This is an optimization exercise on Yosys and OpenROAD, whose aim is small area, a short achievable clock period and few clock cycles per item, not a production implementation.
At most, simulation tests tie the RTL to the original design; equivalence was not proved.
Some runs may be left out. An edit can pass the tests and still lose a function that they never use.
The RTL of runs 4 and 8 was laid out without a check of its function.

File: design.v
module JAM (
input CLK,
input RST,
output reg [2:0] W,
output reg [2:0] J,
input [6:0] Cost,
output reg [3:0] MatchCount,
output reg [9:0] MinCost,
output reg Valid );
reg [5:0]state;
reg [2:0]num[0:7];
reg [2:0]back_num[0:7];
reg [3:0]ans_count;  
reg [9:0]ans_min;    
reg [15:0]count;     
reg [15:0]sum_cost;
reg [15:0] i;
reg [15:0] r;
reg [15:0] change_point1;   
reg [15:0] change_point2;   
reg [15:0] right_min;  
always @(posedge CLK or posedge RST) 
begin
    if(RST)
    begin
        state <= 0;
        num[0] <= 0;
        num[1] <= 1;
        num[2] <= 2;
        num[3] <= 3;
        num[4] <= 4;
        num[5] <= 5;
        num[6] <= 6;
        num[7] <= 7;
        back_num[0] <= 0;
        back_num[1] <= 0;
        back_num[2] <= 0;
        back_num[3] <= 0;
        back_num[4] <= 0;
        back_num[5] <= 0;
        back_num[6] <= 0;
        back_num[7] <= 0;
        ans_count <= 0;
        ans_min <= 1023;
        count <= 1;
        sum_cost <= 0;
        i <= 0;
        r <= 7;
        W <= 0;
        J <= 0;
        MatchCount <= 0;
        MinCost <= 0;
        Valid <= 0;
    end
    else 
    begin
    	case(state)
    		5'd0:    
    		begin
    			W <= i;
    			J <= num[i[2:0]];
    			if(i>0)begin
    				sum_cost <= sum_cost + Cost;
    			end
    			i <= i + 1;
    			state <= 0;
    			if(i == 8)begin    
    				W <= i;
    				J <= num[i[2:0]];
    				sum_cost <= sum_cost + Cost;
				state <= 1;
    			end
    		end
    		5'd1:
    		begin
    			if(sum_cost < ans_min)    
    			begin
    				ans_min <= sum_cost;
    				ans_count <= 1;   
    			end
    			else if(sum_cost == ans_min)   
    			begin
    				ans_count <= ans_count + 1;
    			end
    			else    
    			begin	
    			end
    			if( num[0]==7 && num[1]==6 && num[2]==5 && num[3]==4 && num[4]==3 && num[5]==2 && num[6]==1 && num[7]==0)
    			begin   
    				state <= 5;   
    			end
    			r <= 7;
    			if(num[7]>num[6])begin
    				change_point1 <= 6;   
    				i <= 7;
    				change_point2 <= 7;
    				right_min <= num[7];   
    				state <= 2;
    			end
    			else if(num[6]>num[5])begin
    				change_point1 <= 5;   
    				i <= 6;
    				change_point2 <= 6;
    				right_min <= num[6];   
    				state <= 2;
    			end
    			else if(num[5]>num[4])begin
    				change_point1 <= 4;   
    				i <= 5;
    				change_point2 <= 5;
    				right_min <= num[5];   
    				state <= 2;
    			end
    			else if(num[4]>num[3])begin
    				change_point1 <= 3;   
    				i <= 4;
    				change_point2 <= 4;
    				right_min <= num[4];   
    				state <= 2;
    			end
    			else if(num[3]>num[2])begin
    				change_point1 <= 2;   
    				i <= 3;
    				change_point2 <= 3;
    				right_min <= num[3];   
    				state <= 2;
    			end
    			else if(num[2]>num[1])begin
    				change_point1 <= 1;   
    				i <= 2;
    				change_point2 <= 2;
    				right_min <= num[2];   
    				state <= 2;
    			end
    			else if(num[1]>num[0])begin
    				change_point1 <= 0;   
    				i <= 1;
    				change_point2 <= 1;
    				right_min <= num[1];   
    				state <= 2;
    			end
    		end
    		5'd5:    
    		begin
    			MatchCount <= ans_count;
    			MinCost <= ans_min;
    			Valid <= 1;
    		end
    		5'd2:    
    		begin
    			if(i <= 7)
    			begin
    				i <= i + 1;
    				if(num[i] < right_min && num[i] > num[change_point1] )   
    				begin
    					right_min <= num[i];
    					change_point2 <= i;
    				end
    			end
    			else    
    			begin
    				num[change_point1] <= num[change_point2];
    				num[change_point2] <= num[change_point1];	
    				r <= 0;
    				state <= 3;
    			end
    		end
    		5'd3:
    		begin
    			back_num[0] <= num[7];
    			back_num[1] <= num[6];
    			back_num[2] <= num[5];
    			back_num[3] <= num[4];
    			back_num[4] <= num[3];
    			back_num[5] <= num[2];
    			back_num[6] <= num[1];
    			back_num[7] <= num[0];
    			change_point1 <= change_point1 + 1;
    			r <= 0;
    			state <= 4;
    		end
    		5'd4:     
    		begin
    			if(change_point1 == 7)
    			begin
    				num[7] <= back_num[0];
    				i <= 0;
    				r <= 7;
    				sum_cost <= 0;
    				state <= 0;
    			end
    			else if(change_point1 == 6)
    			begin
    				num[6] <= back_num[0];
    				num[7] <= back_num[1];
    				i <= 0;
    				r <= 7;
    				sum_cost <= 0;
    				state <= 0;
    			end
    			else if(change_point1 == 5)
    			begin
    				num[5] <= back_num[0];
    				num[6] <= back_num[1];
    				num[7] <= back_num[2];
    				i <= 0;
    				r <= 7;
    				sum_cost <= 0;
    				state <= 0;
    			end
    			else if(change_point1 == 4)
    			begin
    				num[4] <= back_num[0];
    				num[5] <= back_num[1];
    				num[6] <= back_num[2];
    				num[7] <= back_num[3];
    				i <= 0;
    				r <= 7;
    				sum_cost <= 0;
    				state <= 0;
    			end
    			else if(change_point1 == 3)
    			begin
    				num[3] <= back_num[0];
    				num[4] <= back_num[1];
    				num[5] <= back_num[2];
    				num[6] <= back_num[3];
    				num[7] <= back_num[4];
    				i <= 0;
    				r <= 7;
    				sum_cost <= 0;
    				state <= 0;
    			end
    			else if(change_point1 == 2)
    			begin
    				num[2] <= back_num[0];
    				num[3] <= back_num[1];
    				num[4] <= back_num[2];
    				num[5] <= back_num[3];
    				num[6] <= back_num[4];
    				num[7] <= back_num[5];
    				i <= 0;
    				r <= 7;
    				sum_cost <= 0;
    				state <= 0;
    			end
    			else if(change_point1 == 1)
    			begin
    				num[1] <= back_num[0];
    				num[2] <= back_num[1];
    				num[3] <= back_num[2];
    				num[4] <= back_num[3];
    				num[5] <= back_num[4];
    				num[6] <= back_num[5];
    				num[7] <= back_num[6];
    				i <= 0;
    				r <= 7;
    				sum_cost <= 0;
    				state <= 0;
    			end
    			else if(change_point1 == 0)
    			begin
    				num[0] <= back_num[0];
    				num[1] <= back_num[1];
    				num[2] <= back_num[2];
    				num[3] <= back_num[3];
    				num[4] <= back_num[4];
    				num[5] <= back_num[5];
    				num[6] <= back_num[6];
    				num[7] <= back_num[7];
    				i <= 0;
    				r <= 7;
    				sum_cost <= 0;
    				state <= 0;
    			end
    		end
    	endcase
    end
end
endmodule
File: run.sh
#!/bin/bash
# synth_recipe.tcl (not shown) runs the flow's synth.tcl, then flattens the netlist and writes it again
# the make line also repeats each setting of config.mk as NAME=value (left out here)
make -C /OpenROAD-flow-scripts/flow DESIGN_CONFIG=/design/flow/config.mk WORK_HOME=/design/flow/orfs CLKGATE_MAP_FILE= SYNTH_SCRIPT=/design/flow/synth_recipe.tcl finish
File: config.mk
export PLATFORM = sky130hd
export DESIGN_NAME = JAM
export DESIGN_NICKNAME = JAM
export VERILOG_FILES = /design/flow/design.v
export SDC_FILE = /design/flow/constraint.sdc
export NUM_CORES = 4
export LEC_CHECK = 0
export CAP_MARGIN = 20
export CORE_MARGIN = 2
export CORE_UTILIZATION = 40
export SLEW_MARGIN = 20
File: constraint.sdc
create_clock -name core_clock -period 5.0 [get_ports {CLK}]
set_input_delay 1.0000 -clock core_clock [delete_from_list [all_inputs] [get_ports {CLK}]]
set_output_delay 1.0000 -clock core_clock [all_outputs]
set_load 0.01 [all_outputs]
==> summary.md, run 1 <==
| Metric | Value |
|---|---|
| Status | complete, no violations |
| Worst Hold Path EP | MinCost[5] |
| Largest net degree at the start of global routing | 62 |
| Post-synthesis sequential area ratio | 0.358 |
| Post-synthesis mux area share | 0.0660 |
| Most numerous cell in the Yosys netlist | nand2_1 |
| Synth top area cells | dfrtp_1 (24%), ha_1 (6.9%), edfxtp_1 (6.5%) |
| Fin crit period | roughly 4 ns |
| CORE AREA | 0.0251 mm2 |
| Worst Hold Depth | 2 |
| Ant diodes | 0 |
| Warnings, synthesis | 3 |
| CP Class | reg -> reg |
| Die Area | around 0.027 mm2 |
| Gr ovfl total | 0 |
| Period utilization | 0.799 |
| Ports | 30 |
| Pre-CTS setup slack | approximately 1.1 ns |
| TNS Setup | 0 ns |
| CTS Buf Count | 17 |
| Synth Flop Type | dfrtp_1 |
| CP Launch Type | register |
| Reg-to-reg endpoint | change_point2[0] |
| Mapped Area | slightly above 0.01 mm2 |
| #FFs+latches synth | 140 |
| Via density per instance | between 6 and 7 |
| Site Rows | 58 |
| Post-route ant nets | 0 |
| XOR/XNOR share of the synthesized area | 0.0181 |
| Mapped Nets | 1,229 |
| Worst setup margin | about 1.0 ns |
| Setup slack, reg-to-reg | 1.01 ns |
| Slew Viols, Final | 0 |
| CP Max Fanout | 31 |
| CTS Hold Buffers Added | 0 |
| First-pass GRT wire length | just under 50,000 um |
| Final Net Count | roughly 1,200 |
| Yosys top cell by area | dfrtp_1 |
| Final clock skew | 0.0124 ns |
| Worst R2R Path Depth | 12 |
| Final number of hold-violating endpoints | 0 |
| Largest stage delay, worst path | between 0.6 and 0.7 ns |
| RSZ-0062 raised after global routing | no |
| Initial antenna violation count | 0 |
| Hold WS | ~0.48 ns |
| Required @ worst endpoint | 5.07 ns |
| Post-synthesis compound-gate area fraction | 0.229 |
| Top cells by instance count after synthesis | nand2_1 (146), o21ai_0 (114), dfrtp_1 (96) |
| DRT met1 WL | 13,800 um |
| Routability Congestion | 0.997 |
| EDFF count, synth | 22 |
| Final setup fails | 0 |
| Highest routed layer | met4 |
| Worst EP arrival | between 4 and 5 ns |
| Layout cells sized above 1 | 0.120 |
| Worst setup EP type | register |
| Synth Area in Adders | 0.0708 |
| Post-route cell area | about 0.011 mm2 |
| Post-synthesis area per instance | between 8 and 9 um2 |
| Clock Sinks | 140 |
| Asr flop ratio synth | 0.843 |
| Hold Startpoint | MinCost[5] |
| Root Buffer | clkbuf_16 |
| Setup Fix Bufs, Post-CTS | 0 |
| Critical path startpoint | change_point1[2] |
| Initial DRT Pass Iterations | 8 |
| First DRT Iteration DRCs | 1,057 |
| Post-Route WL | approximately 31,000 um |
| Clock-pin slew on the worst setup and hold paths | 0.07 ns |
| Post-Synthesis Cells | about 1,200 |
| Most used cell, CP | ha_1 |
| Share of the synthesized area in the top cell type | 0.236 |
| CTS Buffer Depth | 2 |
| Dpl hpwl | between 20,000 and 25,000 um |
| FMAX | 250 MHz |
| Via Count | 9,173 |
| Vias in the first global route | ~8,700 |
| Distinct cell type count after synthesis | 97 |
| Reg-to-Reg Start | change_point1[2] |
| Initial core utilization | 0.405 |
| CTS tree | yes |
| Met3 WL | 2840 um |
| Max_cap viols | 0 |
| Worst-Skew Late Latency | between 0.4 and 0.5 ns |
| Simple-gate share of the synthesized area | 0.204 |
| Synth-to-layout area growth | 10.8% |
| DRC viols | 0 |
| Placed instance count | ~1,500 |
| Post-cts sizing count | 0 |
| Hold Path Class | reg -> reg |
| CP Cell Sequence | buf_4, inv_2, ha_1, a22oi_1, o21ai_0, o32ai_2, ha_1, nor2b_1, o21a_1, o2111ai_1, a311o_1, a21oi_1 |
| Largest family of logic cells by synthesized area | compound AO/OA/AOI/OAI gates |
| Slew @ Worst Pin | ~0.94 ns |
| Worst slew margin | 0.372 |
| Placed inst area | 0.0107 mm2 |
| Met2 wire len | 13,800 um |
| H-tree levels | 4 |
| CP max stage cell | o32ai_2 |
Testbench counts for the RTL of run 1, summed over its fixed seeds: cycles 14,242,368, items 24.
run 1: placed cells by master (no fill, tap or decap), types with 7 or more instances in the layout:
master / count
a22oi_1: 15
nand3_1: 37
nor3_1: 21
buf_4: 11
xor2_1: 15
inv_1: 63
a21o_1: 7
nor2_1: 95
mux2_2: 15
o31ai_1: 10
mux2i_1: 42
edfxtp_1: 22
o21a_1: 7
dfrtp_1: 96
a21oi_1: 48
clkdlybuf4s50_1: 29
a211oi_1: 20
o211ai_1: 13
nand2_1: 146
o21ai_0: 114
and3_1: 13
nand4_1: 13
clkbuf_16: 17
ha_1: 56
nor2b_1: 11
a31oi_1: 21
o22ai_1: 7
or2_2: 8
o221ai_1: 8
nand2b_1: 8
dfstp_2: 22
run 1: worst max-delay path, delay by kind of cell, from the launching register on:
family | cells | cell delay (ns)
AOI/OAI and AO/OA | 7 | 2.06
adders and majority gates | 2 | 0.55
buffers and inverters | 2 | 0.53
DFF | 1 | 0.32
and+or+nand+nor | 1 | 0.15
run 1: layout make-up:
class / count / area, um2
fillers: 2512 / 13800
multi-input cells: 894 / 6000
flip-flops and latches: 140 / 3640
clock buffers: 17 / 425
well taps: 330 / 413
repair buffers: 41 / 393
inverters: 67 / 254
clock inverters: 15 / 149
run 1: registers in the layout, summed over array words and instances, names as in the netlist:
signal	count
ans_count	4
ans_min	10
J	3
back_num	24
W	3
change_point2	3
state	3
Valid	1
num	24
MinCost	10
i	16
change_point1	16
right_min	3
sum_cost	16
MatchCount	4
run 1: logic make-up after synthesis:
kind of cell,after synthesis
DFF,140
muxes,62
xor gates and xnor gates,21
and+or+nand+nor,410
adders and majority gates,57
AOI/OAI and AO/OA,344
buffers and inverters,129
run 1: metal layers:
metal | track usage | vias to the layer above
met5 | 0 | -
met4 | 0.0909 | 0
li1 | - | 4289
met3 | 0.0460 | 89
met2 | 0.366 | 432
met1 | 0.339 | 4363
run 1: worst max path at each step:
stage                        to  cells after the start
3_5_place_dp   change_point2[1]                     12
6_report       change_point2[0]                     12
4_1_cts        change_point2[0]                     12
2_1_floorplan              J[0]                      1
5_1_grt        change_point2[2]                     12
3_3_place_gp   change_point2[0]                     12
run 1: metrics by stage:
step	util
floorplan	-
global placement	0.426
detailed placement	0.426
CTS	0.449
global route	0.449
finish	0.449
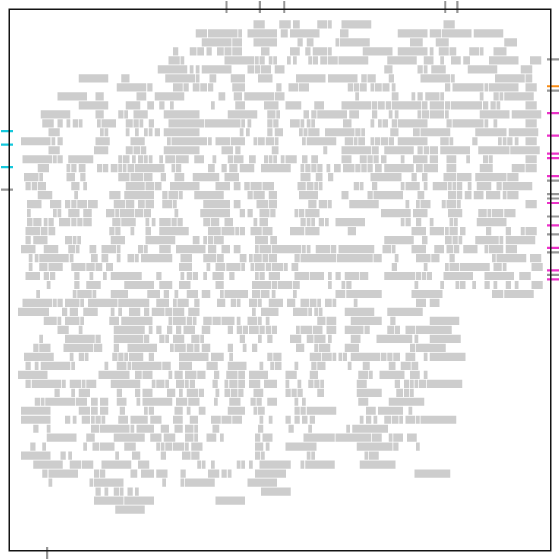
(run_1/io_placement.png)
Pins as bars across the die edge, other pins in grey.
Key: W = cyan [pins 3, direction output, edge left]; Valid = orange [pins 1, direction output, edge right]; MinCost = magenta [pins 10, direction output, edge right]
Die Span Y: 164 um
die width: 164 um
port bufs: 29

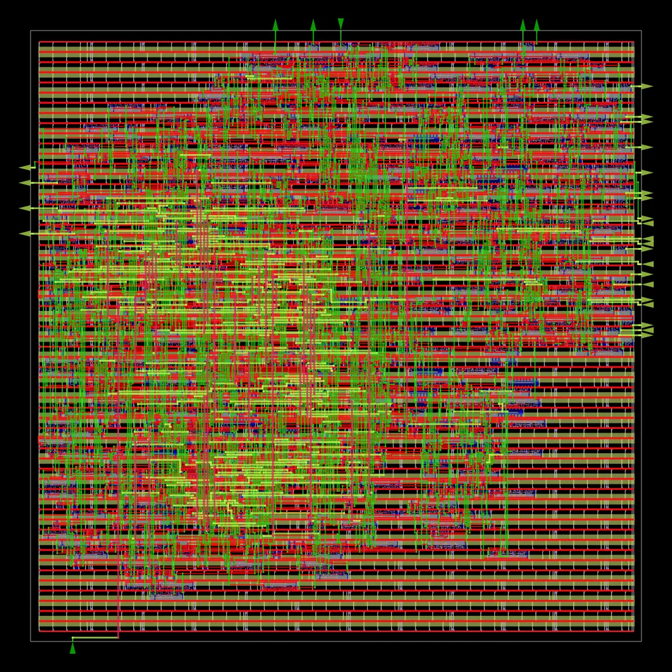
(run_1/routing.png)
Routed wire per std cell: 20.9 um
All-Layer GR Usage: 0.241

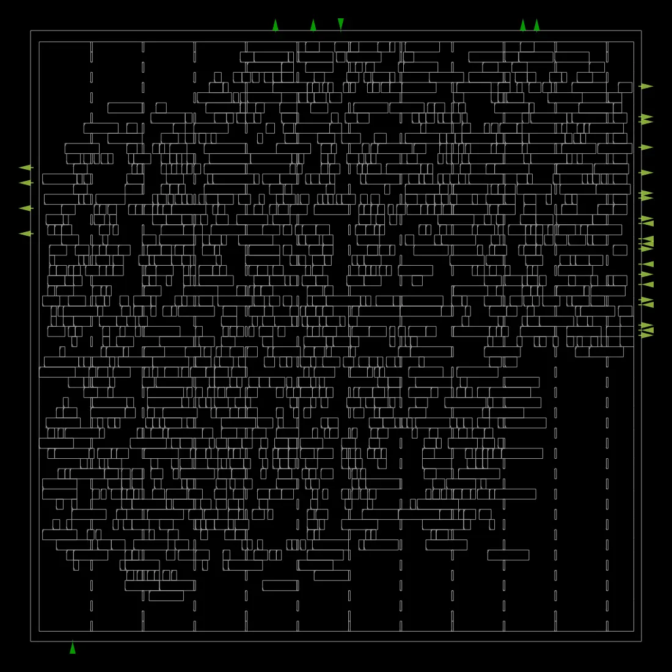
(run_1/placement.png)
tap cells: 330
non-filler cells, final: 1,504

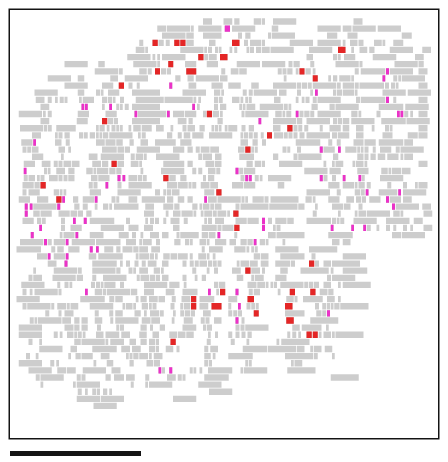
(run_1/logic_types.png)
The bar under the picture is 50 um long.
Key: AND and OR gates = red [cells 40]; inverters = magenta [cells 67]

==> run 2: a larger rewrite; changed files in full <==
==> design.v <==
module JAM #(parameter Q = 1) (
input CLK,
input RST,
output reg [2:0] W,
output reg [2:0] J,
input [6:0] Cost,
output [3:0] MatchCount,
output [9:0] MinCost,
output reg Valid );
localparam P = 1 << Q;
localparam K_NONE = 3'd0, K_CR = 3'd1, K_INIT = 3'd2, K_H = 3'd3, K_SCAN = 3'd4, K_EXT = 3'd5;
localparam S_CR = 4'd0, S_WCR = 4'd1, S_INIT = 4'd2, S_WROW = 4'd3, S_SCAN = 4'd4,
           S_EXT = 4'd5, S_WEXT = 4'd6, S_RY = 4'd8, S_RYW = 4'd9, S_DONE = 4'd10;
function [3:0] pop8;
    input [7:0] x;
    pop8 = x[0] + x[1] + x[2] + x[3] + x[4] + x[5] + x[6] + x[7];
endfunction
function [3:0] mul16;
    input [3:0] a, b;
    reg [7:0] t;
    begin
        t = a * b;
        mul16 = t[3:0];
    end
endfunction
reg [3:0] st;
reg [2:0] ak;           
reg       afirst, alast;
reg [7:0] vsel;         
reg [2:0] bk;           
reg       ev;           
reg [7:0] rowasg;       
reg       aug_on;
reg       s1v;
reg [2:0] bi, bj;
reg       bfirst, blast;
reg [7:0] cs;           
reg [7:0] v [0:7];      
reg [7:0] d [0:7];      
reg [2:0] prow [0:7];   
reg [7:0] pval;         
reg [2:0] way [0:7];    
reg [7:0] wset;         
reg [7:0] ready;
reg [7:0] rv; reg rtb; reg [2:0] rj; reg [7:0] rmask;
reg [7:0] mu; reg [2:0] jst; reg jst_m;
reg [8:0] base;
reg [2:0] js;
reg [2:0] row_cur, aug_row, aug_j;
reg [7:0] pend;
reg [9:0] acc;
reg [7:0] T [0:7];
reg [7:0] Fr, Gp, U0, U1, X;
reg [3:0] racc;
assign MinCost = acc;
assign MatchCount = racc;
wire       is_cr = bk == K_CR, is_init = bk == K_INIT, is_scan = bk == K_SCAN, is_ext = bk == K_EXT;
wire [7:0] dold = d[bj];
wire [9:0] nd = {base[8], base} + {2'b00, cs};
wire       lt = nd[8:0] < {1'b0, dold};
reg  [7:0] cv; reg ctb; reg [2:0] cidx;
always @* begin
    cv = cs; ctb = 1'b0; cidx = bj;
    case (bk)
        K_CR:   begin ctb = rowasg[bi]; cidx = bi; end
        K_INIT: begin ctb = pval[bj]; end
        K_SCAN: begin cv = lt ? nd[7:0] : dold; ctb = pval[bj]; end
        default: ;
    endcase
end
wire       take = bfirst || ({cv, ctb} < {rv, rtb});
wire       same = cv == rv;
wire [7:0] fv = take ? cv : rv;
wire       ftb = take ? ctb : rtb;
wire [2:0] fidx = take ? cidx : rj;
wire [7:0] ohj = 8'd1 << bj;
wire [7:0] fmask = (bfirst || cv < rv) ? ohj : same ? (rmask | ohj) : rmask;
wire       decide = ev && st == S_WROW;
wire       dec_free = decide && !jst_m;
wire       dec_exp = decide && jst_m;
wire       start_next = (ev && st == S_WCR) || dec_free;
wire       any_todo = ~rowasg != 8'd0;
reg  [2:0] next_row;
integer k;
always @* begin
    next_row = 3'd0;
    for (k = 7; k >= 0; k = k - 1)
        if (!rowasg[k]) next_row = k;
end
wire       vu_en = start_next || st == S_INIT || (st == S_EXT && !(W == 3'd7 && J == 3'd7));
wire [2:0] icol = start_next ? 3'd0 : J + 3'd1;
wire [7:0] vnew = ready[icol] ? v[icol] + d[icol] - mu : v[icol];
reg  [2:0] sj;
always @* begin
    sj = 3'd0;
    for (k = 7; k >= 0; k = k - 1)
        if (pend[k]) sj = k;
end
wire [7:0] pend_n = pend & ~(8'd1 << sj);
wire       slast = pend_n == 8'd0;
wire [7:0] Xn = (X - Gp) & Gp;
reg  [7:0] Fc;
always @* begin
    Fc = 8'd0;
    for (k = 0; k < 8; k = k + 1)
        if (T[k] != 8'd0 && (T[k] & (T[k] - 8'd1)) == 8'd0) Fc = Fc | T[k];
end
wire [7:0] Gc = ~Fc;
wire [7:0] u0c = Gc & (~Gc + 8'd1);
wire [7:0] G1 = Gc & ~u0c;
wire [7:0] u0q = (Q >= 1) ? u0c : 8'd0;
wire [7:0] u1c = (Q >= 2) ? (G1 & (~G1 + 8'd1)) : 8'd0;
reg [15:0] pp [0:P-1];
reg        psg [0:P-1];
reg        pv [0:P-1];
genvar g;
generate for (g = 0; g < P; g = g + 1) begin : ry
    wire [7:0] pat = ((g & 1) ? U0 : 8'd0) | ((g & 2) ? U1 : 8'd0);
    wire       ok = !((g & 1) && U0 == 8'd0) && !((g & 2) && U1 == 8'd0);
    wire [7:0] S = Fr | X | pat;
    wire [3:0] r0 = pop8(T[0] & S), r1 = pop8(T[1] & S), r2 = pop8(T[2] & S), r3 = pop8(T[3] & S);
    wire [3:0] r4 = pop8(T[4] & S), r5 = pop8(T[5] & S), r6 = pop8(T[6] & S), r7 = pop8(T[7] & S);
    always @(posedge CLK) begin
        pp[g] <= {mul16(r0, r1), mul16(r2, r3), mul16(r4, r5), mul16(r6, r7)};
        psg[g] <= ^S;
        pv[g] <= ok;
    end
    wire [3:0] prod = mul16(mul16(pp[g][15:12], pp[g][11:8]), mul16(pp[g][7:4], pp[g][3:0]));
    wire [3:0] term = !pv[g] ? 4'd0 : psg[g] ? (4'd0 - prod) : prod;
end endgenerate
wire [3:0] tsum;
generate
    if (P == 1) assign tsum = ry[0].term;
    else if (P == 2) assign tsum = ry[0].term + ry[1].term;
    else assign tsum = ry[0].term + ry[1].term + ry[2].term + ry[3].term;
endgenerate
always @(posedge CLK or posedge RST) begin
    if (RST) begin
        st <= S_CR; W <= 3'd0; J <= 3'd0; ak <= K_CR; afirst <= 1'b1; alast <= 1'b0;
        vsel <= 8'd0; bk <= K_NONE; ev <= 1'b0; rowasg <= 8'd0; aug_on <= 1'b0;
        s1v <= 1'b0; Valid <= 1'b0;
    end else begin
        bk <= ak;
        ev <= blast && ((is_cr && bj == 3'd7) || is_init || is_scan || (is_ext && bi == 3'd7));
        if (is_cr && blast && !ftb) rowasg[fidx] <= 1'b1;
        if (dec_free) aug_on <= wset[jst];
        else if (aug_on) aug_on <= wset[aug_j];
        s1v <= st == S_RY;
        vsel <= vnew;
        case (st)
            S_CR: begin
                if (W == 3'd7 && J == 3'd7) begin
                    st <= S_WCR; ak <= K_NONE;
                end else begin
                    W <= W + 3'd1; if (W == 3'd7) J <= J + 3'd1;
                    ak <= K_CR; afirst <= W == 3'd7; alast <= W == 3'd6;
                end
                vsel <= 8'd0;
            end
            S_INIT: begin
                J <= J + 3'd1; ak <= K_INIT; afirst <= 1'b0; alast <= J == 3'd6;
                if (J == 3'd6) st <= S_WROW;
            end
            S_SCAN: begin
                J <= sj; ak <= K_SCAN; afirst <= ak == K_H; alast <= slast;
                vsel <= v[sj];
                if (slast) st <= S_WROW;
            end
            S_EXT: begin
                if (W == 3'd7 && J == 3'd7) begin
                    st <= S_WEXT; ak <= K_NONE;
                end else begin
                    J <= J + 3'd1; if (J == 3'd7) W <= W + 3'd1;
                    ak <= K_EXT; afirst <= J == 3'd7; alast <= J == 3'd6;
                end
            end
            S_WCR, S_WROW: begin
                ak <= K_NONE;
                if (dec_exp) begin
                    W <= prow[jst]; J <= jst; ak <= K_H; afirst <= 1'b0; alast <= 1'b0;
                    vsel <= v[jst]; st <= S_SCAN;
                end
            end
            S_WEXT: begin
                ak <= K_NONE;
                if (ev) st <= S_RY;
            end
            S_RY: if (Xn == 8'd0) st <= S_RYW;
            S_RYW: begin Valid <= 1'b1; st <= S_DONE; end
            default: ;
        endcase
        if (start_next) begin
            J <= 3'd0; afirst <= 1'b1; alast <= 1'b0;
            if (any_todo) begin
                rowasg[next_row] <= 1'b1; W <= next_row; ak <= K_INIT; st <= S_INIT;
            end else begin
                W <= 3'd0; ak <= K_EXT; st <= S_EXT;
            end
        end
    end
end
always @(posedge CLK) begin
    cs <= {1'b0, Cost} - vsel;
    bi <= W; bj <= J; bfirst <= afirst; blast <= alast;
    if (is_cr || is_init || is_scan || is_ext) begin
        rv <= fv; rtb <= ftb; rj <= fidx; rmask <= fmask;
    end
    if (is_init) d[bj] <= cs;
    if (is_scan && lt) begin
        d[bj] <= nd[7:0]; way[bj] <= js; wset[bj] <= 1'b1;
    end
    if (bk == K_H) base <= {1'b0, mu} - {1'b0, cs};
    if (blast && (is_init || is_scan)) begin
        mu <= fv; jst <= fidx; jst_m <= ftb;
    end
    if (blast && is_cr) begin
        v[bj] <= fv; prow[bj] <= fidx; pval[bj] <= ~ftb;
        acc <= (bj == 3'd0 ? 10'd0 : acc) + {2'b00, fv};
    end
    if (blast && is_ext) T[bi] <= fmask;
    if (st == S_CR) ready <= 8'd0;
    if (vu_en) begin
        v[icol] <= vnew;
        if (icol == 3'd7) begin
            ready <= 8'd0;
            if (st == S_INIT) wset <= 8'd0;
        end
    end
    if (dec_exp) begin
        ready[jst] <= 1'b1; js <= jst;
        pend <= ~ready & ~(8'd1 << jst);
    end
    if (st == S_SCAN) pend <= pend_n;
    if (start_next && any_todo) row_cur <= next_row;
    if (dec_free) begin
        acc <= acc + {2'b00, mu};
        prow[jst] <= wset[jst] ? prow[way[jst]] : row_cur; pval[jst] <= 1'b1;
        aug_j <= way[jst]; aug_row <= row_cur;
    end else if (aug_on) begin
        prow[aug_j] <= wset[aug_j] ? prow[way[aug_j]] : aug_row;
        aug_j <= way[aug_j];
    end
    if (st == S_WEXT) begin
        Fr <= Fc; Gp <= Gc & ~u0q & ~u1c; U0 <= u0q; U1 <= u1c; X <= 8'd0; racc <= 4'd0;
    end
    if (st == S_RY) X <= Xn;
    if (s1v) racc <= racc + tsum;
end
endmodule
==> summary.md, run 2 <==
| Metric | Value |
|---|---|
| Status | finished with violations |
| Fail Reasons | negative setup slack |
| CORE AREA | between 0.07 and 0.08 mm2 |
| Layout Utilization | 0.482 |
| Post-route ant nets | 0 |
| Port bufs | 29 |
| Reg-to-reg endpoint | acc[8] |
| Vias in the first global route | approximately 25,000 |
| Die Area | 0.0813 mm2 |
| Share of the synthesized area in the top cell type | 0.328 |
| Most numerous cell in the Yosys netlist | nand2_1 |
| Routed wire per std cell | approximately 23 um |
| Mapped Nets | roughly 3,300 |
| Top flop regs | T x64, d x64, v x64 |
| Hold Path Class | reg -> reg |
| FMAX | approximately 160 MHz |
| DRC viols | 0 |
| Final setup fails | around 210 |
| Routability Congestion | about 0.94 |
| Setup slack, reg-to-reg | -1.38 ns |
| Initial antenna violation count | 1 |
| Critical path startpoint | base[0] |
| Worst Hold Depth | 0 |
| Worst slew margin | 0.247 |
| H-tree levels | 2 |
| Warnings, synthesis | 4 |
| Clock Sinks | 464 |
| Final Net Count | about 3,600 |
| Largest net degree at the start of global routing | 39 |
| Ports | 30 |
| Yosys top cell by area | edfxtp_1 |
| Post-Synthesis Cells | roughly 3,100 |
| Final number of hold-violating endpoints | 0 |
| Most frequent cells in the layout | nand2_1 (386), edfxtp_1 (345), buf_4 (291), nor2_1 (210) |
| Post-synthesis sequential area ratio | 0.409 |
| Clock-pin slew on the worst setup and hold paths | about 0.060 ns |
| CP Launch Type | register |
| #FFs+latches synth | about 460 |
| Most common cell after layout, fill and taps aside | nand2_1 |
| CP Class | reg -> reg |
| Mapped Area | roughly 0.032 mm2 |
| CTS Buffer Depth | 3 |
| CP Max Fanout | 7 |
| Gr ovfl total | 0 |
| Asr flop ratio synth | 0.0819 |
| Worst EP arrival | ~6.7 ns |
| Dpl hpwl | around 76,000 um |
| First-pass GRT wire length | between 150,000 and 200,000 um |
| Site Rows | ~100 |
| Fin crit period | about 6.4 ns |
| Root Buffer | clkbuf_16 |
| Setup crit end | acc[8] |
| Max_cap viols | 0 |
| Ant diodes | 0 |
| Layout cells sized above 1 | 0.199 |
| Hold Startpoint | alast |
| Top cells by instance count after synthesis | nand2_1 (393), edfxtp_1 (345), nor2_1 (212) |
| Worst setup margin | -1.38 ns |
| Slew Viols, Final | 0 |
| CP max stage cell | edfxtp_1 |
| RSZ-0062 raised after global routing | yes |
| CTS Buf Count | 51 |
| Via density per instance | roughly 5.7 |
| Post-synthesis area per instance | between 10 and 15 um2 |
| EDFF count, synth | about 350 |
| Worst-Skew Late Latency | between 0.6 and 0.7 ns |
| All-Layer GR Usage | 0.242 |
| Worst setup EP type | register |
| Synth Flop Type | edfxtp_1 |
| Synth top area cells | edfxtp_1 (33%), ha_1 (8.0%), dfxtp_1 (5.1%) |
| Largest stage delay, worst path | 0.36 ns |
| Distinct cell type count after synthesis | around 110 |
| First DRT Iteration DRCs | about 2,400 |
| Synth-to-layout area growth | 19.8% |
| Required @ worst endpoint | approximately 5.4 ns |
| CTS Hold Buffers Added | 0 |
| Initial DRT Pass Iterations | 7 |
| Period utilization | 1.28 |
| Slew @ Worst Pin | 1.13 ns |
| Reg-to-Reg Start | base[0] |
| Initial core utilization | 0.402 |
| Worst R2R Path Depth | 36 |
| Final clock skew | roughly 0.024 ns |
| CTS tree | yes |
Testbench counts for the RTL of run 2, summed over its fixed seeds: cycles 5,795, items 24.
[run 2: cell count changes in the layout (fill, tap and decap cells not counted), moves of 115 or more]
cell      change
edfxtp_1    +323
buf_4       +280
nand2_1     +240
ha_1        +124
inv_1       +117
nor2_1      +115
[run 2: cells by family (layout without fill, tap and decap cells)]
kind of cell             after synthesis  after routing  synth area share
flip-flops                           464            464             0.409
AO/OA/AOI/OAI                        579            579             0.124
adder cells (fa/ha/maj)              285            285             0.132
AND/OR/NAND/NOR                     1075           1075             0.166
buffers and inverters                302            628            0.0378
XOR/XNOR                             167            167            0.0478
multiplexers                         180            180            0.0842
[run 2: worst min-delay path by stage]
stage	end	slack, ns
final	blast	0.38
after global routing	blast	0.40
after CTS	blast	0.38
after detailed placement	blast	0.37
after global placement	blast	0.36
after floorplan	blast	0.35
[run 2: metrics by stage]
step / hold slack, ns / TNS (ns) / worst slack [ns] / instances / instance area (um2)
floorplan: 0.347 / -11.06 / -1.31 / 3052 / 31800
global placement: 0.362 / -69.28 / -1.34 / 4303 / 35100
detailed placement: 0.369 / -80.11 / -1.42 / 4303 / 35100
CTS: 0.385 / -47.58 / -1.31 / 4411 / 37200
global route: 0.397 / -110.96 / -1.76 / 4428 / 37900
finish: 0.383 / -57.94 / -1.38 / 4428 / 37900
[run 2: layout make-up]
type	instances	area, um2
fill	7270	40700
multi-input combinational	2286	18300
sequential	464	12900
timing repair buffer	344	2820
clock buffer	64	1450
tap	1050	1310
inverter	189	709
clock inverter	31	355
[run 2: metal layers]
layer / up-vias / part of all wire / GRT usage
met5: - / 0 / 0
met4: 0 / 0.048 / 0.105
met3: 276 / 0.065 / 0.0355
met2: 977 / 0.49 / 0.421
met1: 12300 / 0.39 / 0.297
li1: 11700 / - / -
[run 2: worst max-delay path, delay by kind of cell (launching register included)]
| family | cells | cell delay [ns] |
|---|---|---|
| fa+ha+maj | 5 | 1.17 |
| buf+inv | 7 | 0.68 |
| simple gates | 10 | 1.31 |
| compound gates | 14 | 2.58 |
| flops | 1 | 0.36 |
[run 2: timing repair]
action / in CTS / in global routing
gates resized for setup: 45 / 112
setup endpoints to repair: 217 / 224
buffers inserted: 13 / 18
cloned: 0 / 1
pin swaps: 20 / 51
hold endpoints to repair: 0 / 0
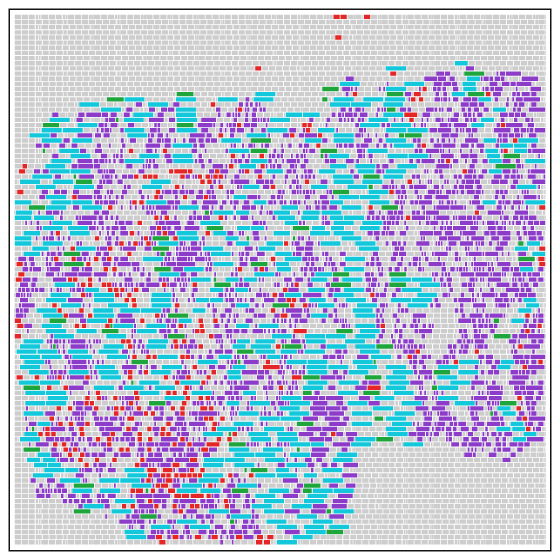
(run_2/placement_by_type.png)
Fill, decap, tap and diode cells in grey.
Key: clock drivers and dummy loads = green [cells 95, share of their area 4.9%]; combinational and other logic = purple [cells 2,475, share of their area 52%]; other buffers and delay cells = red [cells 344, share of their area 7.7%]; flops = cyan [cells 464, share of their area 35%]

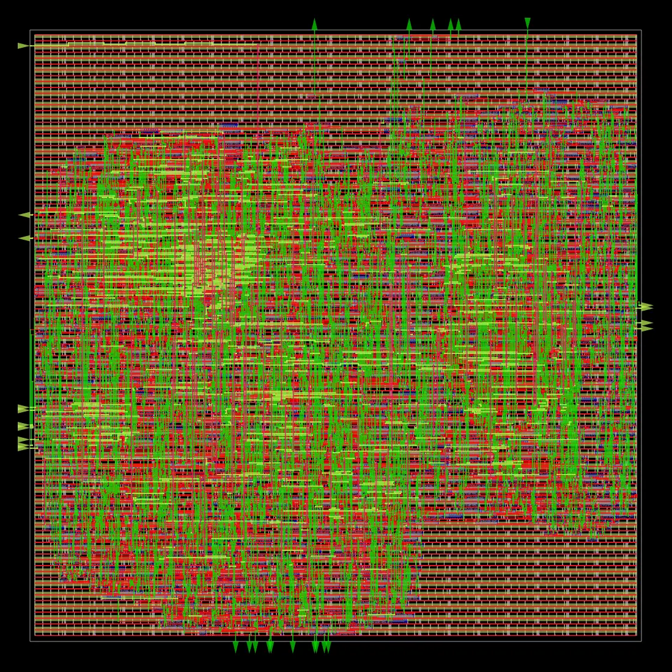
(run_2/routing.png)
met2 wire len: 49,500 um
Post-Route WL: 100,000 um
DRT met1 WL: 39,700 um
highest routed layer: met4
Via Count: 25,200

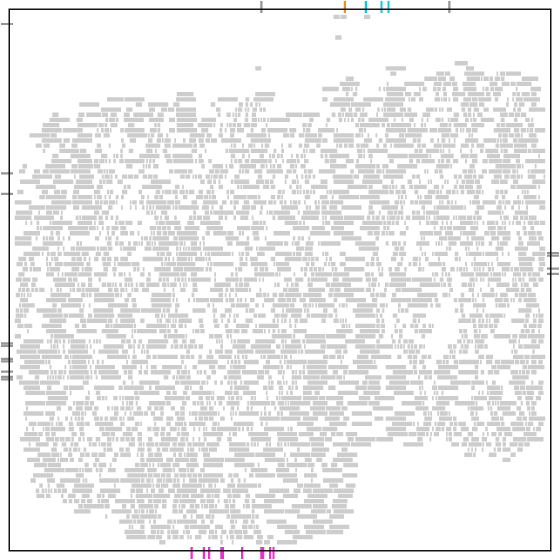
(run_2/io_placement.png)
Pins as bars across the die edge, other pins in grey.
Key: Valid = orange [pins 1, direction output, edge top]; W = cyan [pins 3, direction output, edge top]; MinCost = magenta [pins 10, direction output, edge bottom]
die width: 285 um
Die Span Y: 285 um

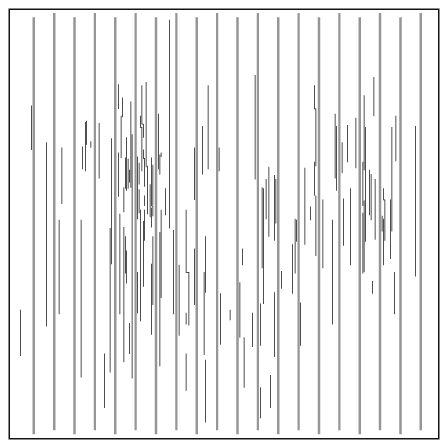
(run_2/layer_met4.png)
Supply wires on this layer in grey.
93 nets have wire on it. The longest straight run is 163 um. The layer carries 4,820 um of wire. The layer holds 4.8% of the routed length. The wires run mostly vertical.

==> run 2 -> run 3 <==
--- a/design.v
+++ b/design.v
@@ -1,4 +1,4 @@
-module JAM #(parameter Q = 1) (
+module JAM #(parameter Q = 2) (
 input CLK,
 input RST,
 output reg [2:0] W,
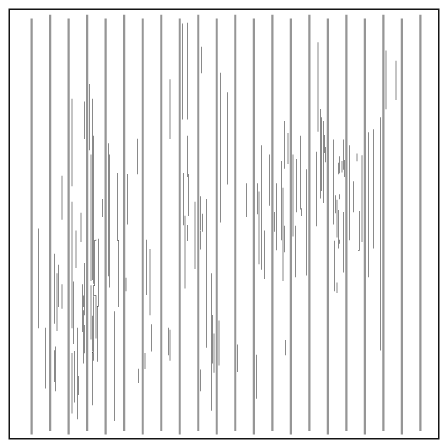
(run_3/layer_met4.png)
Supply wires on this layer in grey.
The longest straight run is 171 um. The layer holds 4.3% of the routed length. The layer carries 5,320 um of wire. 92 nets have wire on it.

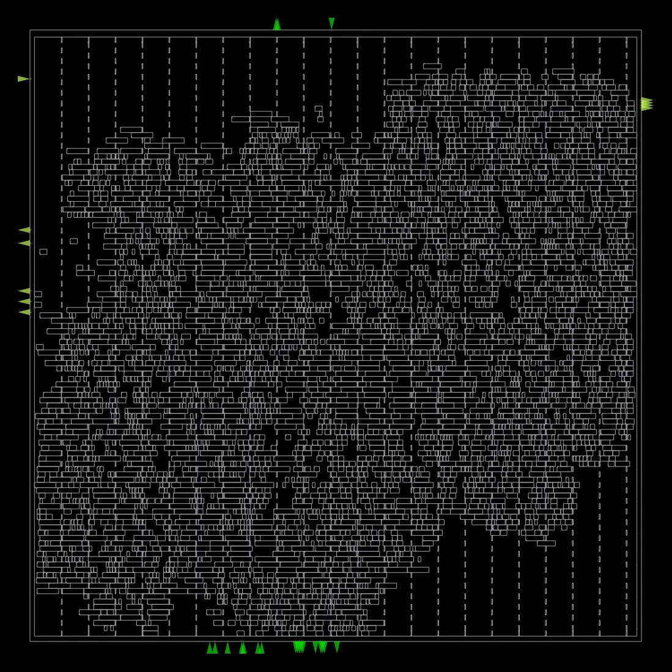
(run_3/placement.png)
non-filler cells, final: 5,524
fill count: 8,790
Layout Utilization: 0.487
Seq/total area: 0.299

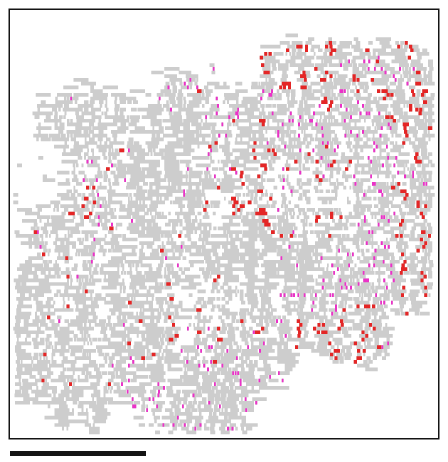
(run_3/logic_types.png)
The bar under the picture is 100 um long.
Key: AND and OR gates = red [cells 257, where widely spread]; inverters = magenta [cells 285]
most common cell after layout, fill and taps aside: nand2_1
multi-input combinational area share: 0.520

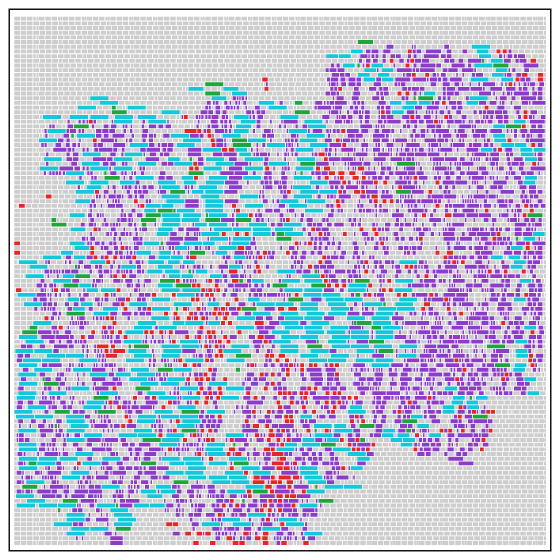
(run_3/placement_by_type.png)
Fill, decap, tap and diode cells in grey.
Key: clock drivers and dummy loads = green [cells 108, share of their area 4.4%]; flops = cyan [cells 505, share of their area 31%]; combinational and other logic = purple [cells 3,186, share of their area 56%]; other buffers and delay cells = red [cells 460, share of their area 8.4%]
CORE AREA: 0.0950 mm2
post-route cell area: 0.0463 mm2
Site Rows: 113

==> summary.md, run 3 <==
| Metric | Value |
|---|---|
| Status | finished with violations |
| Fail Reasons | negative setup slack |
| Die width | 314 um |
| Dpl hpwl | 93,400 um |
| EDFF count, synth | 350 |
| CP Class | reg -> reg |
| Hold Path Class | reg -> reg |
| Vias in the first global route | between 30,000 and 40,000 |
| Root Buffer | clkbuf_16 |
| Pre-CTS setup slack | -2.14 ns |
| Most frequent cells in the layout | nand2_1 (488), buf_4 (387), edfxtp_1 (350), inv_1 (272), ha_1 (262) |
| Worst-Skew Late Latency | 0.67 ns |
| Worst setup margin | -2.05 ns |
| Post-Synthesis Cells | 3,826 |
| Max_cap viols | 0 |
| Initial antenna violation count | 2 |
| Ant diodes | 0 |
| Die Area | roughly 0.098 mm2 |
| Final number of hold-violating endpoints | 0 |
| Most used cell, CP | a21o_1 |
| Via density per instance | about 5.6 |
| Synth top area cells | edfxtp_1 (27%), ha_1 (10%), fa_1 (7.7%) |
| Clock-pin slew on the worst setup and hold paths | 0.06 ns |
| Final setup fails | 227 |
| Buf/Inv on CP | 3 |
| Worst EP arrival | 7.47 ns |
| CP Launch Type | register |
| CTS Hold Buffers Added | 0 |
| Post-synthesis area per instance | about 10 um2 |
| Die Span Y | approximately 310 um |
| DRC viols | 0 |
| All-Layer GR Usage | 0.251 |
| RSZ-0062 raised after global routing | yes |
| #FFs+latches synth | ~510 |
| TNS Setup | -126.88 ns |
| Initial core utilization | 0.404 |
| Share of the synthesized area in the top cell type | 0.274 |
| Most numerous cell in the Yosys netlist | nand2_1 |
| Largest net degree at the start of global routing | 39 |
| Clock Sinks | between 500 and 600 |
| CP top delay family | compound AO/OA/AOI/OAI gates |
| Post-Route WL | around 120,000 um |
| Worst setup EP type | register |
| CTS Buffer Depth | 3 |
| CTS Buf Count | 57 |
| Fin crit period | between 7 and 8 ns |
| Gr ovfl total | 0 |
| Asr flop ratio synth | 0.0752 |
| Required @ worst endpoint | roughly 5.4 ns |
| First DRT Iteration DRCs | 2,726 |
| Synth Flop Type | edfxtp_1 |
| Mapped Area | roughly 0.038 mm2 |
| Top cells by instance count after synthesis | nand2_1 (491), edfxtp_1 (350), ha_1 (310) |
| Initial DRT Pass Iterations | 6 |
| Largest stage delay, worst path | about 0.47 ns |
| Ports | 30 |
| Routability Congestion | between 0.9 and 1 |
| Final clock skew | a little under 0.05 ns |
| First-pass GRT wire length | 188,000 um |
| H-tree levels | 2 |
| Synth-to-layout area growth | 20.5% |
| Worst slew margin | 0.227 |
| FMAX | 142 MHz |
| CP Max Fanout | 7 |
| Via Count | between 30,000 and 40,000 |
| CP max stage cell | a2111o_1 |
| Final Net Count | between 4,000 and 5,000 |
| Slew @ Worst Pin | 1.15 ns |
| Hold WS | 0.390 ns |
| Mapped Nets | between 4,000 and 5,000 |
| Layout cells sized above 1 | 0.205 |
| Post-route ant nets | 0 |
| Yosys top cell by area | edfxtp_1 |
| Port bufs | 29 |
| Post-synthesis sequential area ratio | 0.360 |
| Distinct cell type count after synthesis | 114 |
| Slew Viols, Final | 0 |
Testbench counts for the RTL of run 3, summed over its fixed seeds: cycles 5,155, items 24.
[run 3: metal layers]
metal | wire [um] | GRT usage | up-vias
met5 | 13 | 0 | -
met4 | 5320 | 0.0992 | 2
met1 | 51300 | 0.327 | 15200
li1 | - | - | 14300
met3 | 9240 | 0.0410 | 271
met2 | 58000 | 0.416 | 1237
[run 3: layout make-up]
type                       count  area, um2
sequential                   505      13800
clock buffer                  73       1550
fill                        8790      48800
inverter                     285       1070
clock inverter                35        408
tap                         1265       1580
timing repair buffer         460       3770
multi-input combinational   2901      24100
[run 3: worst register-to-register path, delay by kind of cell, from the launching register on]
| kind | cells | cell delay (ns) |
|---|---|---|
| simple gates | 7 | 0.94 |
| mux | 1 | 0.33 |
| fa+ha+maj | 4 | 0.90 |
| buf+inv | 3 | 0.44 |
| compound gates | 20 | 3.84 |
| flops | 1 | 0.38 |
[run 3: what timing repair did]
| item | CTS | global route |
|---|---|---|
| setup buffers | 61 | 9 |
| gates resized for setup | 207 | 22 |
| endpoints found under the setup margin | 229 | 232 |
| cloned | 9 | 0 |
| pin swaps | 187 | 48 |
[run 3: path summary, 6_finish.rpt]
kind	startpoint	end	slack [ns]	cells past startpoint
max	base[1]	acc[9]	-2.05	35
min	alast	blast	0.39	0
max reg2reg	base[1]	acc[9]	-2.05	35
min reg2reg	alast	blast	0.39	0
max in group asynchronous	RST	bk[2]	3.77	3
min in group asynchronous	RST	s1v	0.80	3
[run 3: cells by family (layout without fill, tap and decap cells)]
logic type      count (synthesis)  count (layout)  share of synthesized area
mux                           172             172                     0.0636
flops                         505             505                      0.360
xor+xnor                      281             281                     0.0661
simple gates                 1359            1359                      0.177
fa+ha+maj                     465             465                      0.180
compound gates                617             624                      0.109
buf+inv                       427             853                     0.0444
[run 3: stage by stage]
stage,area [um2],cells
floorplan,38700,3826
global placement,42800,5343
detailed placement,42800,5343
CTS,46100,5519
global route,46300,5524
finish,46300,5524
==> run 4: a larger rewrite; changed files in full <==
==> design.v <==
module JAM (
input CLK,
input RST,
output reg [2:0] W,
output reg [2:0] J,
input [6:0] Cost,
output [3:0] MatchCount,
output reg [9:0] MinCost,
output reg Valid );
localparam K_NONE = 3'd0, K_CR = 3'd1, K_INIT = 3'd2, K_H = 3'd3, K_SCAN = 3'd4, K_EXT = 3'd5;
localparam S_CR = 4'd0, S_WCR = 4'd1, S_INIT = 4'd2, S_WROW = 4'd3, S_HB = 4'd4, S_SCAN = 4'd5,
           S_EXT = 4'd6, S_WEXT = 4'd7, S_RY = 4'd8, S_RYW = 4'd9, S_DONE = 4'd10;
function [3:0] pop8;
    input [7:0] x;
    pop8 = x[0] + x[1] + x[2] + x[3] + x[4] + x[5] + x[6] + x[7];
endfunction
function [3:0] mul16;
    input [3:0] a, b;
    reg [7:0] t;
    begin
        t = a * b;
        mul16 = t[3:0];
    end
endfunction
reg [3:0] st;
reg [2:0] ak;           
reg       afirst, alast;
reg [9:0] vsel;         
reg [2:0] bk;           
reg       ev;           
reg       accf, accl;        
reg [7:0] rowasg;       
reg       aug_on;
reg       s1v;
reg [2:0] bi, bj;
reg       bfirst, blast;
reg [8:0] cs;           
reg [7:0] dB;           
reg [7:0] v [0:7];      
reg [7:0] d [0:7];      
reg [2:0] prow [0:7];   
reg [7:0] pval;         
reg [2:0] way [0:7];    
reg [7:0] wset;         
reg [7:0] ready;
reg [7:0] rv; reg rtb; reg [2:0] rj; reg [7:0] rmask;
reg [7:0] mu; reg [2:0] jst; reg jst_m;
reg [7:0] hreg;
reg [2:0] js;
reg [2:0] row_cur, aug_row, aug_j;
reg [7:0] pend;
reg [3:0] rcnt;         
reg [7:0] Fm;           
reg [3:0] rs [0:7];     
reg [7:0] Gp, Xg, B, cr, cu;
reg       fin, par;
reg [2:0] ic;           
reg [2:0] sj;           
reg [3:0] racc;
assign MatchCount = racc;
wire is_cr = bk == K_CR, is_init = bk == K_INIT, is_scan = bk == K_SCAN, is_ext = bk == K_EXT;
wire       ctb = is_cr ? (rowasg[bi] || (accf && !rtb && rj == bi)) : is_ext ? 1'b0 : pval[bj];
wire       lt = cs < {1'b0, dB};
wire       k1 = {cs, ctb} < {1'b0, rv, rtb};
wire       k2 = {dB, ctb} < {rv, rtb};
wire       take = bfirst || (is_scan && !lt ? k2 : k1);
wire [7:0] cv = is_scan && !lt ? dB : cs[7:0];
wire [7:0] fv = take ? cv : rv;
wire       ftb = take ? ctb : rtb;
wire [2:0] cidx = is_cr ? bi : bj;
wire [2:0] fidx = take ? cidx : rj;
wire [7:0] ohj = 8'd1 << bj;
wire       ceq = cs[7:0] == rv;
wire [7:0] fmask = (bfirst || k1) ? ohj : ceq ? (rmask | ohj) : rmask;
wire [3:0] fcnt = (bfirst || k1) ? 4'd1 : ceq ? rcnt + 4'd1 : rcnt;
wire       decide = ev && st == S_WROW;
wire       dec_free = decide && !jst_m;
wire       dec_exp = decide && jst_m;
wire       start_next = (ev && st == S_WCR) || dec_free;
wire       any_todo = ~rowasg != 8'd0;
reg  [2:0] next_row;
integer k;
always @* begin
    next_row = 3'd0;
    for (k = 7; k >= 0; k = k - 1)
        if (!rowasg[k]) next_row = k;
end
wire       vu_en = start_next || st == S_INIT || (st == S_EXT && !(W == 3'd7 && J == 3'd7));
wire [2:0] icol = ic;
wire [7:0] vnew = ready[icol] ? v[icol] + d[icol] - mu : v[icol];
function [2:0] low3;
    input [7:0] x;
    integer m;
    begin
        low3 = 3'd0;
        for (m = 7; m >= 0; m = m - 1)
            if (x[m]) low3 = m;
    end
endfunction
wire [7:0] pend_n = pend & ~(8'd1 << sj);
wire       slast = pend_n == 8'd0;
wire [7:0] pend_0 = ~ready & ~(8'd1 << jst);
wire [7:0] hsrc = bk == K_H ? cs[7:0] : hreg;
wire [7:0] vs = v[sj];
wire [9:0] vscan = {{2{vs[7]}}, vs} - {2'b00, mu} + {2'b00, hsrc};
wire [7:0] vj = v[jst];
wire [7:0] Gc = ~Fm;
wire [7:0] u0c = Gc & (~Gc + 8'd1);
wire [7:0] G1 = Gc & ~u0c;
wire [7:0] Bn = (B - Gp) & Gp;
reg  [7:0] tcol;        
always @* begin
    for (k = 0; k < 8; k = k + 1)
        tcol[k] = (d[k] & cr) != 8'd0;
end
wire       cin = (Xg & cr) != 8'd0;    
reg [7:0] pp0, pp1;
reg       pv1, par1;
reg [3:0] ra [0:7];
reg [3:0] rb [0:7];
always @* begin
    for (k = 0; k < 8; k = k + 1) begin
        ra[k] = rs[k];
        rb[k] = rs[k] - {3'b000, cu[k]};
    end
end
always @(posedge CLK) begin
    pp0 <= {mul16(mul16(ra[0], ra[1]), mul16(ra[2], ra[3])), mul16(mul16(ra[4], ra[5]), mul16(ra[6], ra[7]))};
    pp1 <= {mul16(mul16(rb[0], rb[1]), mul16(rb[2], rb[3])), mul16(mul16(rb[4], rb[5]), mul16(rb[6], rb[7]))};
end
wire [3:0] prod0 = mul16(pp0[7:4], pp0[3:0]);
wire [3:0] prod1 = mul16(pp1[7:4], pp1[3:0]);
wire [3:0] tsum = (par1 ? 4'd0 - prod0 : prod0) + (!pv1 ? 4'd0 : par1 ? prod1 : 4'd0 - prod1);
always @(posedge CLK or posedge RST) begin
    if (RST) begin
        st <= S_CR; W <= 3'd0; J <= 3'd0; ak <= K_CR; afirst <= 1'b1; alast <= 1'b0;
        vsel <= 10'd0; bk <= K_NONE; ev <= 1'b0; accf <= 1'b0; accl <= 1'b0; rowasg <= 8'd0; aug_on <= 1'b0;
        s1v <= 1'b0; Valid <= 1'b0; MinCost <= 10'd0;
    end else begin
        bk <= ak;
        ev <= (blast && (is_init || is_scan || (is_ext && bi == 3'd7))) || (accf && accl);
        accf <= blast && is_cr;
        accl <= blast && is_cr && bj == 3'd7;
        if (accf) MinCost <= MinCost + {2'b00, rv};
        if (dec_free) MinCost <= MinCost + {2'b00, mu};
        if (accf && !rtb) rowasg[rj] <= 1'b1;
        if (dec_free) aug_on <= wset[jst];
        else if (aug_on) aug_on <= wset[aug_j];
        s1v <= st == S_RY;
        if (st == S_RY && fin) st <= S_RYW;
        vsel <= {{2{vnew[7]}}, vnew};
        case (st)
            S_CR: begin
                if (W == 3'd7 && J == 3'd7) begin
                    st <= S_WCR; ak <= K_NONE;
                end else begin
                    W <= W + 3'd1; if (W == 3'd7) J <= J + 3'd1;
                    ak <= K_CR; afirst <= W == 3'd7; alast <= W == 3'd6;
                end
                vsel <= 10'd0;
            end
            S_INIT: begin
                J <= J + 3'd1; ak <= K_INIT; afirst <= 1'b0; alast <= J == 3'd6;
                if (J == 3'd6) st <= S_WROW;
            end
            S_HB: begin
                ak <= K_NONE; st <= S_SCAN;
            end
            S_SCAN: begin
                J <= sj; ak <= K_SCAN; afirst <= bk == K_H; alast <= slast;
                vsel <= vscan;
                if (slast) st <= S_WROW;
            end
            S_EXT: begin
                if (W == 3'd7 && J == 3'd7) begin
                    st <= S_WEXT; ak <= K_NONE;
                end else begin
                    J <= J + 3'd1; if (J == 3'd7) W <= W + 3'd1;
                    ak <= K_EXT; afirst <= J == 3'd7; alast <= J == 3'd6;
                end
            end
            S_WCR, S_WROW: begin
                ak <= K_NONE;
                if (dec_exp) begin
                    W <= prow[jst]; J <= jst; ak <= K_H; afirst <= 1'b0; alast <= 1'b0;
                    vsel <= {{2{vj[7]}}, vj}; st <= S_HB;
                end
            end
            S_WEXT: begin
                ak <= K_NONE;
                if (ev) st <= S_RY;
            end
            S_RYW: begin Valid <= 1'b1; st <= S_DONE; end
            default: ;
        endcase
        if (start_next) begin
            J <= 3'd0; afirst <= 1'b1; alast <= 1'b0;
            if (any_todo) begin
                rowasg[next_row] <= 1'b1; W <= next_row; ak <= K_INIT; st <= S_INIT;
            end else begin
                W <= 3'd0; ak <= K_EXT; st <= S_EXT;
            end
        end
    end
end
always @(posedge CLK) begin
    cs <= {3'b000, Cost} - vsel;
    dB <= d[J];
    bi <= W; bj <= J; bfirst <= afirst; blast <= alast;
    if (is_cr || is_init || is_scan || is_ext) begin
        rv <= fv; rtb <= ftb; rj <= fidx; rmask <= fmask;
    end
    if (is_init) d[bj] <= cs[7:0];
    if (is_scan && lt) begin
        d[bj] <= cs[7:0]; way[bj] <= js; wset[bj] <= 1'b1;
    end
    if (bk == K_H) hreg <= cs[7:0];
    if (blast && (is_init || is_scan)) begin
        mu <= fv; jst <= fidx; jst_m <= ftb;
    end
    if (blast && is_cr) begin
        v[bj] <= fv; prow[bj] <= fidx; pval[bj] <= ~ftb;
    end
    if (blast && is_ext) begin
        d[bi] <= fmask; rs[bi] <= fcnt;
        if (fcnt == 4'd1) Fm <= Fm | fmask;
    end
    if (is_ext) rcnt <= fcnt;
    if (st == S_CR) Fm <= 8'd0;
    if (st == S_CR) ready <= 8'd0;
    if (st == S_CR) ic <= 3'd0;
    if (vu_en) begin
        ic <= ic + 3'd1;
        v[icol] <= vnew;
        if (icol == 3'd7) begin
            ready <= 8'd0;
            if (st == S_INIT) wset <= 8'd0;
        end
    end
    if (dec_exp) begin
        ready[jst] <= 1'b1; js <= jst;
        pend <= pend_0; sj <= low3(pend_0);
    end
    if (st == S_SCAN) begin
        pend <= pend_n; sj <= low3(pend_n);
    end
    if (start_next && any_todo) row_cur <= next_row;
    if (dec_free) begin
        prow[jst] <= wset[jst] ? prow[way[jst]] : row_cur; pval[jst] <= 1'b1;
        aug_j <= way[jst]; aug_row <= row_cur;
    end else if (aug_on) begin
        prow[aug_j] <= wset[aug_j] ? prow[way[aug_j]] : aug_row;
        aug_j <= way[aug_j];
    end
    if (st == S_WEXT) begin
        Gp <= G1; Xg <= G1; B <= G1 & (~G1 + 8'd1); cr <= G1 & (~G1 + 8'd1); fin <= G1 == 8'd0;
        for (k = 0; k < 8; k = k + 1) cu[k] <= (d[k] & u0c) != 8'd0;
        pv1 <= u0c != 8'd0; par <= 1'b0; racc <= 4'd0;
    end
    if (st == S_RY) begin
        par1 <= par;
        if (!fin) begin
            for (k = 0; k < 8; k = k + 1)
                if (tcol[k]) rs[k] <= cin ? rs[k] - 4'd1 : rs[k] + 4'd1;
            Xg <= Xg ^ cr; par <= !par;
            B <= Bn; cr <= Bn & (~Bn + 8'd1); fin <= Bn == 8'd0;
        end
    end
    if (s1v) racc <= racc + tsum;
end
endmodule
==> summary.md, run 4 <==
| Metric | Value |
|---|---|
| Slew @ Worst Pin | around 1.1 ns |
| Top cells by instance count after synthesis | edfxtp_1 (291), nand2_1 (239), ha_1 (190) |
| #FFs+latches synth | 460 |
| Final number of hold-violating endpoints | 0 |
| Worst setup EP type | register |
| Final Net Count | roughly 2,800 |
| Dpl hpwl | just over 60,000 um |
| Vias in the first global route | 21,500 |
| Ant diodes | 0 |
| Die Area | 0.0745 mm2 |
| TNS Setup | 0 ns |
| DRC viols | 0 |
| FMAX | between 200 and 250 MHz |
| Initial antenna violation count | 0 |
| Synth-to-layout area growth | 11.0% |
| Post-synthesis area per instance | ~11 um2 |
| Routability Congestion | about 0.9 |
| Post-Synthesis Cells | around 2,600 |
| Warnings, synthesis | 3 |
| Asr flop ratio synth | 0.111 |
| Via Count | about 21,000 |
| CTS Buffer Depth | 3 |
| Period utilization | 0.896 |
| Largest stage delay, worst path | 0.66 ns |
| Most frequent cells in the layout | edfxtp_1 (291), nand2_1 (239), ha_1 (190), nor2_1 (188), xnor2_1 (126) |
| All-Layer GR Usage | 0.217 |
| Post-route ant nets | 0 |
| Synth Flop Type | edfxtp_1 |
| Placed inst area | ~0.030 mm2 |
| First-pass GRT wire length | 126,000 um |
| Final clock skew | roughly 0.023 ns |
| Clock Sinks | 460 |
| Hold Path Class | reg -> reg |
| RSZ-0062 raised after global routing | no |
| Largest net degree at the start of global routing | 33 |
| Post-cts sizing count | 0 |
| H-tree levels | 2 |
| Worst EP arrival | 4.93 ns |
| CP Cell Sequence | buf_4, mux4_2, mux2i_1, ha_1, inv_1, ha_1, fa_1, a21o_1, a21oi_1, o21bai_1, a21oi_1, xor2_1, o21ai_1, nand2_1, o21ai_1 |
| Root Buffer | clkbuf_16 |
| Most numerous cell in the Yosys netlist | edfxtp_1 |
| Gr ovfl total | 0 |
| CP max stage cell | dfxtp_2 |
| Status | complete, no violations |
| Initial DRT Pass Iterations | 6 |
| CTS Hold Buffers Added | 0 |
| CP Launch Type | register |
| Setup Fix Bufs, Post-CTS | 0 |
| Yosys top cell by area | edfxtp_1 |
| Clock-pin slew on the worst setup and hold paths | ~0.060 ns |
| Slew Viols, Final | 0 |
| Hold WS | between 0.3 and 0.4 ns |
| Post-Route WL | ~81,000 um |
| Synth top area cells | edfxtp_1 (30%), mux4_2 (9.3%), ha_1 (8.2%) |
| Final setup fails | 0 |
| Layout cells sized above 1 | 0.129 |
| CP Max Fanout | 14 |
| Port bufs | 29 |
| CP Class | reg -> reg |
| Setup slack, reg-to-reg | between 0.5 and 0.6 ns |
| Required @ worst endpoint | 5.45 ns |
| First DRT Iteration DRCs | approximately 1,700 |
| Post-synthesis sequential area ratio | 0.428 |
| Worst-Skew Late Latency | between 0.6 and 0.7 ns |
| Mapped Nets | approximately 2,800 |
| Via density per instance | 5.77 |
| CTS tree | yes |
| Routed wire per std cell | approximately 22 um |
| EDFF count, synth | around 290 |
| Distinct cell type count after synthesis | a little under 80 |
| CP top delay family | compound AO/OA/AOI/OAI gates |
| Ports | 30 |
| Post-route cell area | ~0.032 mm2 |
| Mapped Area | around 0.029 mm2 |
| Top flop regs | d x64, v x64, rs x32 |
| Buf/Inv on CP | 2 |
| Worst slew margin | 0.282 |
| Max_cap viols | 0 |
| Fin crit period | ~4.5 ns |
| Initial core utilization | 0.404 |
| Placed instance count | around 3,500 |
| CTS Buf Count | 51 |
| Share of the synthesized area in the top cell type | 0.302 |
run 4: changes by cell type in the layout (fill, tap and decap cells not counted), moves of 52 or more:
| cell | previous run | this run |
|---|---|---|
| nand2_1 | 488 | 239 |
| fa_1 | 131 | 30 |
| and2_1 | 152 | 37 |
| ha_1 | 262 | 190 |
| xnor2_1 | 181 | 126 |
| buf_4 | 387 | 55 |
| nand3_1 | 77 | 25 |
| inv_1 | 272 | 125 |
| nor2b_1 | 130 | 34 |
| mux4_2 | 52 | 120 |
| edfxtp_1 | 350 | 291 |
run 4: final cells by class:
cell class,count,area [um2],area share
Multi-Input combinational cell,1879,15600,0.486
Clock inverter,29,358,0.0111
Sequential cell,460,12400,0.386
Inverter,139,522,0.0162
Clock buffer,67,1370,0.0425
Tap cell,950,1190,0.0370
Timing Repair Buffer,84,703,0.0219
run 4: cells by family after synthesis:
| family | after synthesis | share of synthesized area |
|---|---|---|
| xor+xnor | 178 | 0.0539 |
| other cells | 1 | 0.000130 |
| flops | 460 | 0.428 |
| fa+ha+maj | 221 | 0.103 |
| mux | 305 | 0.161 |
| compound gates | 511 | 0.113 |
| simple gates | 663 | 0.106 |
| buf+inv | 254 | 0.0339 |
run 4: layer usage:
metal	track usage	vias to the layer above	part of all wire
met5	0	-	0
li1	-	9636	-
met4	0.0677	0	0.029
met3	0.0237	134	0.048
met2	0.373	630	0.49
met1	0.286	10400	0.43
run 4: through the flow:
step / worst slack [ns] / utilization
after CTS: 0.559 / 0.448
final: 0.521 / 0.448
after global placement: 0.741 / 0.424
after detailed placement: 0.587 / 0.424
after global routing: 0.196 / 0.448
after floorplan: 0.190 / -
run 4: final timing paths:
path | from | endpoint | cells after the start
setup / recovery | register | v[2][6] | 15
hold / removal | alast | blast | 0
setup reg to reg | register | v[2][6] | 15
hold reg to reg | alast | blast | 0
max in group asynchronous | RST | vsel[0] | 3
min in group asynchronous | RST | W[1] | 2
run 4: worst register-to-register path: stages (launching register included):
cell	delay, ns
dfxtp_2	0.66
buf_4	0.36
mux4_2	0.53
mux2i_1	0.32
ha_1	0.18
inv_1	0.04
ha_1	0.20
fa_1	0.46
a21o_1	0.17
a21oi_1	0.21
o21bai_1	0.09
a21oi_1	0.19
xor2_1	0.10
o21ai_1	0.57
nand2_1	0.11
o21ai_1	0.13
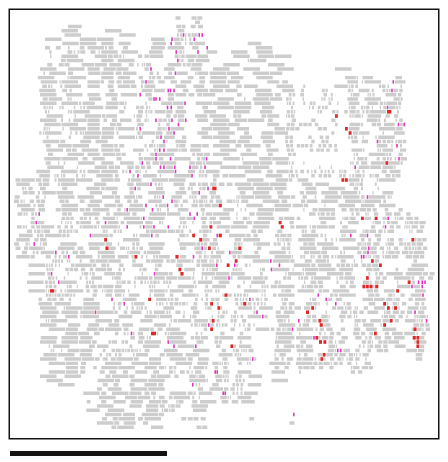
(run_4/logic_types.png)
The bar under the picture is 100 um long.
Key: AND and OR gates = red [cells 67]; inverters = magenta [cells 139]
non-filler cells, final: 3,608
most common cell after layout, fill and taps aside: edfxtp_1
multi-input combinational area share: 0.486

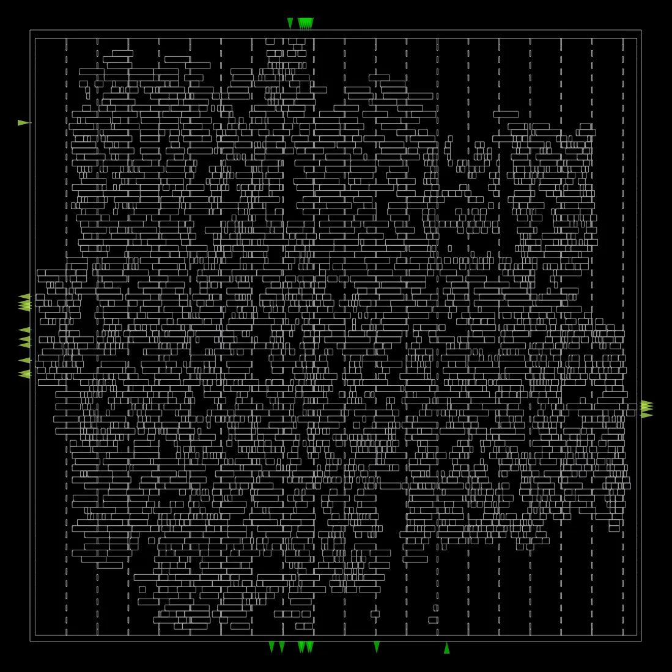
(run_4/placement.png)
fill count: 6,610
Seq/total area: 0.386
Layout Utilization: 0.448
CORE AREA: 0.0716 mm2
Site Rows: 98

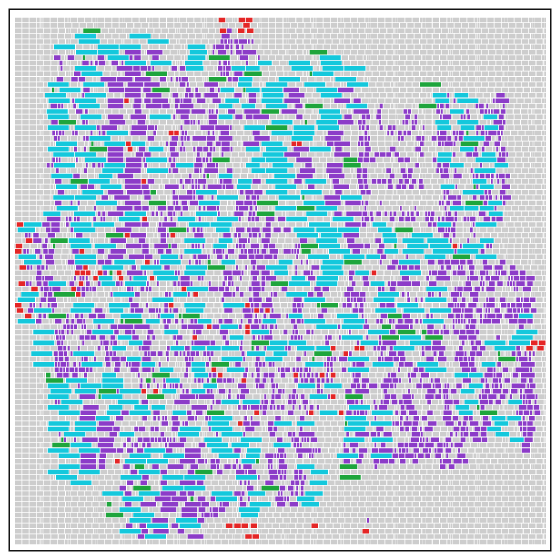
(run_4/placement_by_type.png)
Fill, decap, tap and diode cells in grey.
Key: clock drivers and dummy loads = green [cells 96, share of their area 5.6%]; combinational and other logic = purple [cells 2,018, share of their area 52%]; other buffers and delay cells = red [cells 84, share of their area 2.3%]; flops = cyan [cells 460, share of their area 40%]

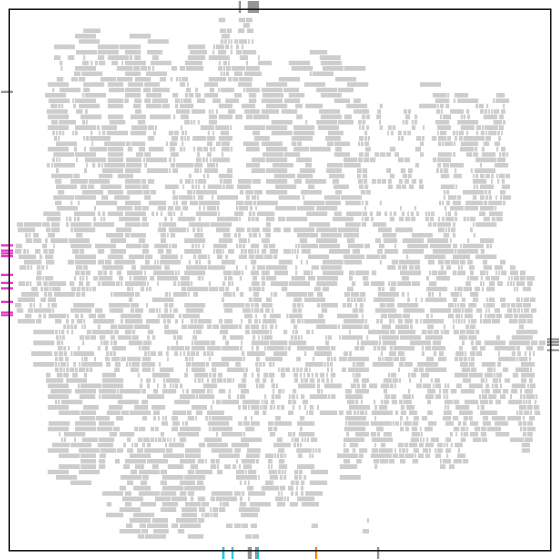
(run_4/io_placement.png)
Pins as bars across the die edge, other pins in grey.
Key: W = cyan [pins 3, direction output, edge bottom]; Valid = orange [pins 1, direction output, edge bottom]; MinCost = magenta [pins 10, direction output, edge left]
All pins by edge: 11 left, 8 bottom, 7 top, 4 right.
die width: 273 um
Die Span Y: 273 um

--- run 5 (changed files replaced; the others as in run 4) ---
==> design.v <==
module JAM (
input CLK,
input RST,
output reg [2:0] W,
output reg [2:0] J,
input [6:0] Cost,
output [3:0] MatchCount,
output reg [9:0] MinCost,
output reg Valid );
localparam K_NONE = 3'd0, K_CR = 3'd1, K_INIT = 3'd2, K_H = 3'd3, K_SCAN = 3'd4, K_EXT = 3'd5;
localparam S_CR = 4'd0, S_WCR = 4'd1, S_INIT = 4'd2, S_WROW = 4'd3, S_HB = 4'd4, S_SCAN = 4'd5,
           S_EXT = 4'd6, S_WEXT = 4'd7, S_RY = 4'd8, S_RYW = 4'd9, S_DONE = 4'd10;
function [3:0] mul16;
    input [3:0] a, b;
    reg [7:0] t;
    begin
        t = a * b;
        mul16 = t[3:0];
    end
endfunction
function [2:0] low3;
    input [7:0] x;
    integer m;
    begin
        low3 = 3'd0;
        for (m = 7; m >= 0; m = m - 1)
            if (x[m]) low3 = m;
    end
endfunction
reg [3:0] st;
reg [2:0] ak;           
reg       afirst, alast;
reg [7:0] vsel;         
reg [9:0] corr;         
reg [2:0] bk;           
reg       ev;           
reg       accf, accl;   
reg [7:0] rowasg;       
reg       aug_on;
reg       s1v;
reg [2:0] vi;           
reg [2:0] bi, bj;
reg       bfirst, blast;
reg [8:0] cs;           
reg [7:0] dA, dB;       
reg [7:0] v [0:7];      
reg [7:0] d [0:7];      
reg [2:0] prow [0:7];   
reg [7:0] pval;         
reg [2:0] way [0:7];    
reg [7:0] wset;         
reg [7:0] ready;
reg [7:0] rv; reg rtb; reg [2:0] rj; reg [7:0] rmask; reg [3:0] rcnt;
reg [7:0] mu; reg [2:0] jst; reg jst_m;
reg [9:0] mvj;          
reg [2:0] js;
reg       fresh;        
reg [2:0] row_cur, aug_row, aug_j;
reg [7:0] pend;
reg [7:0] Fm;           
reg [3:0] rs [0:7];     
reg [7:0] Gp, Xg, B, cr, cu;
reg       fin, par;
reg [3:0] racc;
assign MatchCount = racc;
wire is_cr = bk == K_CR, is_init = bk == K_INIT, is_scan = bk == K_SCAN, is_ext = bk == K_EXT;
wire       ctb = is_cr ? (rowasg[bi] || (accf && !rtb && rj == bi)) : is_ext ? 1'b0 : pval[bj];
wire       lt = cs < {1'b0, dB};
wire       k1 = {cs, ctb} < {1'b0, rv, rtb};
wire       k2 = {dB, ctb} < {rv, rtb};
wire       take = bfirst || (is_scan && !lt ? k2 : k1);
wire [7:0] cv = is_scan && !lt ? dB : cs[7:0];
wire [7:0] fv = take ? cv : rv;
wire       ftb = take ? ctb : rtb;
wire [2:0] cidx = is_cr ? bi : bj;
wire [2:0] fidx = take ? cidx : rj;
wire [7:0] ohj = 8'd1 << bj;
wire       ceq = cs[7:0] == rv;
wire [7:0] fmask = (bfirst || k1) ? ohj : ceq ? (rmask | ohj) : rmask;
wire [3:0] fcnt = (bfirst || k1) ? 4'd1 : ceq ? rcnt + 4'd1 : rcnt;
wire       decide = ev && st == S_WROW;
wire       dec_free = decide && !jst_m;
wire       dec_exp = decide && jst_m;
wire       start_next = (ev && st == S_WCR) || dec_free;
wire       any_todo = ~rowasg != 8'd0;
reg  [2:0] next_row;
integer k;
always @* begin
    next_row = 3'd0;
    for (k = 7; k >= 0; k = k - 1)
        if (!rowasg[k]) next_row = k;
end
wire [7:0] vv = v[vi];
wire [7:0] dv = d[vi];
wire [9:0] cnew = ready[vi] ? {2'b00, dv} - {2'b00, mu} : 10'd0;
wire [7:0] pend_n = pend & ~(8'd1 << vi);
wire       slast = pend_n == 8'd0;
wire [7:0] Gc = ~Fm;
wire [7:0] u0c = Gc & (~Gc + 8'd1);
wire [7:0] G1 = Gc & ~u0c;
wire [7:0] Bn = (B - Gp) & Gp;
reg  [7:0] tcol;        
always @* begin
    for (k = 0; k < 8; k = k + 1)
        tcol[k] = (d[k] & cr) != 8'd0;
end
wire       cin = (Xg & cr) != 8'd0;    
reg [7:0] pp0, pp1;
reg       pv1, par1;
reg [3:0] ra [0:7];
reg [3:0] rb [0:7];
always @* begin
    for (k = 0; k < 8; k = k + 1) begin
        ra[k] = rs[k];
        rb[k] = rs[k] - {3'b000, cu[k]};
    end
end
always @(posedge CLK) begin
    pp0 <= {mul16(mul16(ra[0], ra[1]), mul16(ra[2], ra[3])), mul16(mul16(ra[4], ra[5]), mul16(ra[6], ra[7]))};
    pp1 <= {mul16(mul16(rb[0], rb[1]), mul16(rb[2], rb[3])), mul16(mul16(rb[4], rb[5]), mul16(rb[6], rb[7]))};
end
wire [3:0] prod0 = mul16(pp0[7:4], pp0[3:0]);
wire [3:0] prod1 = mul16(pp1[7:4], pp1[3:0]);
wire [3:0] tsum = (par1 ? 4'd0 - prod0 : prod0) + (!pv1 ? 4'd0 : par1 ? prod1 : 4'd0 - prod1);
always @(posedge CLK or posedge RST) begin
    if (RST) begin
        st <= S_CR; W <= 3'd0; J <= 3'd0; ak <= K_CR; afirst <= 1'b1; alast <= 1'b0;
        vsel <= 8'd0; corr <= 10'd0; bk <= K_NONE; ev <= 1'b0; accf <= 1'b0; accl <= 1'b0;
        rowasg <= 8'd0; aug_on <= 1'b0; s1v <= 1'b0; Valid <= 1'b0; MinCost <= 10'd0; vi <= 3'd0;
    end else begin
        bk <= ak;
        ev <= (blast && (is_init || is_scan || (is_ext && bi == 3'd7))) || (accf && accl);
        accf <= blast && is_cr;
        accl <= blast && is_cr && bj == 3'd7;
        if (accf) MinCost <= MinCost + {2'b00, rv};
        if (dec_free) MinCost <= MinCost + {2'b00, mu};
        if (accf && !rtb) rowasg[rj] <= 1'b1;
        if (dec_free) aug_on <= 1'b1;
        else if (aug_on) aug_on <= wset[aug_j];
        s1v <= st == S_RY;
        vsel <= vv; corr <= cnew;
        case (st)
            S_CR: begin
                if (W == 3'd7 && J == 3'd7) begin
                    st <= S_WCR; ak <= K_NONE;
                end else begin
                    W <= W + 3'd1; if (W == 3'd7) J <= J + 3'd1;
                    ak <= K_CR; afirst <= W == 3'd7; alast <= W == 3'd6;
                end
                vsel <= 8'd0; corr <= 10'd0;
            end
            S_INIT: begin
                J <= vi; vi <= vi + 3'd1;
                ak <= K_INIT; afirst <= 1'b0; alast <= vi == 3'd7;
                if (vi == 3'd7) st <= S_WROW;
            end
            S_HB: begin
                ak <= K_NONE; st <= S_SCAN; vi <= low3(pend);
            end
            S_SCAN: begin
                J <= vi; vi <= slast ? 3'd0 : low3(pend_n);
                ak <= K_SCAN; afirst <= bk == K_H; alast <= slast;
                if (bk == K_H) corr <= {1'b0, cs} - mvj;
                else corr <= corr;
                if (slast) st <= S_WROW;
            end
            S_EXT: begin
                if (W == 3'd7 && J == 3'd7) begin
                    st <= S_WEXT; ak <= K_NONE;
                end else begin
                    J <= vi; vi <= vi + 3'd1; if (J == 3'd7) W <= W + 3'd1;
                    ak <= K_EXT; afirst <= J == 3'd7; alast <= J == 3'd6;
                end
            end
            S_WCR, S_WROW: begin
                ak <= K_NONE;
                if (dec_exp) begin
                    W <= prow[jst]; J <= jst; ak <= K_H; afirst <= 1'b0; alast <= 1'b0;
                    vsel <= 8'd0; corr <= 10'd0; vi <= jst; st <= S_HB;
                end
            end
            S_WEXT: begin
                ak <= K_NONE;
                if (ev) st <= S_RY;
            end
            S_RY: if (fin) st <= S_RYW;
            S_RYW: begin Valid <= 1'b1; st <= S_DONE; end
            default: ;
        endcase
        if (start_next) begin
            J <= 3'd0; vi <= 3'd1; afirst <= 1'b1; alast <= 1'b0;
            if (any_todo) begin
                rowasg[next_row] <= 1'b1; W <= next_row; ak <= K_INIT; st <= S_INIT;
            end else begin
                W <= 3'd0; ak <= K_EXT; st <= S_EXT;
            end
        end
    end
end
always @(posedge CLK) begin
    dA <= dv;
    cs <= {3'b000, Cost} - {{2{vsel[7]}}, vsel} - corr;
    dB <= dA;
    bi <= W; bj <= J; bfirst <= afirst; blast <= alast;
    if (ak == K_INIT || ak == K_EXT) v[J] <= vsel + corr[7:0];
    if (is_cr || is_init || is_scan || is_ext) begin
        rv <= fv; rtb <= ftb; rj <= fidx; rmask <= fmask; rcnt <= fcnt;
    end
    if (is_init) d[bj] <= cs[7:0];
    if (is_scan && lt) begin
        d[bj] <= cs[7:0]; way[bj] <= js; wset[bj] <= 1'b1;
    end
    if (blast && (is_init || is_scan)) begin
        mu <= fv; jst <= fidx; jst_m <= ftb;
    end
    if (blast && is_cr) begin
        v[bj] <= fv; prow[bj] <= fidx; pval[bj] <= ~ftb;
    end
    if (blast && is_ext) begin
        d[bi] <= fmask; rs[bi] <= fcnt;
        if (fcnt == 4'd1) Fm <= Fm | fmask;
    end
    if (st == S_CR) begin
        ready <= 8'd0; Fm <= 8'd0;
    end
    if ((st == S_INIT || st == S_EXT) && vi == 3'd7) ready <= 8'd0;
    if (decide) fresh <= 1'b0;
    if (decide && fresh) wset <= 8'd0;
    if (dec_exp) begin
        ready[jst] <= 1'b1; js <= jst;
        pend <= ~ready & ~(8'd1 << jst);
    end
    if (st == S_HB) mvj <= {2'b00, mu} + {{2{vv[7]}}, vv};
    if (st == S_SCAN) pend <= pend_n;
    if (start_next) begin
        fresh <= 1'b1;
        if (any_todo) row_cur <= next_row;
    end
    if (dec_free) begin
        pval[jst] <= 1'b1; aug_j <= jst; aug_row <= row_cur;
    end else if (aug_on) begin
        prow[aug_j] <= wset[aug_j] ? prow[way[aug_j]] : aug_row;
        aug_j <= way[aug_j];
    end
    if (st == S_WEXT) begin
        Gp <= G1; Xg <= G1; B <= G1 & (~G1 + 8'd1); cr <= G1 & (~G1 + 8'd1); fin <= G1 == 8'd0;
        for (k = 0; k < 8; k = k + 1) cu[k] <= (d[k] & u0c) != 8'd0;
        pv1 <= u0c != 8'd0; par <= 1'b0; racc <= 4'd0;
    end
    if (st == S_RY) begin
        par1 <= par;
        if (!fin) begin
            for (k = 0; k < 8; k = k + 1)
                if (tcol[k]) rs[k] <= cin ? rs[k] - 4'd1 : rs[k] + 4'd1;
            Xg <= Xg ^ cr; par <= !par;
            B <= Bn; cr <= Bn & (~Bn + 8'd1); fin <= Bn == 8'd0;
        end
    end
    if (s1v) racc <= racc + tsum;
end
endmodule
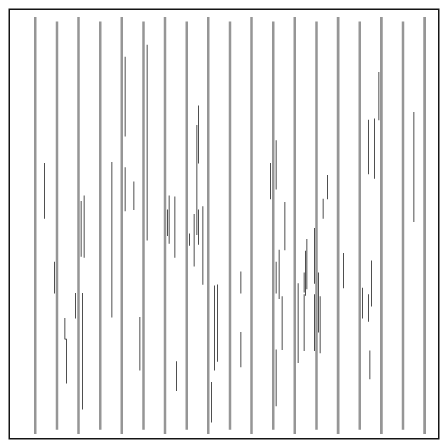
(run_5/layer_met4.png)
Supply wires on this layer in grey.
The wires run mostly vertical. The layer holds 2.4% of the routed length. The layer carries 1,890 um of wire.

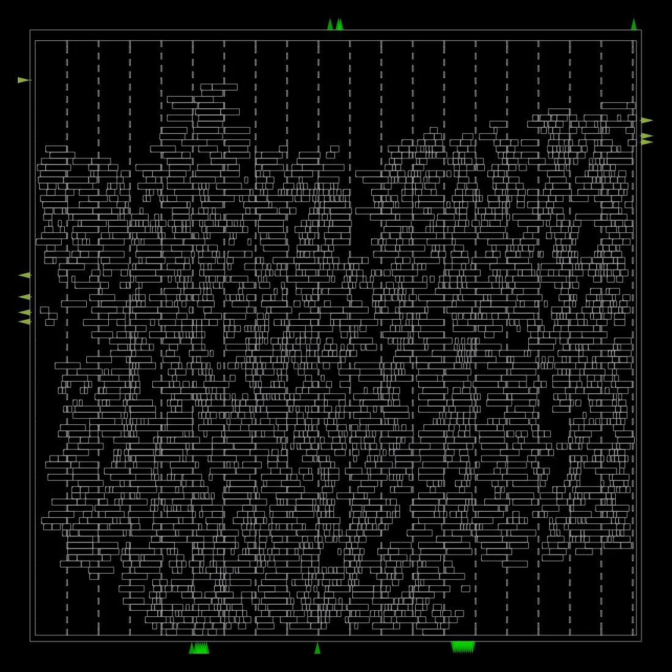
(run_5/placement.png)
CORE AREA: 0.0689 mm2
Layout Utilization: 0.454
Site Rows: 96

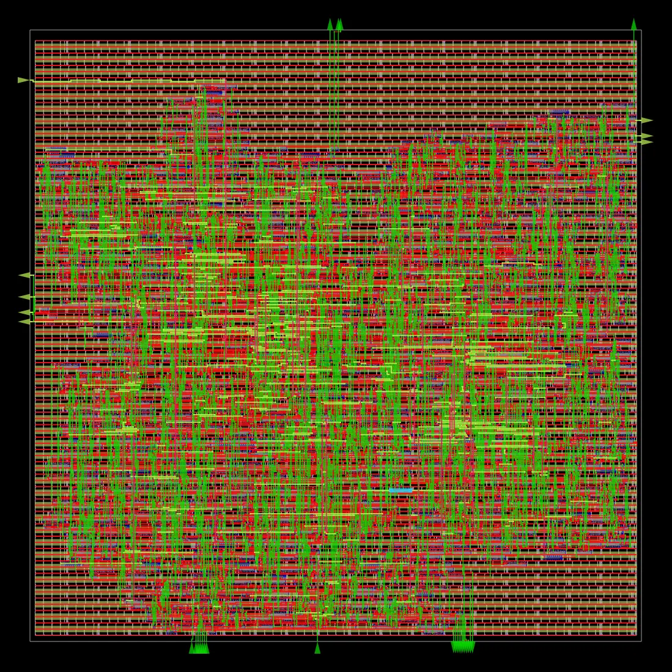
(run_5/routing.png)
met3 WL: 4400 um
Via Count: 20,500
DRT met1 WL: 34,500 um

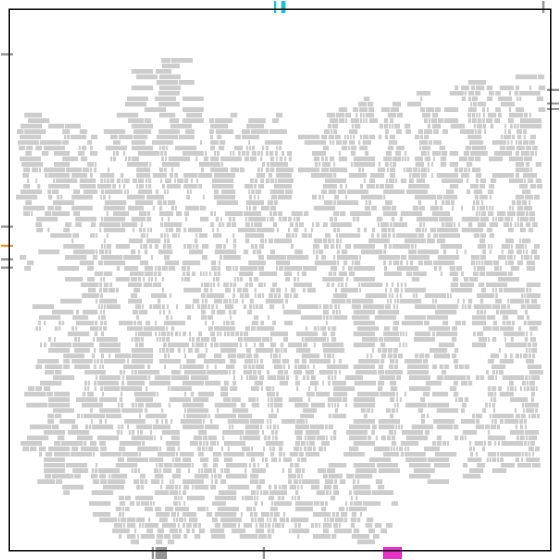
(run_5/io_placement.png)
Pins as bars across the die edge, other pins in grey.
Key: W = cyan [pins 3, direction output, edge top]; MinCost = magenta [pins 10, direction output, edge bottom]; Valid = orange [pins 1, direction output, edge left]
All pins by edge: 18 bottom, 5 left, 4 top, 3 right.
Die Span Y: 269 um
die width: 269 um

==> summary.md, run 5 <==
| Metric | Value |
|---|---|
| Hold Path Class | reg -> reg |
| All-Layer GR Usage | 0.217 |
| Pre-CTS setup slack | 1.07 ns |
| Fin crit period | 4.05 ns |
| Setup Fix Bufs, Post-CTS | 0 |
| Post-route cell area | roughly 0.031 mm2 |
| Max_cap viols | 0 |
| CTS Buffer Depth | 3 |
| Via density per instance | between 5 and 6 |
| Post-route ant nets | 0 |
| DRC viols | 0 |
| Slew Viols, Final | 0 |
| Hold WS | 0.322 ns |
| Initial DRT Pass Iterations | 6 |
| Synth Flop Type | edfxtp_1 |
| Vias in the first global route | ~20,000 |
| Asr flop ratio synth | 0.132 |
| CP Launch Type | register |
| CTS Buf Count | 54 |
| #FFs+latches synth | around 470 |
| Largest net degree at the start of global routing | 34 |
| Initial core utilization | 0.406 |
| CTS Hold Buffers Added | 0 |
| Post-synthesis area per instance | approximately 11 um2 |
| Worst EP arrival | 4.37 ns |
| Worst setup EP type | register |
| Synth top area cells | edfxtp_1 (32%), ha_1 (9.6%), dfxtp_1 (8.1%) |
| Ports | 30 |
| CP Class | reg -> reg |
| Mapped Area | around 0.028 mm2 |
| Final setup fails | 0 |
| Worst setup margin | ~0.95 ns |
| Yosys top cell by area | edfxtp_1 |
| Routed wire per std cell | between 20 and 25 um |
| Post-Route WL | slightly below 80,000 um |
| Ant diodes | 0 |
| Slew @ Worst Pin | around 1.1 ns |
| EDFF count, synth | just under 300 |
| Placed inst area | 0.0294 mm2 |
| Top cells by instance count after synthesis | nand2_1 (305), edfxtp_1 (294), ha_1 (215) |
| Most frequent cells in the layout | nand2_1 (305), edfxtp_1 (294), ha_1 (215), nor2_1 (195), inv_1 (162) |
| Layout cells sized above 1 | 0.0893 |
| Clock Sinks | 469 |
| Die Area | slightly above 0.07 mm2 |
| Post-Synthesis Cells | between 2,000 and 3,000 |
| Final clock skew | approximately 0.031 ns |
| TNS Setup | 0 ns |
| H-tree levels | 2 |
| Routability Congestion | between 0.9 and 1 |
| Distinct cell type count after synthesis | between 70 and 80 |
| Most common cell after layout, fill and taps aside | nand2_1 |
| Root Buffer | clkbuf_16 |
| Share of the synthesized area in the top cell type | 0.315 |
| First-pass GRT wire length | 121,000 um |
| Post-synthesis sequential area ratio | 0.452 |
| Initial antenna violation count | 1 |
| Final number of hold-violating endpoints | 0 |
| Dpl hpwl | slightly below 60,000 um |
| Clock-pin slew on the worst setup and hold paths | approximately 0.060 ns |
| First DRT Iteration DRCs | around 1,700 |
| Warnings, synthesis | 3 |
| Worst slew margin | 0.257 |
| Mapped Nets | just under 3,000 |
| FMAX | approximately 250 MHz |
| Required @ worst endpoint | around 5.3 ns |
| Worst-Skew Late Latency | 0.63 ns |
| CTS tree | yes |
| Status | complete, no violations |
| Final Net Count | between 2,000 and 3,000 |
| Post-cts sizing count | 0 |
| Most numerous cell in the Yosys netlist | nand2_1 |
| Top flop regs | d x64, v x64, rs x32 |
| Fill count | approximately 6,500 |
| Port bufs | 29 |
| RSZ-0062 raised after global routing | no |
| Synth-to-layout area growth | 11.8% |
| Gr ovfl total | 0 |
| Period utilization | 0.810 |
| CP Max Fanout | 18 |
Testbench counts for the RTL of run 5, summed over its fixed seeds: cycles 5,898, items 24.
-- run 5: changes by cell type in the layout (fill, tap and decap cells not counted), sizes merged, moves of 25 or more --
cell / change
mux2i: -45
inv: +29
ha: +25
nand2: +66
mux4: -68
o21ai: +29
-- run 5: logic make-up (layout without fill, tap and decap cells) --
| kind of cell | after synthesis | in the layout | synth area share |
|---|---|---|---|
| muxes | 168 | 168 | 0.0887 |
| other | 1 | 1 | 0.000134 |
| adders and majority gates | 242 | 242 | 0.115 |
| buffers and inverters | 262 | 342 | 0.0359 |
| DFF | 469 | 469 | 0.452 |
| xor gates and xnor gates | 190 | 190 | 0.0595 |
| and+or+nand+nor | 762 | 762 | 0.123 |
| AOI/OAI and AO/OA | 558 | 558 | 0.126 |
-- run 5: layer usage --
metal  global-route usage  vias to the layer above  routed length, um  part of all wire
met1                0.297                    10100              34500              0.44
li1                     -                     9650                  -                 -
met3               0.0282                      127               4400             0.057
met2                0.361                      598              36800              0.47
met5                    0                        -                  8           0.00010
met4               0.0617                        2               1890             0.024
-- run 5: metrics by stage --
stage / instances / utilization
2_1_floorplan: 2652 / -
5_1_grt: 3663 / 0.454
6_report: 3663 / 0.454
3_3_place_gp: 3560 / 0.427
4_1_cts: 3662 / 0.454
3_5_place_dp: 3560 / 0.427
-- run 5: cell type report --
type / count / area, um2 / area share
Tap cell: 931 / 1160 / 0.0372
Clock inverter: 33 / 348 / 0.0111
Sequential cell: 469 / 12600 / 0.404
Clock buffer: 69 / 1500 / 0.0479
Timing Repair Buffer: 73 / 621 / 0.0198
Inverter: 167 / 627 / 0.0200
Multi-Input combinational cell: 1921 / 14400 / 0.460
-- run 5: worst paths after layout --
check,from,endpoint,slack (ns),cells past startpoint
setup reg to reg,bj[2],v[4][3],0.95,10
min in group asynchronous,RST,vi[0],0.92,2
hold reg to reg,dA[5],dB[5],0.32,0
setup / recovery,bj[2],v[4][3],0.95,10
hold / removal,dA[5],dB[5],0.32,0
max in group asynchronous,RST,afirst,3.05,3
-- run 5: worst max-delay path: stages (launching register included) --
cell      delay, ns
dfxtp_1        0.89
nor2_1         0.10
buf_4          0.21
a221o_1        0.32
o21ai_0        0.38
o21ai_0        0.14
a311oi_1       0.36
a21o_1         0.17
buf_4          0.40
mux2i_2        0.58
o21ai_0        0.18
==> run 5 -> run 6 <==
--- a/config.mk
+++ b/config.mk
@@ -7,5 +7,6 @@
 export LEC_CHECK = 0
 export CAP_MARGIN = 20
 export CORE_MARGIN = 2
-export CORE_UTILIZATION = 40
+export CORE_UTILIZATION = 60
+export SETUP_SLACK_MARGIN = 2.2
 export SLEW_MARGIN = 20
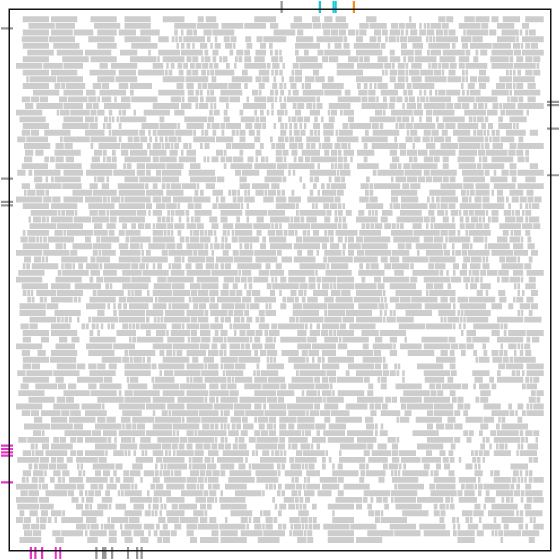
(run_6/io_placement.png)
Pins as bars across the die edge, other pins in grey.
Key: W = cyan [pins 3, direction output, edge top]; MinCost = magenta [pins 10, direction output, edge 5 left, 5 bottom]; Valid = orange [pins 1, direction output, edge top]
All pins by edge: 12 bottom, 9 left, 5 top, 4 right.

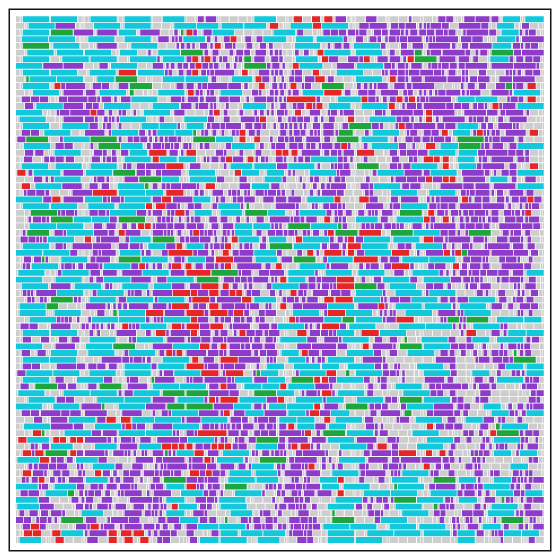
(run_6/placement_by_type.png)
Fill, decap, tap and diode cells in grey.
Key: other buffers and delay cells = red [cells 242, share of their area 7.5%]; combinational and other logic = purple [cells 2,094, share of their area 50%]; clock drivers and dummy loads = green [cells 97, share of their area 5.4%]; flops = cyan [cells 469, share of their area 37%]

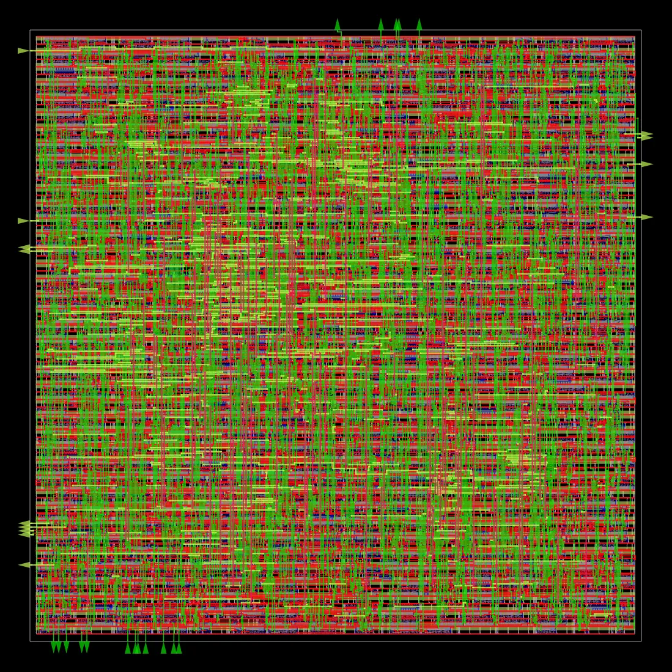
(run_6/routing.png)
Routed wire per std cell: 24.0 um
met2 wire len: 42,000 um
Post-Route WL: 84,000 um
met3 WL: 5590 um
All-Layer GR Usage: 0.339

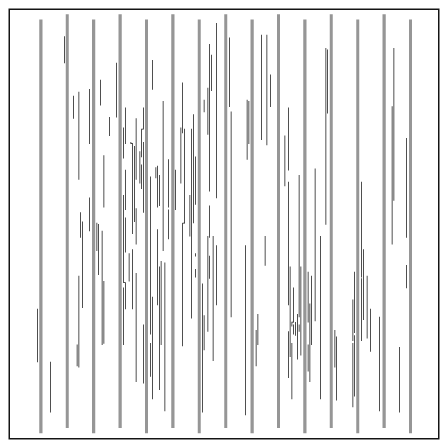
(run_6/layer_met4.png)
Supply wires on this layer in grey.
The layer holds 5.1% of the routed length. 101 nets have wire on it. The layer carries 4,300 um of wire. The wires run mostly vertical.

==> summary.md, run 6 <==
| Metric | Value |
|---|---|
| Fin crit period | about 3.5 ns |
| CTS tree | yes |
| CP Cell Sequence | and2_4, ha_4, ha_4, ha_4, xor2_1, nand2_1, fa_1, fa_2, xnor2_2, xnor2_1, xnor2_1, xnor2_1, nand3_1, and3b_1 |
| Final number of hold-violating endpoints | 0 |
| Hold Path Class | reg -> reg |
| Worst setup EP type | register |
| Share of the synthesized area in the top cell type | 0.315 |
| RSZ-0062 raised after global routing | yes |
| Slew @ Worst Pin | between 0.9 and 1 ns |
| Distinct cell type count after synthesis | 75 |
| Vias in the first global route | 21,700 |
| Initial core utilization | 0.605 |
| Yosys top cell by area | edfxtp_1 |
| CP top delay family | adder cells |
| Die width | around 220 um |
| Worst-Skew Late Latency | around 0.63 ns |
| Max_cap viols | 0 |
| Post-synthesis compound-gate area fraction | 0.126 |
| Port bufs | 29 |
| Initial antenna violation count | 0 |
| Layout cells sized above 1 | 0.252 |
| Die Area | just under 0.05 mm2 |
| XOR/XNOR share of the synthesized area | 0.0595 |
| Largest family of logic cells by synthesized area | compound AO/OA/AOI/OAI gates |
| CORE AREA | roughly 0.046 mm2 |
| Most common cell after layout, fill and taps aside | edfxtp_1 |
| Hold WS | 0.328 ns |
| Post-synthesis sequential area ratio | 0.452 |
| CP Class | reg -> reg |
| Top flop regs | d x64, v x64, rs x32 |
| Ant diodes | 0 |
| Site Rows | 79 |
| Buf/Inv on CP | 0 |
| Required @ worst endpoint | between 5 and 6 ns |
| Final clock skew | between 0.03 and 0.04 ns |
| Final setup fails | 0 |
| Post-synthesis mux area share | 0.0887 |
| Synth top area cells | edfxtp_1 (32%), ha_1 (9.6%), dfxtp_1 (8.1%) |
| TNS Setup | 0 ns |
| Largest net degree at the start of global routing | 41 |
| CTS Buf Count | 52 |
| Die Span Y | around 220 um |
| Final Net Count | about 3,100 |
| Post-Synthesis Cells | around 2,700 |
| Mapped Nets | between 2,000 and 3,000 |
| Worst EP arrival | between 3 and 4 ns |
| Worst slew margin | 0.369 |
| Fill count | 3,064 |
| EDFF count, synth | roughly 300 |
| Dpl hpwl | 56,600 um |
| Top cells by instance count after synthesis | nand2_1 (305), edfxtp_1 (294), ha_1 (215) |
| CTS Buffer Depth | 3 |
| #FFs+latches synth | between 400 and 500 |
| Most frequent cells in the layout | edfxtp_1 (294), nand2_1 (281), nor2_1 (177), ha_1 (159), buf_4 (140) |
| Post-synthesis area per instance | approximately 11 um2 |
| Synth Area in Adders | 0.115 |
| DRC viols | 0 |
| Clock Sinks | ~470 |
| FMAX | ~290 MHz |
| Synth-to-layout area growth | 25.1% |
| Status | complete, no violations |
| Ports | 30 |
| H-tree levels | 2 |
| Simple-gate share of the synthesized area | 0.123 |
| Warnings, synthesis | 3 |
| Via density per instance | ~6.3 |
| Slew Viols, Final | 0 |
| Via Count | 22,000 |
| CP Max Fanout | 3 |
| Asr flop ratio synth | 0.132 |
| Post-route ant nets | 0 |
| Gr ovfl total | 0 |
| CP Launch Type | register |
| Mapped Area | between 0.02 and 0.03 mm2 |
| Synth Flop Type | edfxtp_1 |
| Root Buffer | clkbuf_16 |
| Clock-pin slew on the worst setup and hold paths | about 0.07 ns |
| First DRT Iteration DRCs | between 1,500 and 2,000 |
| Initial DRT Pass Iterations | 8 |
| Largest stage delay, worst path | between 0.4 and 0.5 ns |
| First-pass GRT wire length | around 120,000 um |
| Most numerous cell in the Yosys netlist | nand2_1 |
| Period utilization | 0.699 |
| Routability Congestion | between 1 and 1.5 |
| CP max stage cell | fa_1 |
run 6: worst paths after layout:
check | slack (ns) | start | cells after the start | to
worst max-delay path | 1.50 | pp1[5] | 14 | racc[3]
worst min-delay path | 0.33 | dA[5] | 0 | dB[5]
worst max register to register | 1.50 | pp1[5] | 14 | racc[3]
worst min register to register | 0.33 | dA[5] | 0 | dB[5]
max in group asynchronous | 3.21 | RST | 3 | afirst
min in group asynchronous | 0.86 | RST | 2 | rowasg[7]
run 6: worst register-to-register path, delay by kind of cell, from the launching register on:
kind                       cells  cell delay, ns
adders and majority gates      5            1.64
xor gates and xnor gates       5            0.78
DFF                            1            0.33
and+or+nand+nor                4            0.52
run 6: metal layers:
metal,part of all wire,global-route usage,vias up
met4,0.051,0.153,0
met2,0.50,0.592,891
li1,-,-,10000
met5,0,0,-
met1,0.38,0.410,10800
met3,0.066,0.0576,267
run 6: kinds of logic (layout without fill, tap and decap cells):
family / Yosys count / count (layout)
AOI/OAI and AO/OA: 558 / 558
xor gates and xnor gates: 190 / 190
adders and majority gates: 242 / 242
buffers and inverters: 262 / 506
DFF: 469 / 469
muxes: 168 / 172
other: 1 / 1
and+or+nand+nor: 762 / 764
run 6: repair_timing:
item	in CTS	in global routing
pin swaps	115	123
hold buffers	0	0
buffers inserted	116	56
resized for setup	263	238
gates cloned	10	2
setup endpoints to repair	451	416
run 6: metrics by stage:
step / std cells / instance area (um2) / worst slack, ns / utilization
3_3_place_gp: 3228 / 29300 / 1.28 / 0.632
3_5_place_dp: 3228 / 29300 / 1.16 / 0.632
5_1_grt: 3509 / 35000 / 1.37 / 0.757
4_1_cts: 3451 / 33600 / 1.46 / 0.725
6_report: 3509 / 35000 / 1.50 / 0.757
2_1_floorplan: 2652 / 28400 / 1.56 / -
run 6: cell type report:
cell class / count / area (um2) / share of cell area
Inverter: 167 / 654 / 0.0187
Timing Repair Buffer: 242 / 2560 / 0.0732
Tap cell: 607 / 759 / 0.0217
Clock inverter: 32 / 394 / 0.0113
Sequential cell: 469 / 12700 / 0.363
Clock buffer: 65 / 1440 / 0.0412
Multi-Input combinational cell: 1927 / 16500 / 0.471
==> run 6 -> run 7 <==
--- a/config.mk
+++ b/config.mk
@@ -8,5 +8,5 @@
 export CAP_MARGIN = 20
 export CORE_MARGIN = 2
 export CORE_UTILIZATION = 60
-export SETUP_SLACK_MARGIN = 2.2
+export SETUP_SLACK_MARGIN = 1.5
 export SLEW_MARGIN = 20
==> summary.md, run 7 <==
| Metric | Value |
|---|---|
| Status | complete, no violations |
| Required @ worst endpoint | about 5.3 ns |
| RSZ-0062 raised after global routing | yes |
| Die width | 220 um |
| Reg-to-Reg Start | pp1[4] |
| Clock-pin slew on the worst setup and hold paths | roughly 0.060 ns |
| EDFF count, synth | 294 |
| Post-synthesis sequential area ratio | 0.452 |
| CP Max Fanout | 5 |
| FMAX | around 280 MHz |
| Placed instance count | approximately 3,200 |
| Max_cap viols | 0 |
| Post-Route WL | ~80,000 um |
| Final number of hold-violating endpoints | 0 |
| Initial core utilization | 0.605 |
| Worst setup EP type | register |
| CP Launch Type | register |
| Post-synthesis area per instance | between 10 and 15 um2 |
| CTS Hold Buffers Added | 0 |
| Worst-Skew Late Latency | around 0.61 ns |
| Dpl hpwl | 57,400 um |
| Synth Flop Type | edfxtp_1 |
| Ant diodes | 0 |
| Hold Path Class | reg -> reg |
| Layout cells sized above 1 | 0.127 |
| CP Class | reg -> reg |
| Fin crit period | between 3 and 4 ns |
| Distinct cell type count after synthesis | 75 |
| Initial antenna violation count | 0 |
| Most frequent cells in the layout | nand2_1 (303), edfxtp_1 (294), nor2_1 (194), ha_1 (190), inv_1 (154) |
| Worst EP arrival | between 3 and 4 ns |
| TNS Setup | 0 ns |
| DRT met1 WL | roughly 32,000 um |
| Top flop regs | d x64, v x64, rs x32 |
| Gr ovfl total | 0 |
| Via Count | between 20,000 and 25,000 |
| Yosys top cell by area | edfxtp_1 |
| Clock Sinks | 469 |
| Via density per instance | roughly 6.3 |
| First-pass GRT wire length | ~120,000 um |
| Period utilization | 0.716 |
| Hold WS | ~0.33 ns |
| Most numerous cell in the Yosys netlist | nand2_1 |
| Post-route ant nets | 0 |
| CTS tree | yes |
| Synth-to-layout area growth | 12.9% |
| Hold Startpoint | dA[2] |
| Port bufs | 29 |
| Warnings, synthesis | 3 |
| CTS Buf Count | 50 |
| Post-Synthesis Cells | ~2,700 |
| Highest routed layer | met4 |
| Critical path startpoint | pp1[4] |
| Final clock skew | about 0.023 ns |
| DRC viols | 0 |
| CTS Buffer Depth | 3 |
| Ports | 30 |
| Worst setup margin | approximately 1.4 ns |
| Largest net degree at the start of global routing | 40 |
| H-tree levels | 2 |
| Asr flop ratio synth | 0.132 |
| Top cells by instance count after synthesis | nand2_1 (305), edfxtp_1 (294), ha_1 (215) |
| Final setup fails | 0 |
| Routability Congestion | between 0.9 and 1 |
| Share of the synthesized area in the top cell type | 0.315 |
| Slew @ Worst Pin | about 1.2 ns |
| Synth top area cells | edfxtp_1 (32%), ha_1 (9.6%), dfxtp_1 (8.1%) |
| #FFs+latches synth | approximately 470 |
| Vias in the first global route | around 21,000 |
| First DRT Iteration DRCs | 2,134 |
| Slew Viols, Final | 0 |
| Mapped Area | between 0.02 and 0.03 mm2 |
| Die Span Y | around 220 um |
| Initial DRT Pass Iterations | 5 |
| Final Net Count | 2,961 |
| Worst slew margin | 0.221 |
| Pre-CTS setup slack | about 1 ns |
| Root Buffer | clkbuf_16 |
| Mapped Nets | 2,901 |
| Most common cell after layout, fill and taps aside | nand2_1 |
| Die Area | 0.0484 mm2 |
-- run 7: through the flow --
step           instance area (um2)   util
6_report                     31600  0.683
5_1_grt                      31600  0.683
4_1_cts                      31100  0.671
3_5_place_dp                 29000  0.628
3_3_place_gp                 29000  0.628
2_1_floorplan                28000      -
-- run 7: per-layer routing --
layer,up-vias,track usage
li1,9726,-
met1,10500,0.425
met2,858,0.564
met3,225,0.0458
met4,0,0.132
met5,-,0
-- run 7: path summary, 6_finish.rpt --
kind,cells past startpoint,slack (ns),to
setup / recovery,17,1.42,racc[3]
hold / removal,0,0.33,dB[2]
setup reg to reg,17,1.42,racc[3]
hold reg to reg,0,0.33,dB[2]
max in group asynchronous,3,3.20,ak[0]
min in group asynchronous,2,0.88,J[1]
-- run 7: area by class of cell --
| cell class | instances | area [um2] |
|---|---|---|
| clock inverters | 23 | 223 |
| fillers | 3522 | 14700 |
| flip-flops and latches | 469 | 12700 |
| multi-input cells | 1926 | 15000 |
| repair buffers | 98 | 923 |
| well taps | 607 | 759 |
| inverters | 167 | 628 |
| clock buffers | 71 | 1440 |
-- run 7: what timing repair did --
action / 4_1_cts / 5_1_grt
setup buffers: 13 / 17
endpoints found under the hold margin: 0 / 0
setup endpoints to repair: 193 / 220
pin swaps: 26 / 29
resized for setup: 56 / 56
gates cloned: 0 / 5
-- run 7: cells by family (layout without fill, tap and decap cells) --
kind of cell	count (synthesis)	after routing	share of synthesized area
adders and majority gates	242	242	0.115
other	1	1	0.000134
AOI/OAI and AO/OA	558	558	0.126
and+or+nand+nor	762	762	0.123
buffers and inverters	262	359	0.0359
xor gates and xnor gates	190	190	0.0595
muxes	168	173	0.0887
DFF	469	469	0.452
-- run 7: worst max-delay path: stages, from the launching register on --
cell and delay [ns]:
dfxtp_4 0.36, and2_4 0.14, ha_4 0.26, inv_2 0.04, ha_4 0.20, mux2_4 0.29, nand2_4 0.08, fa_1 0.39
inv_1 0.07, ha_2 0.17, inv_2 0.04, fa_2 0.36, xnor2_2 0.16, xnor2_2 0.14, xnor2_1 0.19, xnor2_1 0.16
nand3_1 0.11, and3b_1 0.18
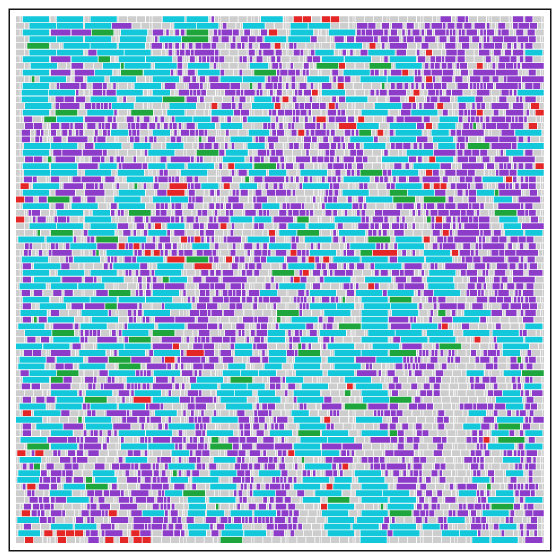
(run_7/placement_by_type.png)
Fill, decap, tap and diode cells in grey.
Key: flops = cyan [cells 469, share of their area 41%]; combinational and other logic = purple [cells 2,093, share of their area 51%]; clock drivers and dummy loads = green [cells 94, share of their area 5.4%]; other buffers and delay cells = red [cells 98, share of their area 3.0%]
Site Rows: 79
CORE AREA: 0.0463 mm2
Seq/total area: 0.401

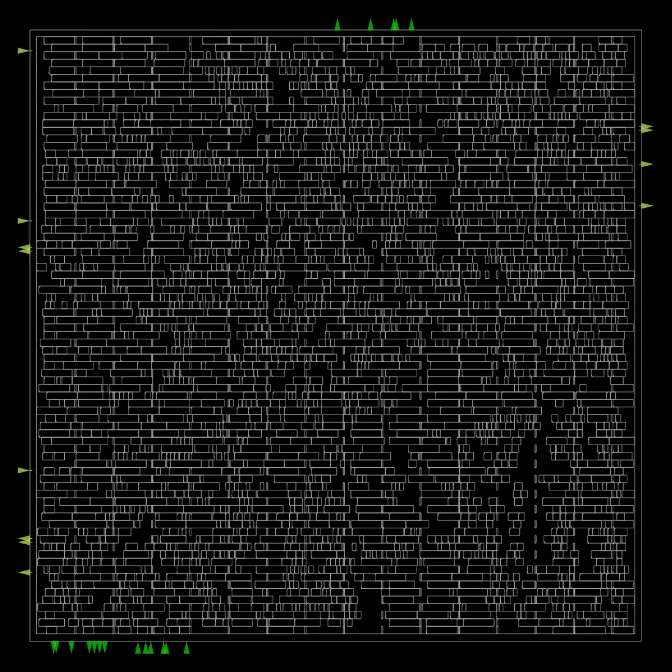
(run_7/placement.png)
non-filler cells, final: 3,361
fill count: 3,522
layout sequential cell count: 469
Layout Utilization: 0.683

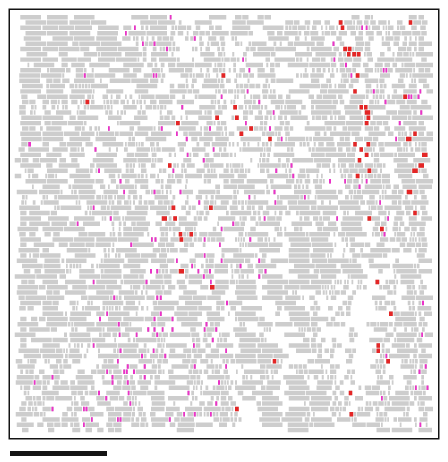
(run_7/logic_types.png)
The bar under the picture is 50 um long.
Key: AND and OR gates = red [cells 60]; inverters = magenta [cells 167, where widely spread]

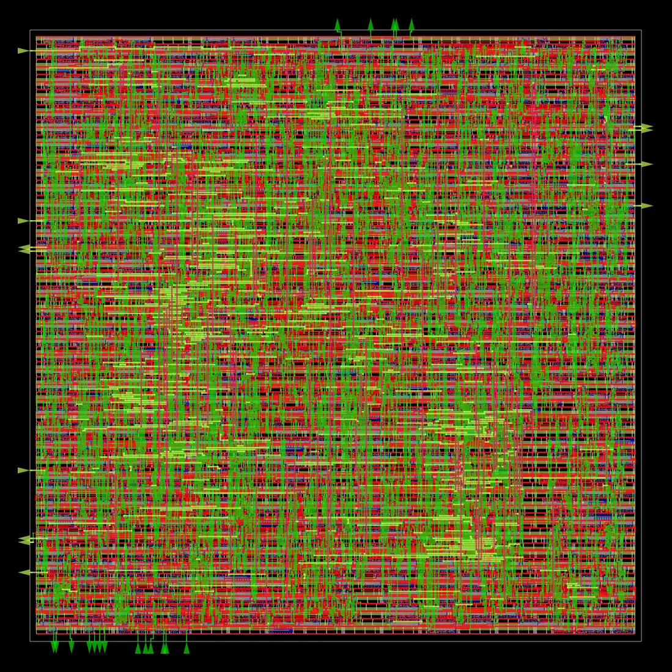
(run_7/routing.png)
met3 WL: 5060 um
All-Layer GR Usage: 0.330
Routed wire per std cell: 23.7 um
met2 wire len: 38,800 um

==> run 7 -> run 8 <==
--- a/design.v
+++ b/design.v
@@ -9,7 +9,7 @@
 output reg Valid );
 localparam K_NONE = 3'd0, K_CR = 3'd1, K_INIT = 3'd2, K_H = 3'd3, K_SCAN = 3'd4, K_EXT = 3'd5;
 localparam S_CR = 4'd0, S_WCR = 4'd1, S_INIT = 4'd2, S_WROW = 4'd3, S_HB = 4'd4, S_SCAN = 4'd5,
-           S_EXT = 4'd6, S_WEXT = 4'd7, S_RY = 4'd8, S_RYW = 4'd9, S_DONE = 4'd10;
+           S_EXT = 4'd6, S_WEXT = 4'd7, S_RY = 4'd8, S_RYW = 4'd9, S_RYW2 = 4'd11, S_DONE = 4'd10;
 function [3:0] mul16;
     input [3:0] a, b;
     reg [7:0] t;
@@ -34,7 +34,7 @@
 reg [9:0] corr;         
 reg [2:0] bk;           
 reg       ev;           
-reg       accf, accl;   
+reg       accf;         
 reg [7:0] rowasg;       
 reg       aug_on;
 reg       s1v;
@@ -82,13 +82,14 @@
 wire       dec_free = decide && !jst_m;
 wire       dec_exp = decide && jst_m;
 wire       start_next = (ev && st == S_WCR) || dec_free;
-wire       any_todo = ~rowasg != 8'd0;
+wire [7:0] rowasg_f = rowasg | ((accf && !rtb) ? (8'd1 << rj) : 8'd0);
+wire       any_todo = ~rowasg_f != 8'd0;
 reg  [2:0] next_row;
 integer k;
 always @* begin
     next_row = 3'd0;
     for (k = 7; k >= 0; k = k - 1)
-        if (!rowasg[k]) next_row = k;
+        if (!rowasg_f[k]) next_row = k;
 end
 wire [7:0] vv = v[vi];
 wire [7:0] dv = d[vi];
@@ -121,23 +122,28 @@
 end
 wire [3:0] prod0 = mul16(pp0[7:4], pp0[3:0]);
 wire [3:0] prod1 = mul16(pp1[7:4], pp1[3:0]);
-wire [3:0] tsum = (par1 ? 4'd0 - prod0 : prod0) + (!pv1 ? 4'd0 : par1 ? prod1 : 4'd0 - prod1);
+reg  [3:0] q0, q1;
+reg        par2, s2v;
+always @(posedge CLK) begin
+    q0 <= prod0; q1 <= pv1 ? prod1 : 4'd0; par2 <= par1;
+end
+wire [3:0] tsum = par2 ? q1 - q0 : q0 - q1;
 always @(posedge CLK or posedge RST) begin
     if (RST) begin
         st <= S_CR; W <= 3'd0; J <= 3'd0; ak <= K_CR; afirst <= 1'b1; alast <= 1'b0;
-        vsel <= 8'd0; corr <= 10'd0; bk <= K_NONE; ev <= 1'b0; accf <= 1'b0; accl <= 1'b0;
-        rowasg <= 8'd0; aug_on <= 1'b0; s1v <= 1'b0; Valid <= 1'b0; MinCost <= 10'd0; vi <= 3'd0;
+        vsel <= 8'd0; corr <= 10'd0; bk <= K_NONE; ev <= 1'b0; accf <= 1'b0;
+        rowasg <= 8'd0; aug_on <= 1'b0; s1v <= 1'b0; s2v <= 1'b0; Valid <= 1'b0; MinCost <= 10'd0; vi <= 3'd0;
     end else begin
         bk <= ak;
-        ev <= (blast && (is_init || is_scan || (is_ext && bi == 3'd7))) || (accf && accl);
+        ev <= blast && ((is_cr && bj == 3'd7) || is_init || is_scan || (is_ext && bi == 3'd7));
         accf <= blast && is_cr;
-        accl <= blast && is_cr && bj == 3'd7;
         if (accf) MinCost <= MinCost + {2'b00, rv};
         if (dec_free) MinCost <= MinCost + {2'b00, mu};
         if (accf && !rtb) rowasg[rj] <= 1'b1;
         if (dec_free) aug_on <= 1'b1;
         else if (aug_on) aug_on <= wset[aug_j];
         s1v <= st == S_RY;
+        s2v <= s1v;
         vsel <= vv; corr <= cnew;
         case (st)
             S_CR: begin
@@ -184,7 +190,8 @@
                 if (ev) st <= S_RY;
             end
             S_RY: if (fin) st <= S_RYW;
-            S_RYW: begin Valid <= 1'b1; st <= S_DONE; end
+            S_RYW: st <= S_RYW2;
+            S_RYW2: begin Valid <= 1'b1; st <= S_DONE; end
             default: ;
         endcase
         if (start_next) begin
@@ -256,6 +263,6 @@
             B <= Bn; cr <= Bn & (~Bn + 8'd1); fin <= Bn == 8'd0;
         end
     end
-    if (s1v) racc <= racc + tsum;
+    if (s2v) racc <= racc + tsum;
 end
 endmodule
==> summary.md, run 8 <==
| Metric | Value |
|---|---|
| Initial core utilization | 0.609 |
| Most frequent cells in the layout | nand2_1 (302), edfxtp_1 (294), nor2_1 (214), ha_1 (204), inv_1 (142) |
| Final clock skew | 0.0195 ns |
| Hold Path Class | reg -> reg |
| Slew @ Worst Pin | about 1.1 ns |
| Post-route ant nets | 0 |
| Required @ worst endpoint | ~5.5 ns |
| Largest stage delay, worst path | approximately 0.42 ns |
| CTS tree | yes |
| Vias in the first global route | 21,000 |
| Mapped Nets | 2,906 |
| Worst Hold Depth | 0 |
| H-tree levels | 2 |
| Pre-CTS setup slack | a little under 1 ns |
| Setup Fix Bufs, Post-CTS | 28 |
| Ant diodes | 0 |
| GR peak layer | met2 |
| Status | complete, no violations |
| #FFs+latches synth | 478 |
| Clock Buffer Count | 75 |
| Seq. cell area | between 0.01 and 0.015 mm2 |
| Stages on worst setup path | 16 |
## run 8: changes by cell type after synthesis, sizes merged, moves of 9 or more
cell | previous run | this run
o21ai | 170 | 155
nor2 | 195 | 215
mux2 | 31 | 21
nor3 | 46 | 28
inv | 164 | 153
nand3 | 41 | 25
dfxtp | 113 | 122
a22o | 4 | 19
## run 8: metal layers
metal,wire [um],part of all wire
met1,31600,0.41
met3,4430,0.058
met2,38300,0.50
met5,9,0.00012
met4,2550,0.033
## run 8: worst reg2reg max path, delay by kind of cell (launching register included)
family | cells | cell delay [ns]
AOI/OAI and AO/OA | 7 | 1.09
xor gates and xnor gates | 1 | 0.19
adders and majority gates | 2 | 0.65
buffers and inverters | 2 | 0.32
DFF | 1 | 0.38
and+or+nand+nor | 4 | 0.68
## run 8: cells by family (layout without fill, tap and decap cells)
family / after synthesis / count (layout)
DFF: 478 / 478
AOI/OAI and AO/OA: 552 / 552
muxes: 168 / 170
adders and majority gates: 249 / 249
other: 1 / 1
buffers and inverters: 248 / 365
xor gates and xnor gates: 186 / 186
and+or+nand+nor: 768 / 768
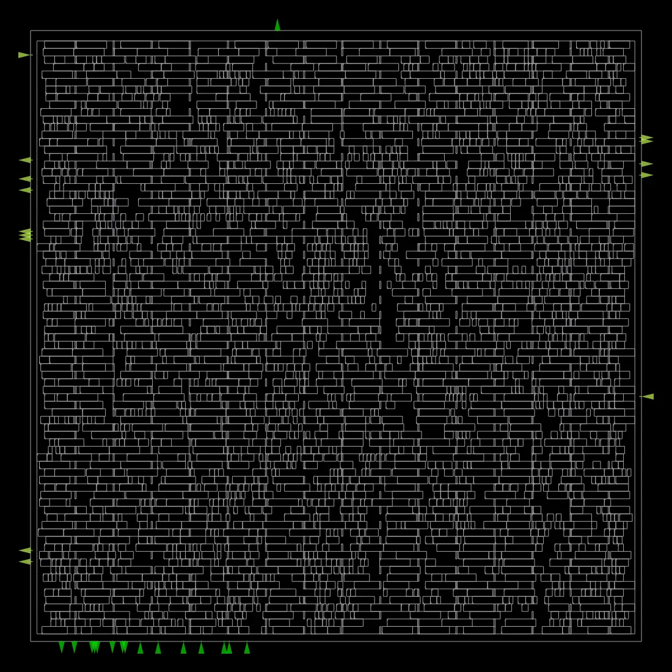
(run_8/placement.png)
tap cells: 607
CORE AREA: 0.0466 mm2
Layout Utilization: 0.686
Seq/total area: 0.402

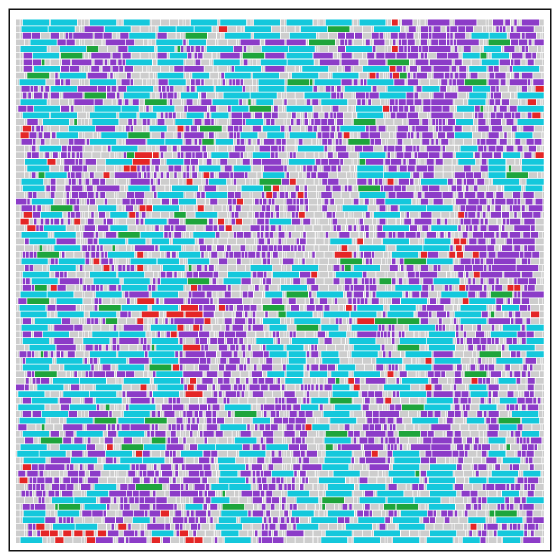
(run_8/placement_by_type.png)
Fill, decap, tap and diode cells in grey.
Key: flops = cyan [cells 478, share of their area 41%]; other buffers and delay cells = red [cells 114, share of their area 3.4%]; clock drivers and dummy loads = green [cells 95, share of their area 5.4%]; combinational and other logic = purple [cells 2,082, share of their area 50%]
post-route cell area: 0.0319 mm2

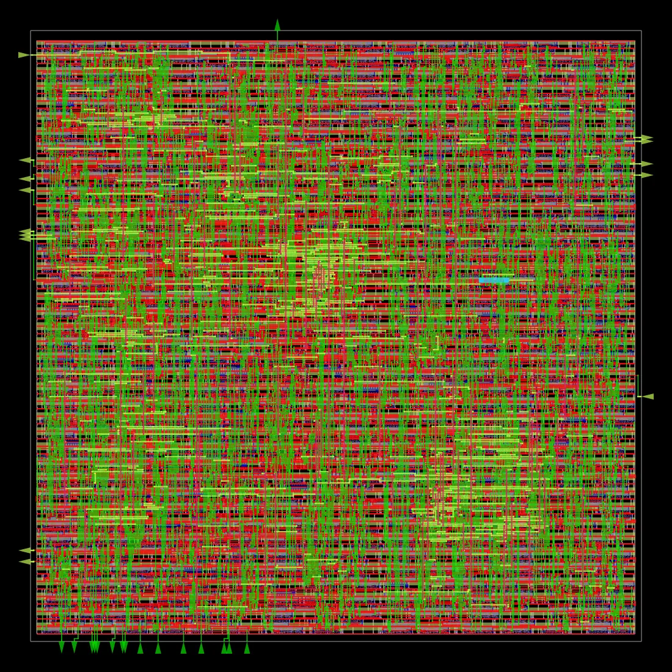
(run_8/routing.png)
met3 WL: 4430 um
Post-Route WL: 77,000 um
All-Layer GR Usage: 0.313

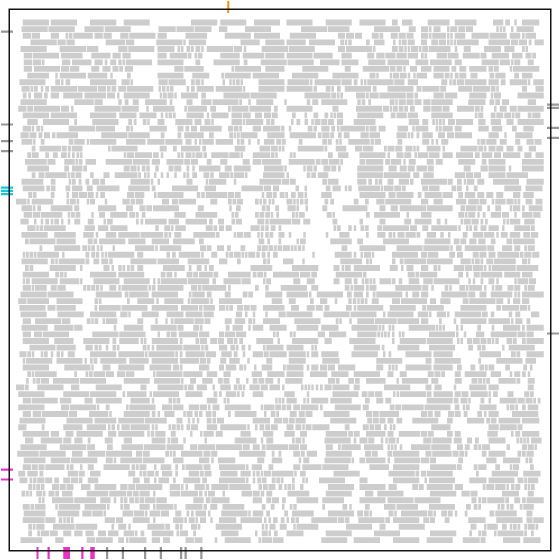
(run_8/io_placement.png)
Pins as bars across the die edge, other pins in grey.
Key: W = cyan [pins 3, direction output, edge left]; MinCost = magenta [pins 10, direction output, edge 8 bottom, 2 left]; Valid = orange [pins 1, direction output, edge top]
All pins by edge: 15 bottom, 9 left, 5 right, 1 top.
die width: 221 um
Die Span Y: 221 um


## Gallery

Gate families picked out.
picture 1
The bar under the picture is 50 um long.
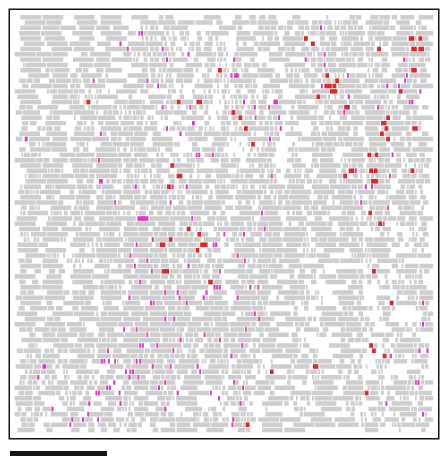
picture 2
The bar under the picture is 100 um long.
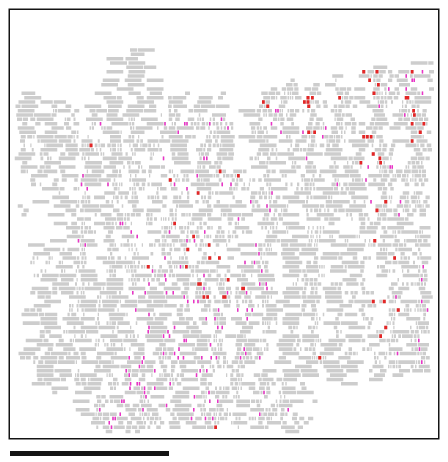
picture 3
The bar under the picture is 100 um long.
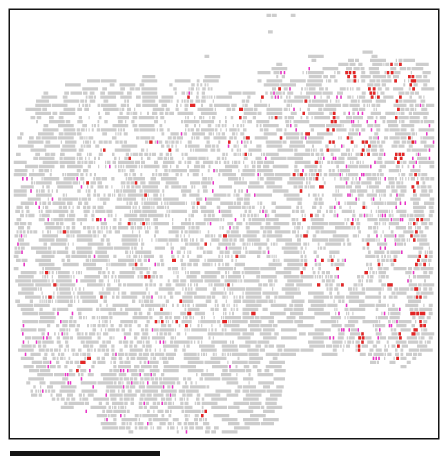
Picture 1 is run 6.
Picture 3 is run 2.
Picture 2 is run 5.
Of these, most cells: picture 3
Of these, smallest die: picture 1


==> gallery <==
The metal 4 layer.
Supply wires on this layer in grey.
Plate I
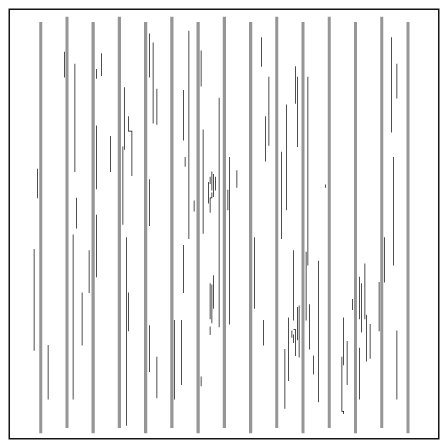
Plate II
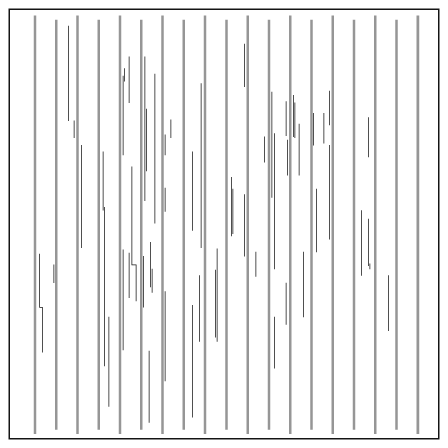
Plate III
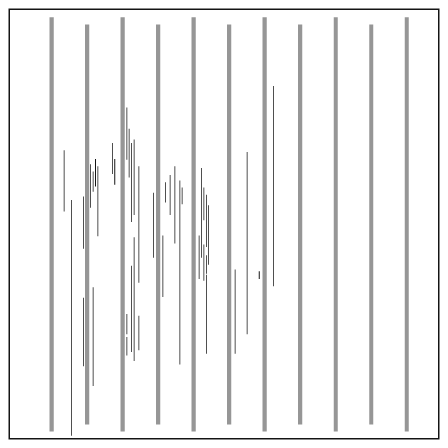
- run 4 = Plate II
- run 8 = Plate I
- run 1 = Plate III

-- afterwards: timing with drivers on the ports --
In the flow no input, the clock included, has a driving cell. The finished layouts below were timed again as built, in two steps.
Step 1: set_driving_cell puts a clkbuf_16 on CLK and a buf_2 on each other input, an assumption about the parent block.
Step 2, shift: input delay + t, output delay - t, t = (earliest + latest rising clock arrival at the registers) / 2. This alone moves slack from input paths to output paths.
a / b / c = no drivers / after step 1 / after step 2; a / b = the first two.
run | shift t [ns] | setup slack, ns | worst setup path after step 2 | pins driven straight from the clock port
run 1 | 0.483 | 1.006 / 1.006 / 1.006 | register to register | 1
run 2 | 0.667 | -1.375 / -1.375 / -1.375 | register to register | 1
run 3 | 0.712 | -2.052 / -2.052 / -2.052 | register to register | 1
run 4 | 0.678 | 0.521 / 0.521 / 0.521 | register to register | 1
run 5 | 0.678 | 0.949 / 0.949 / 0.949 | register to register | 1
run 6 | 0.675 | 1.503 / 1.503 / 1.503 | register to register | 1
run 7 | 0.657 | 1.421 / 1.421 / 1.288 | input to register | 1
run 8 | 0.661 | 1.562 / 1.562 / 1.308 | input to register | 1
The setup slack of run 8, which loses most, moves by 0.000 ns with the drivers and by -0.254 ns with both steps.
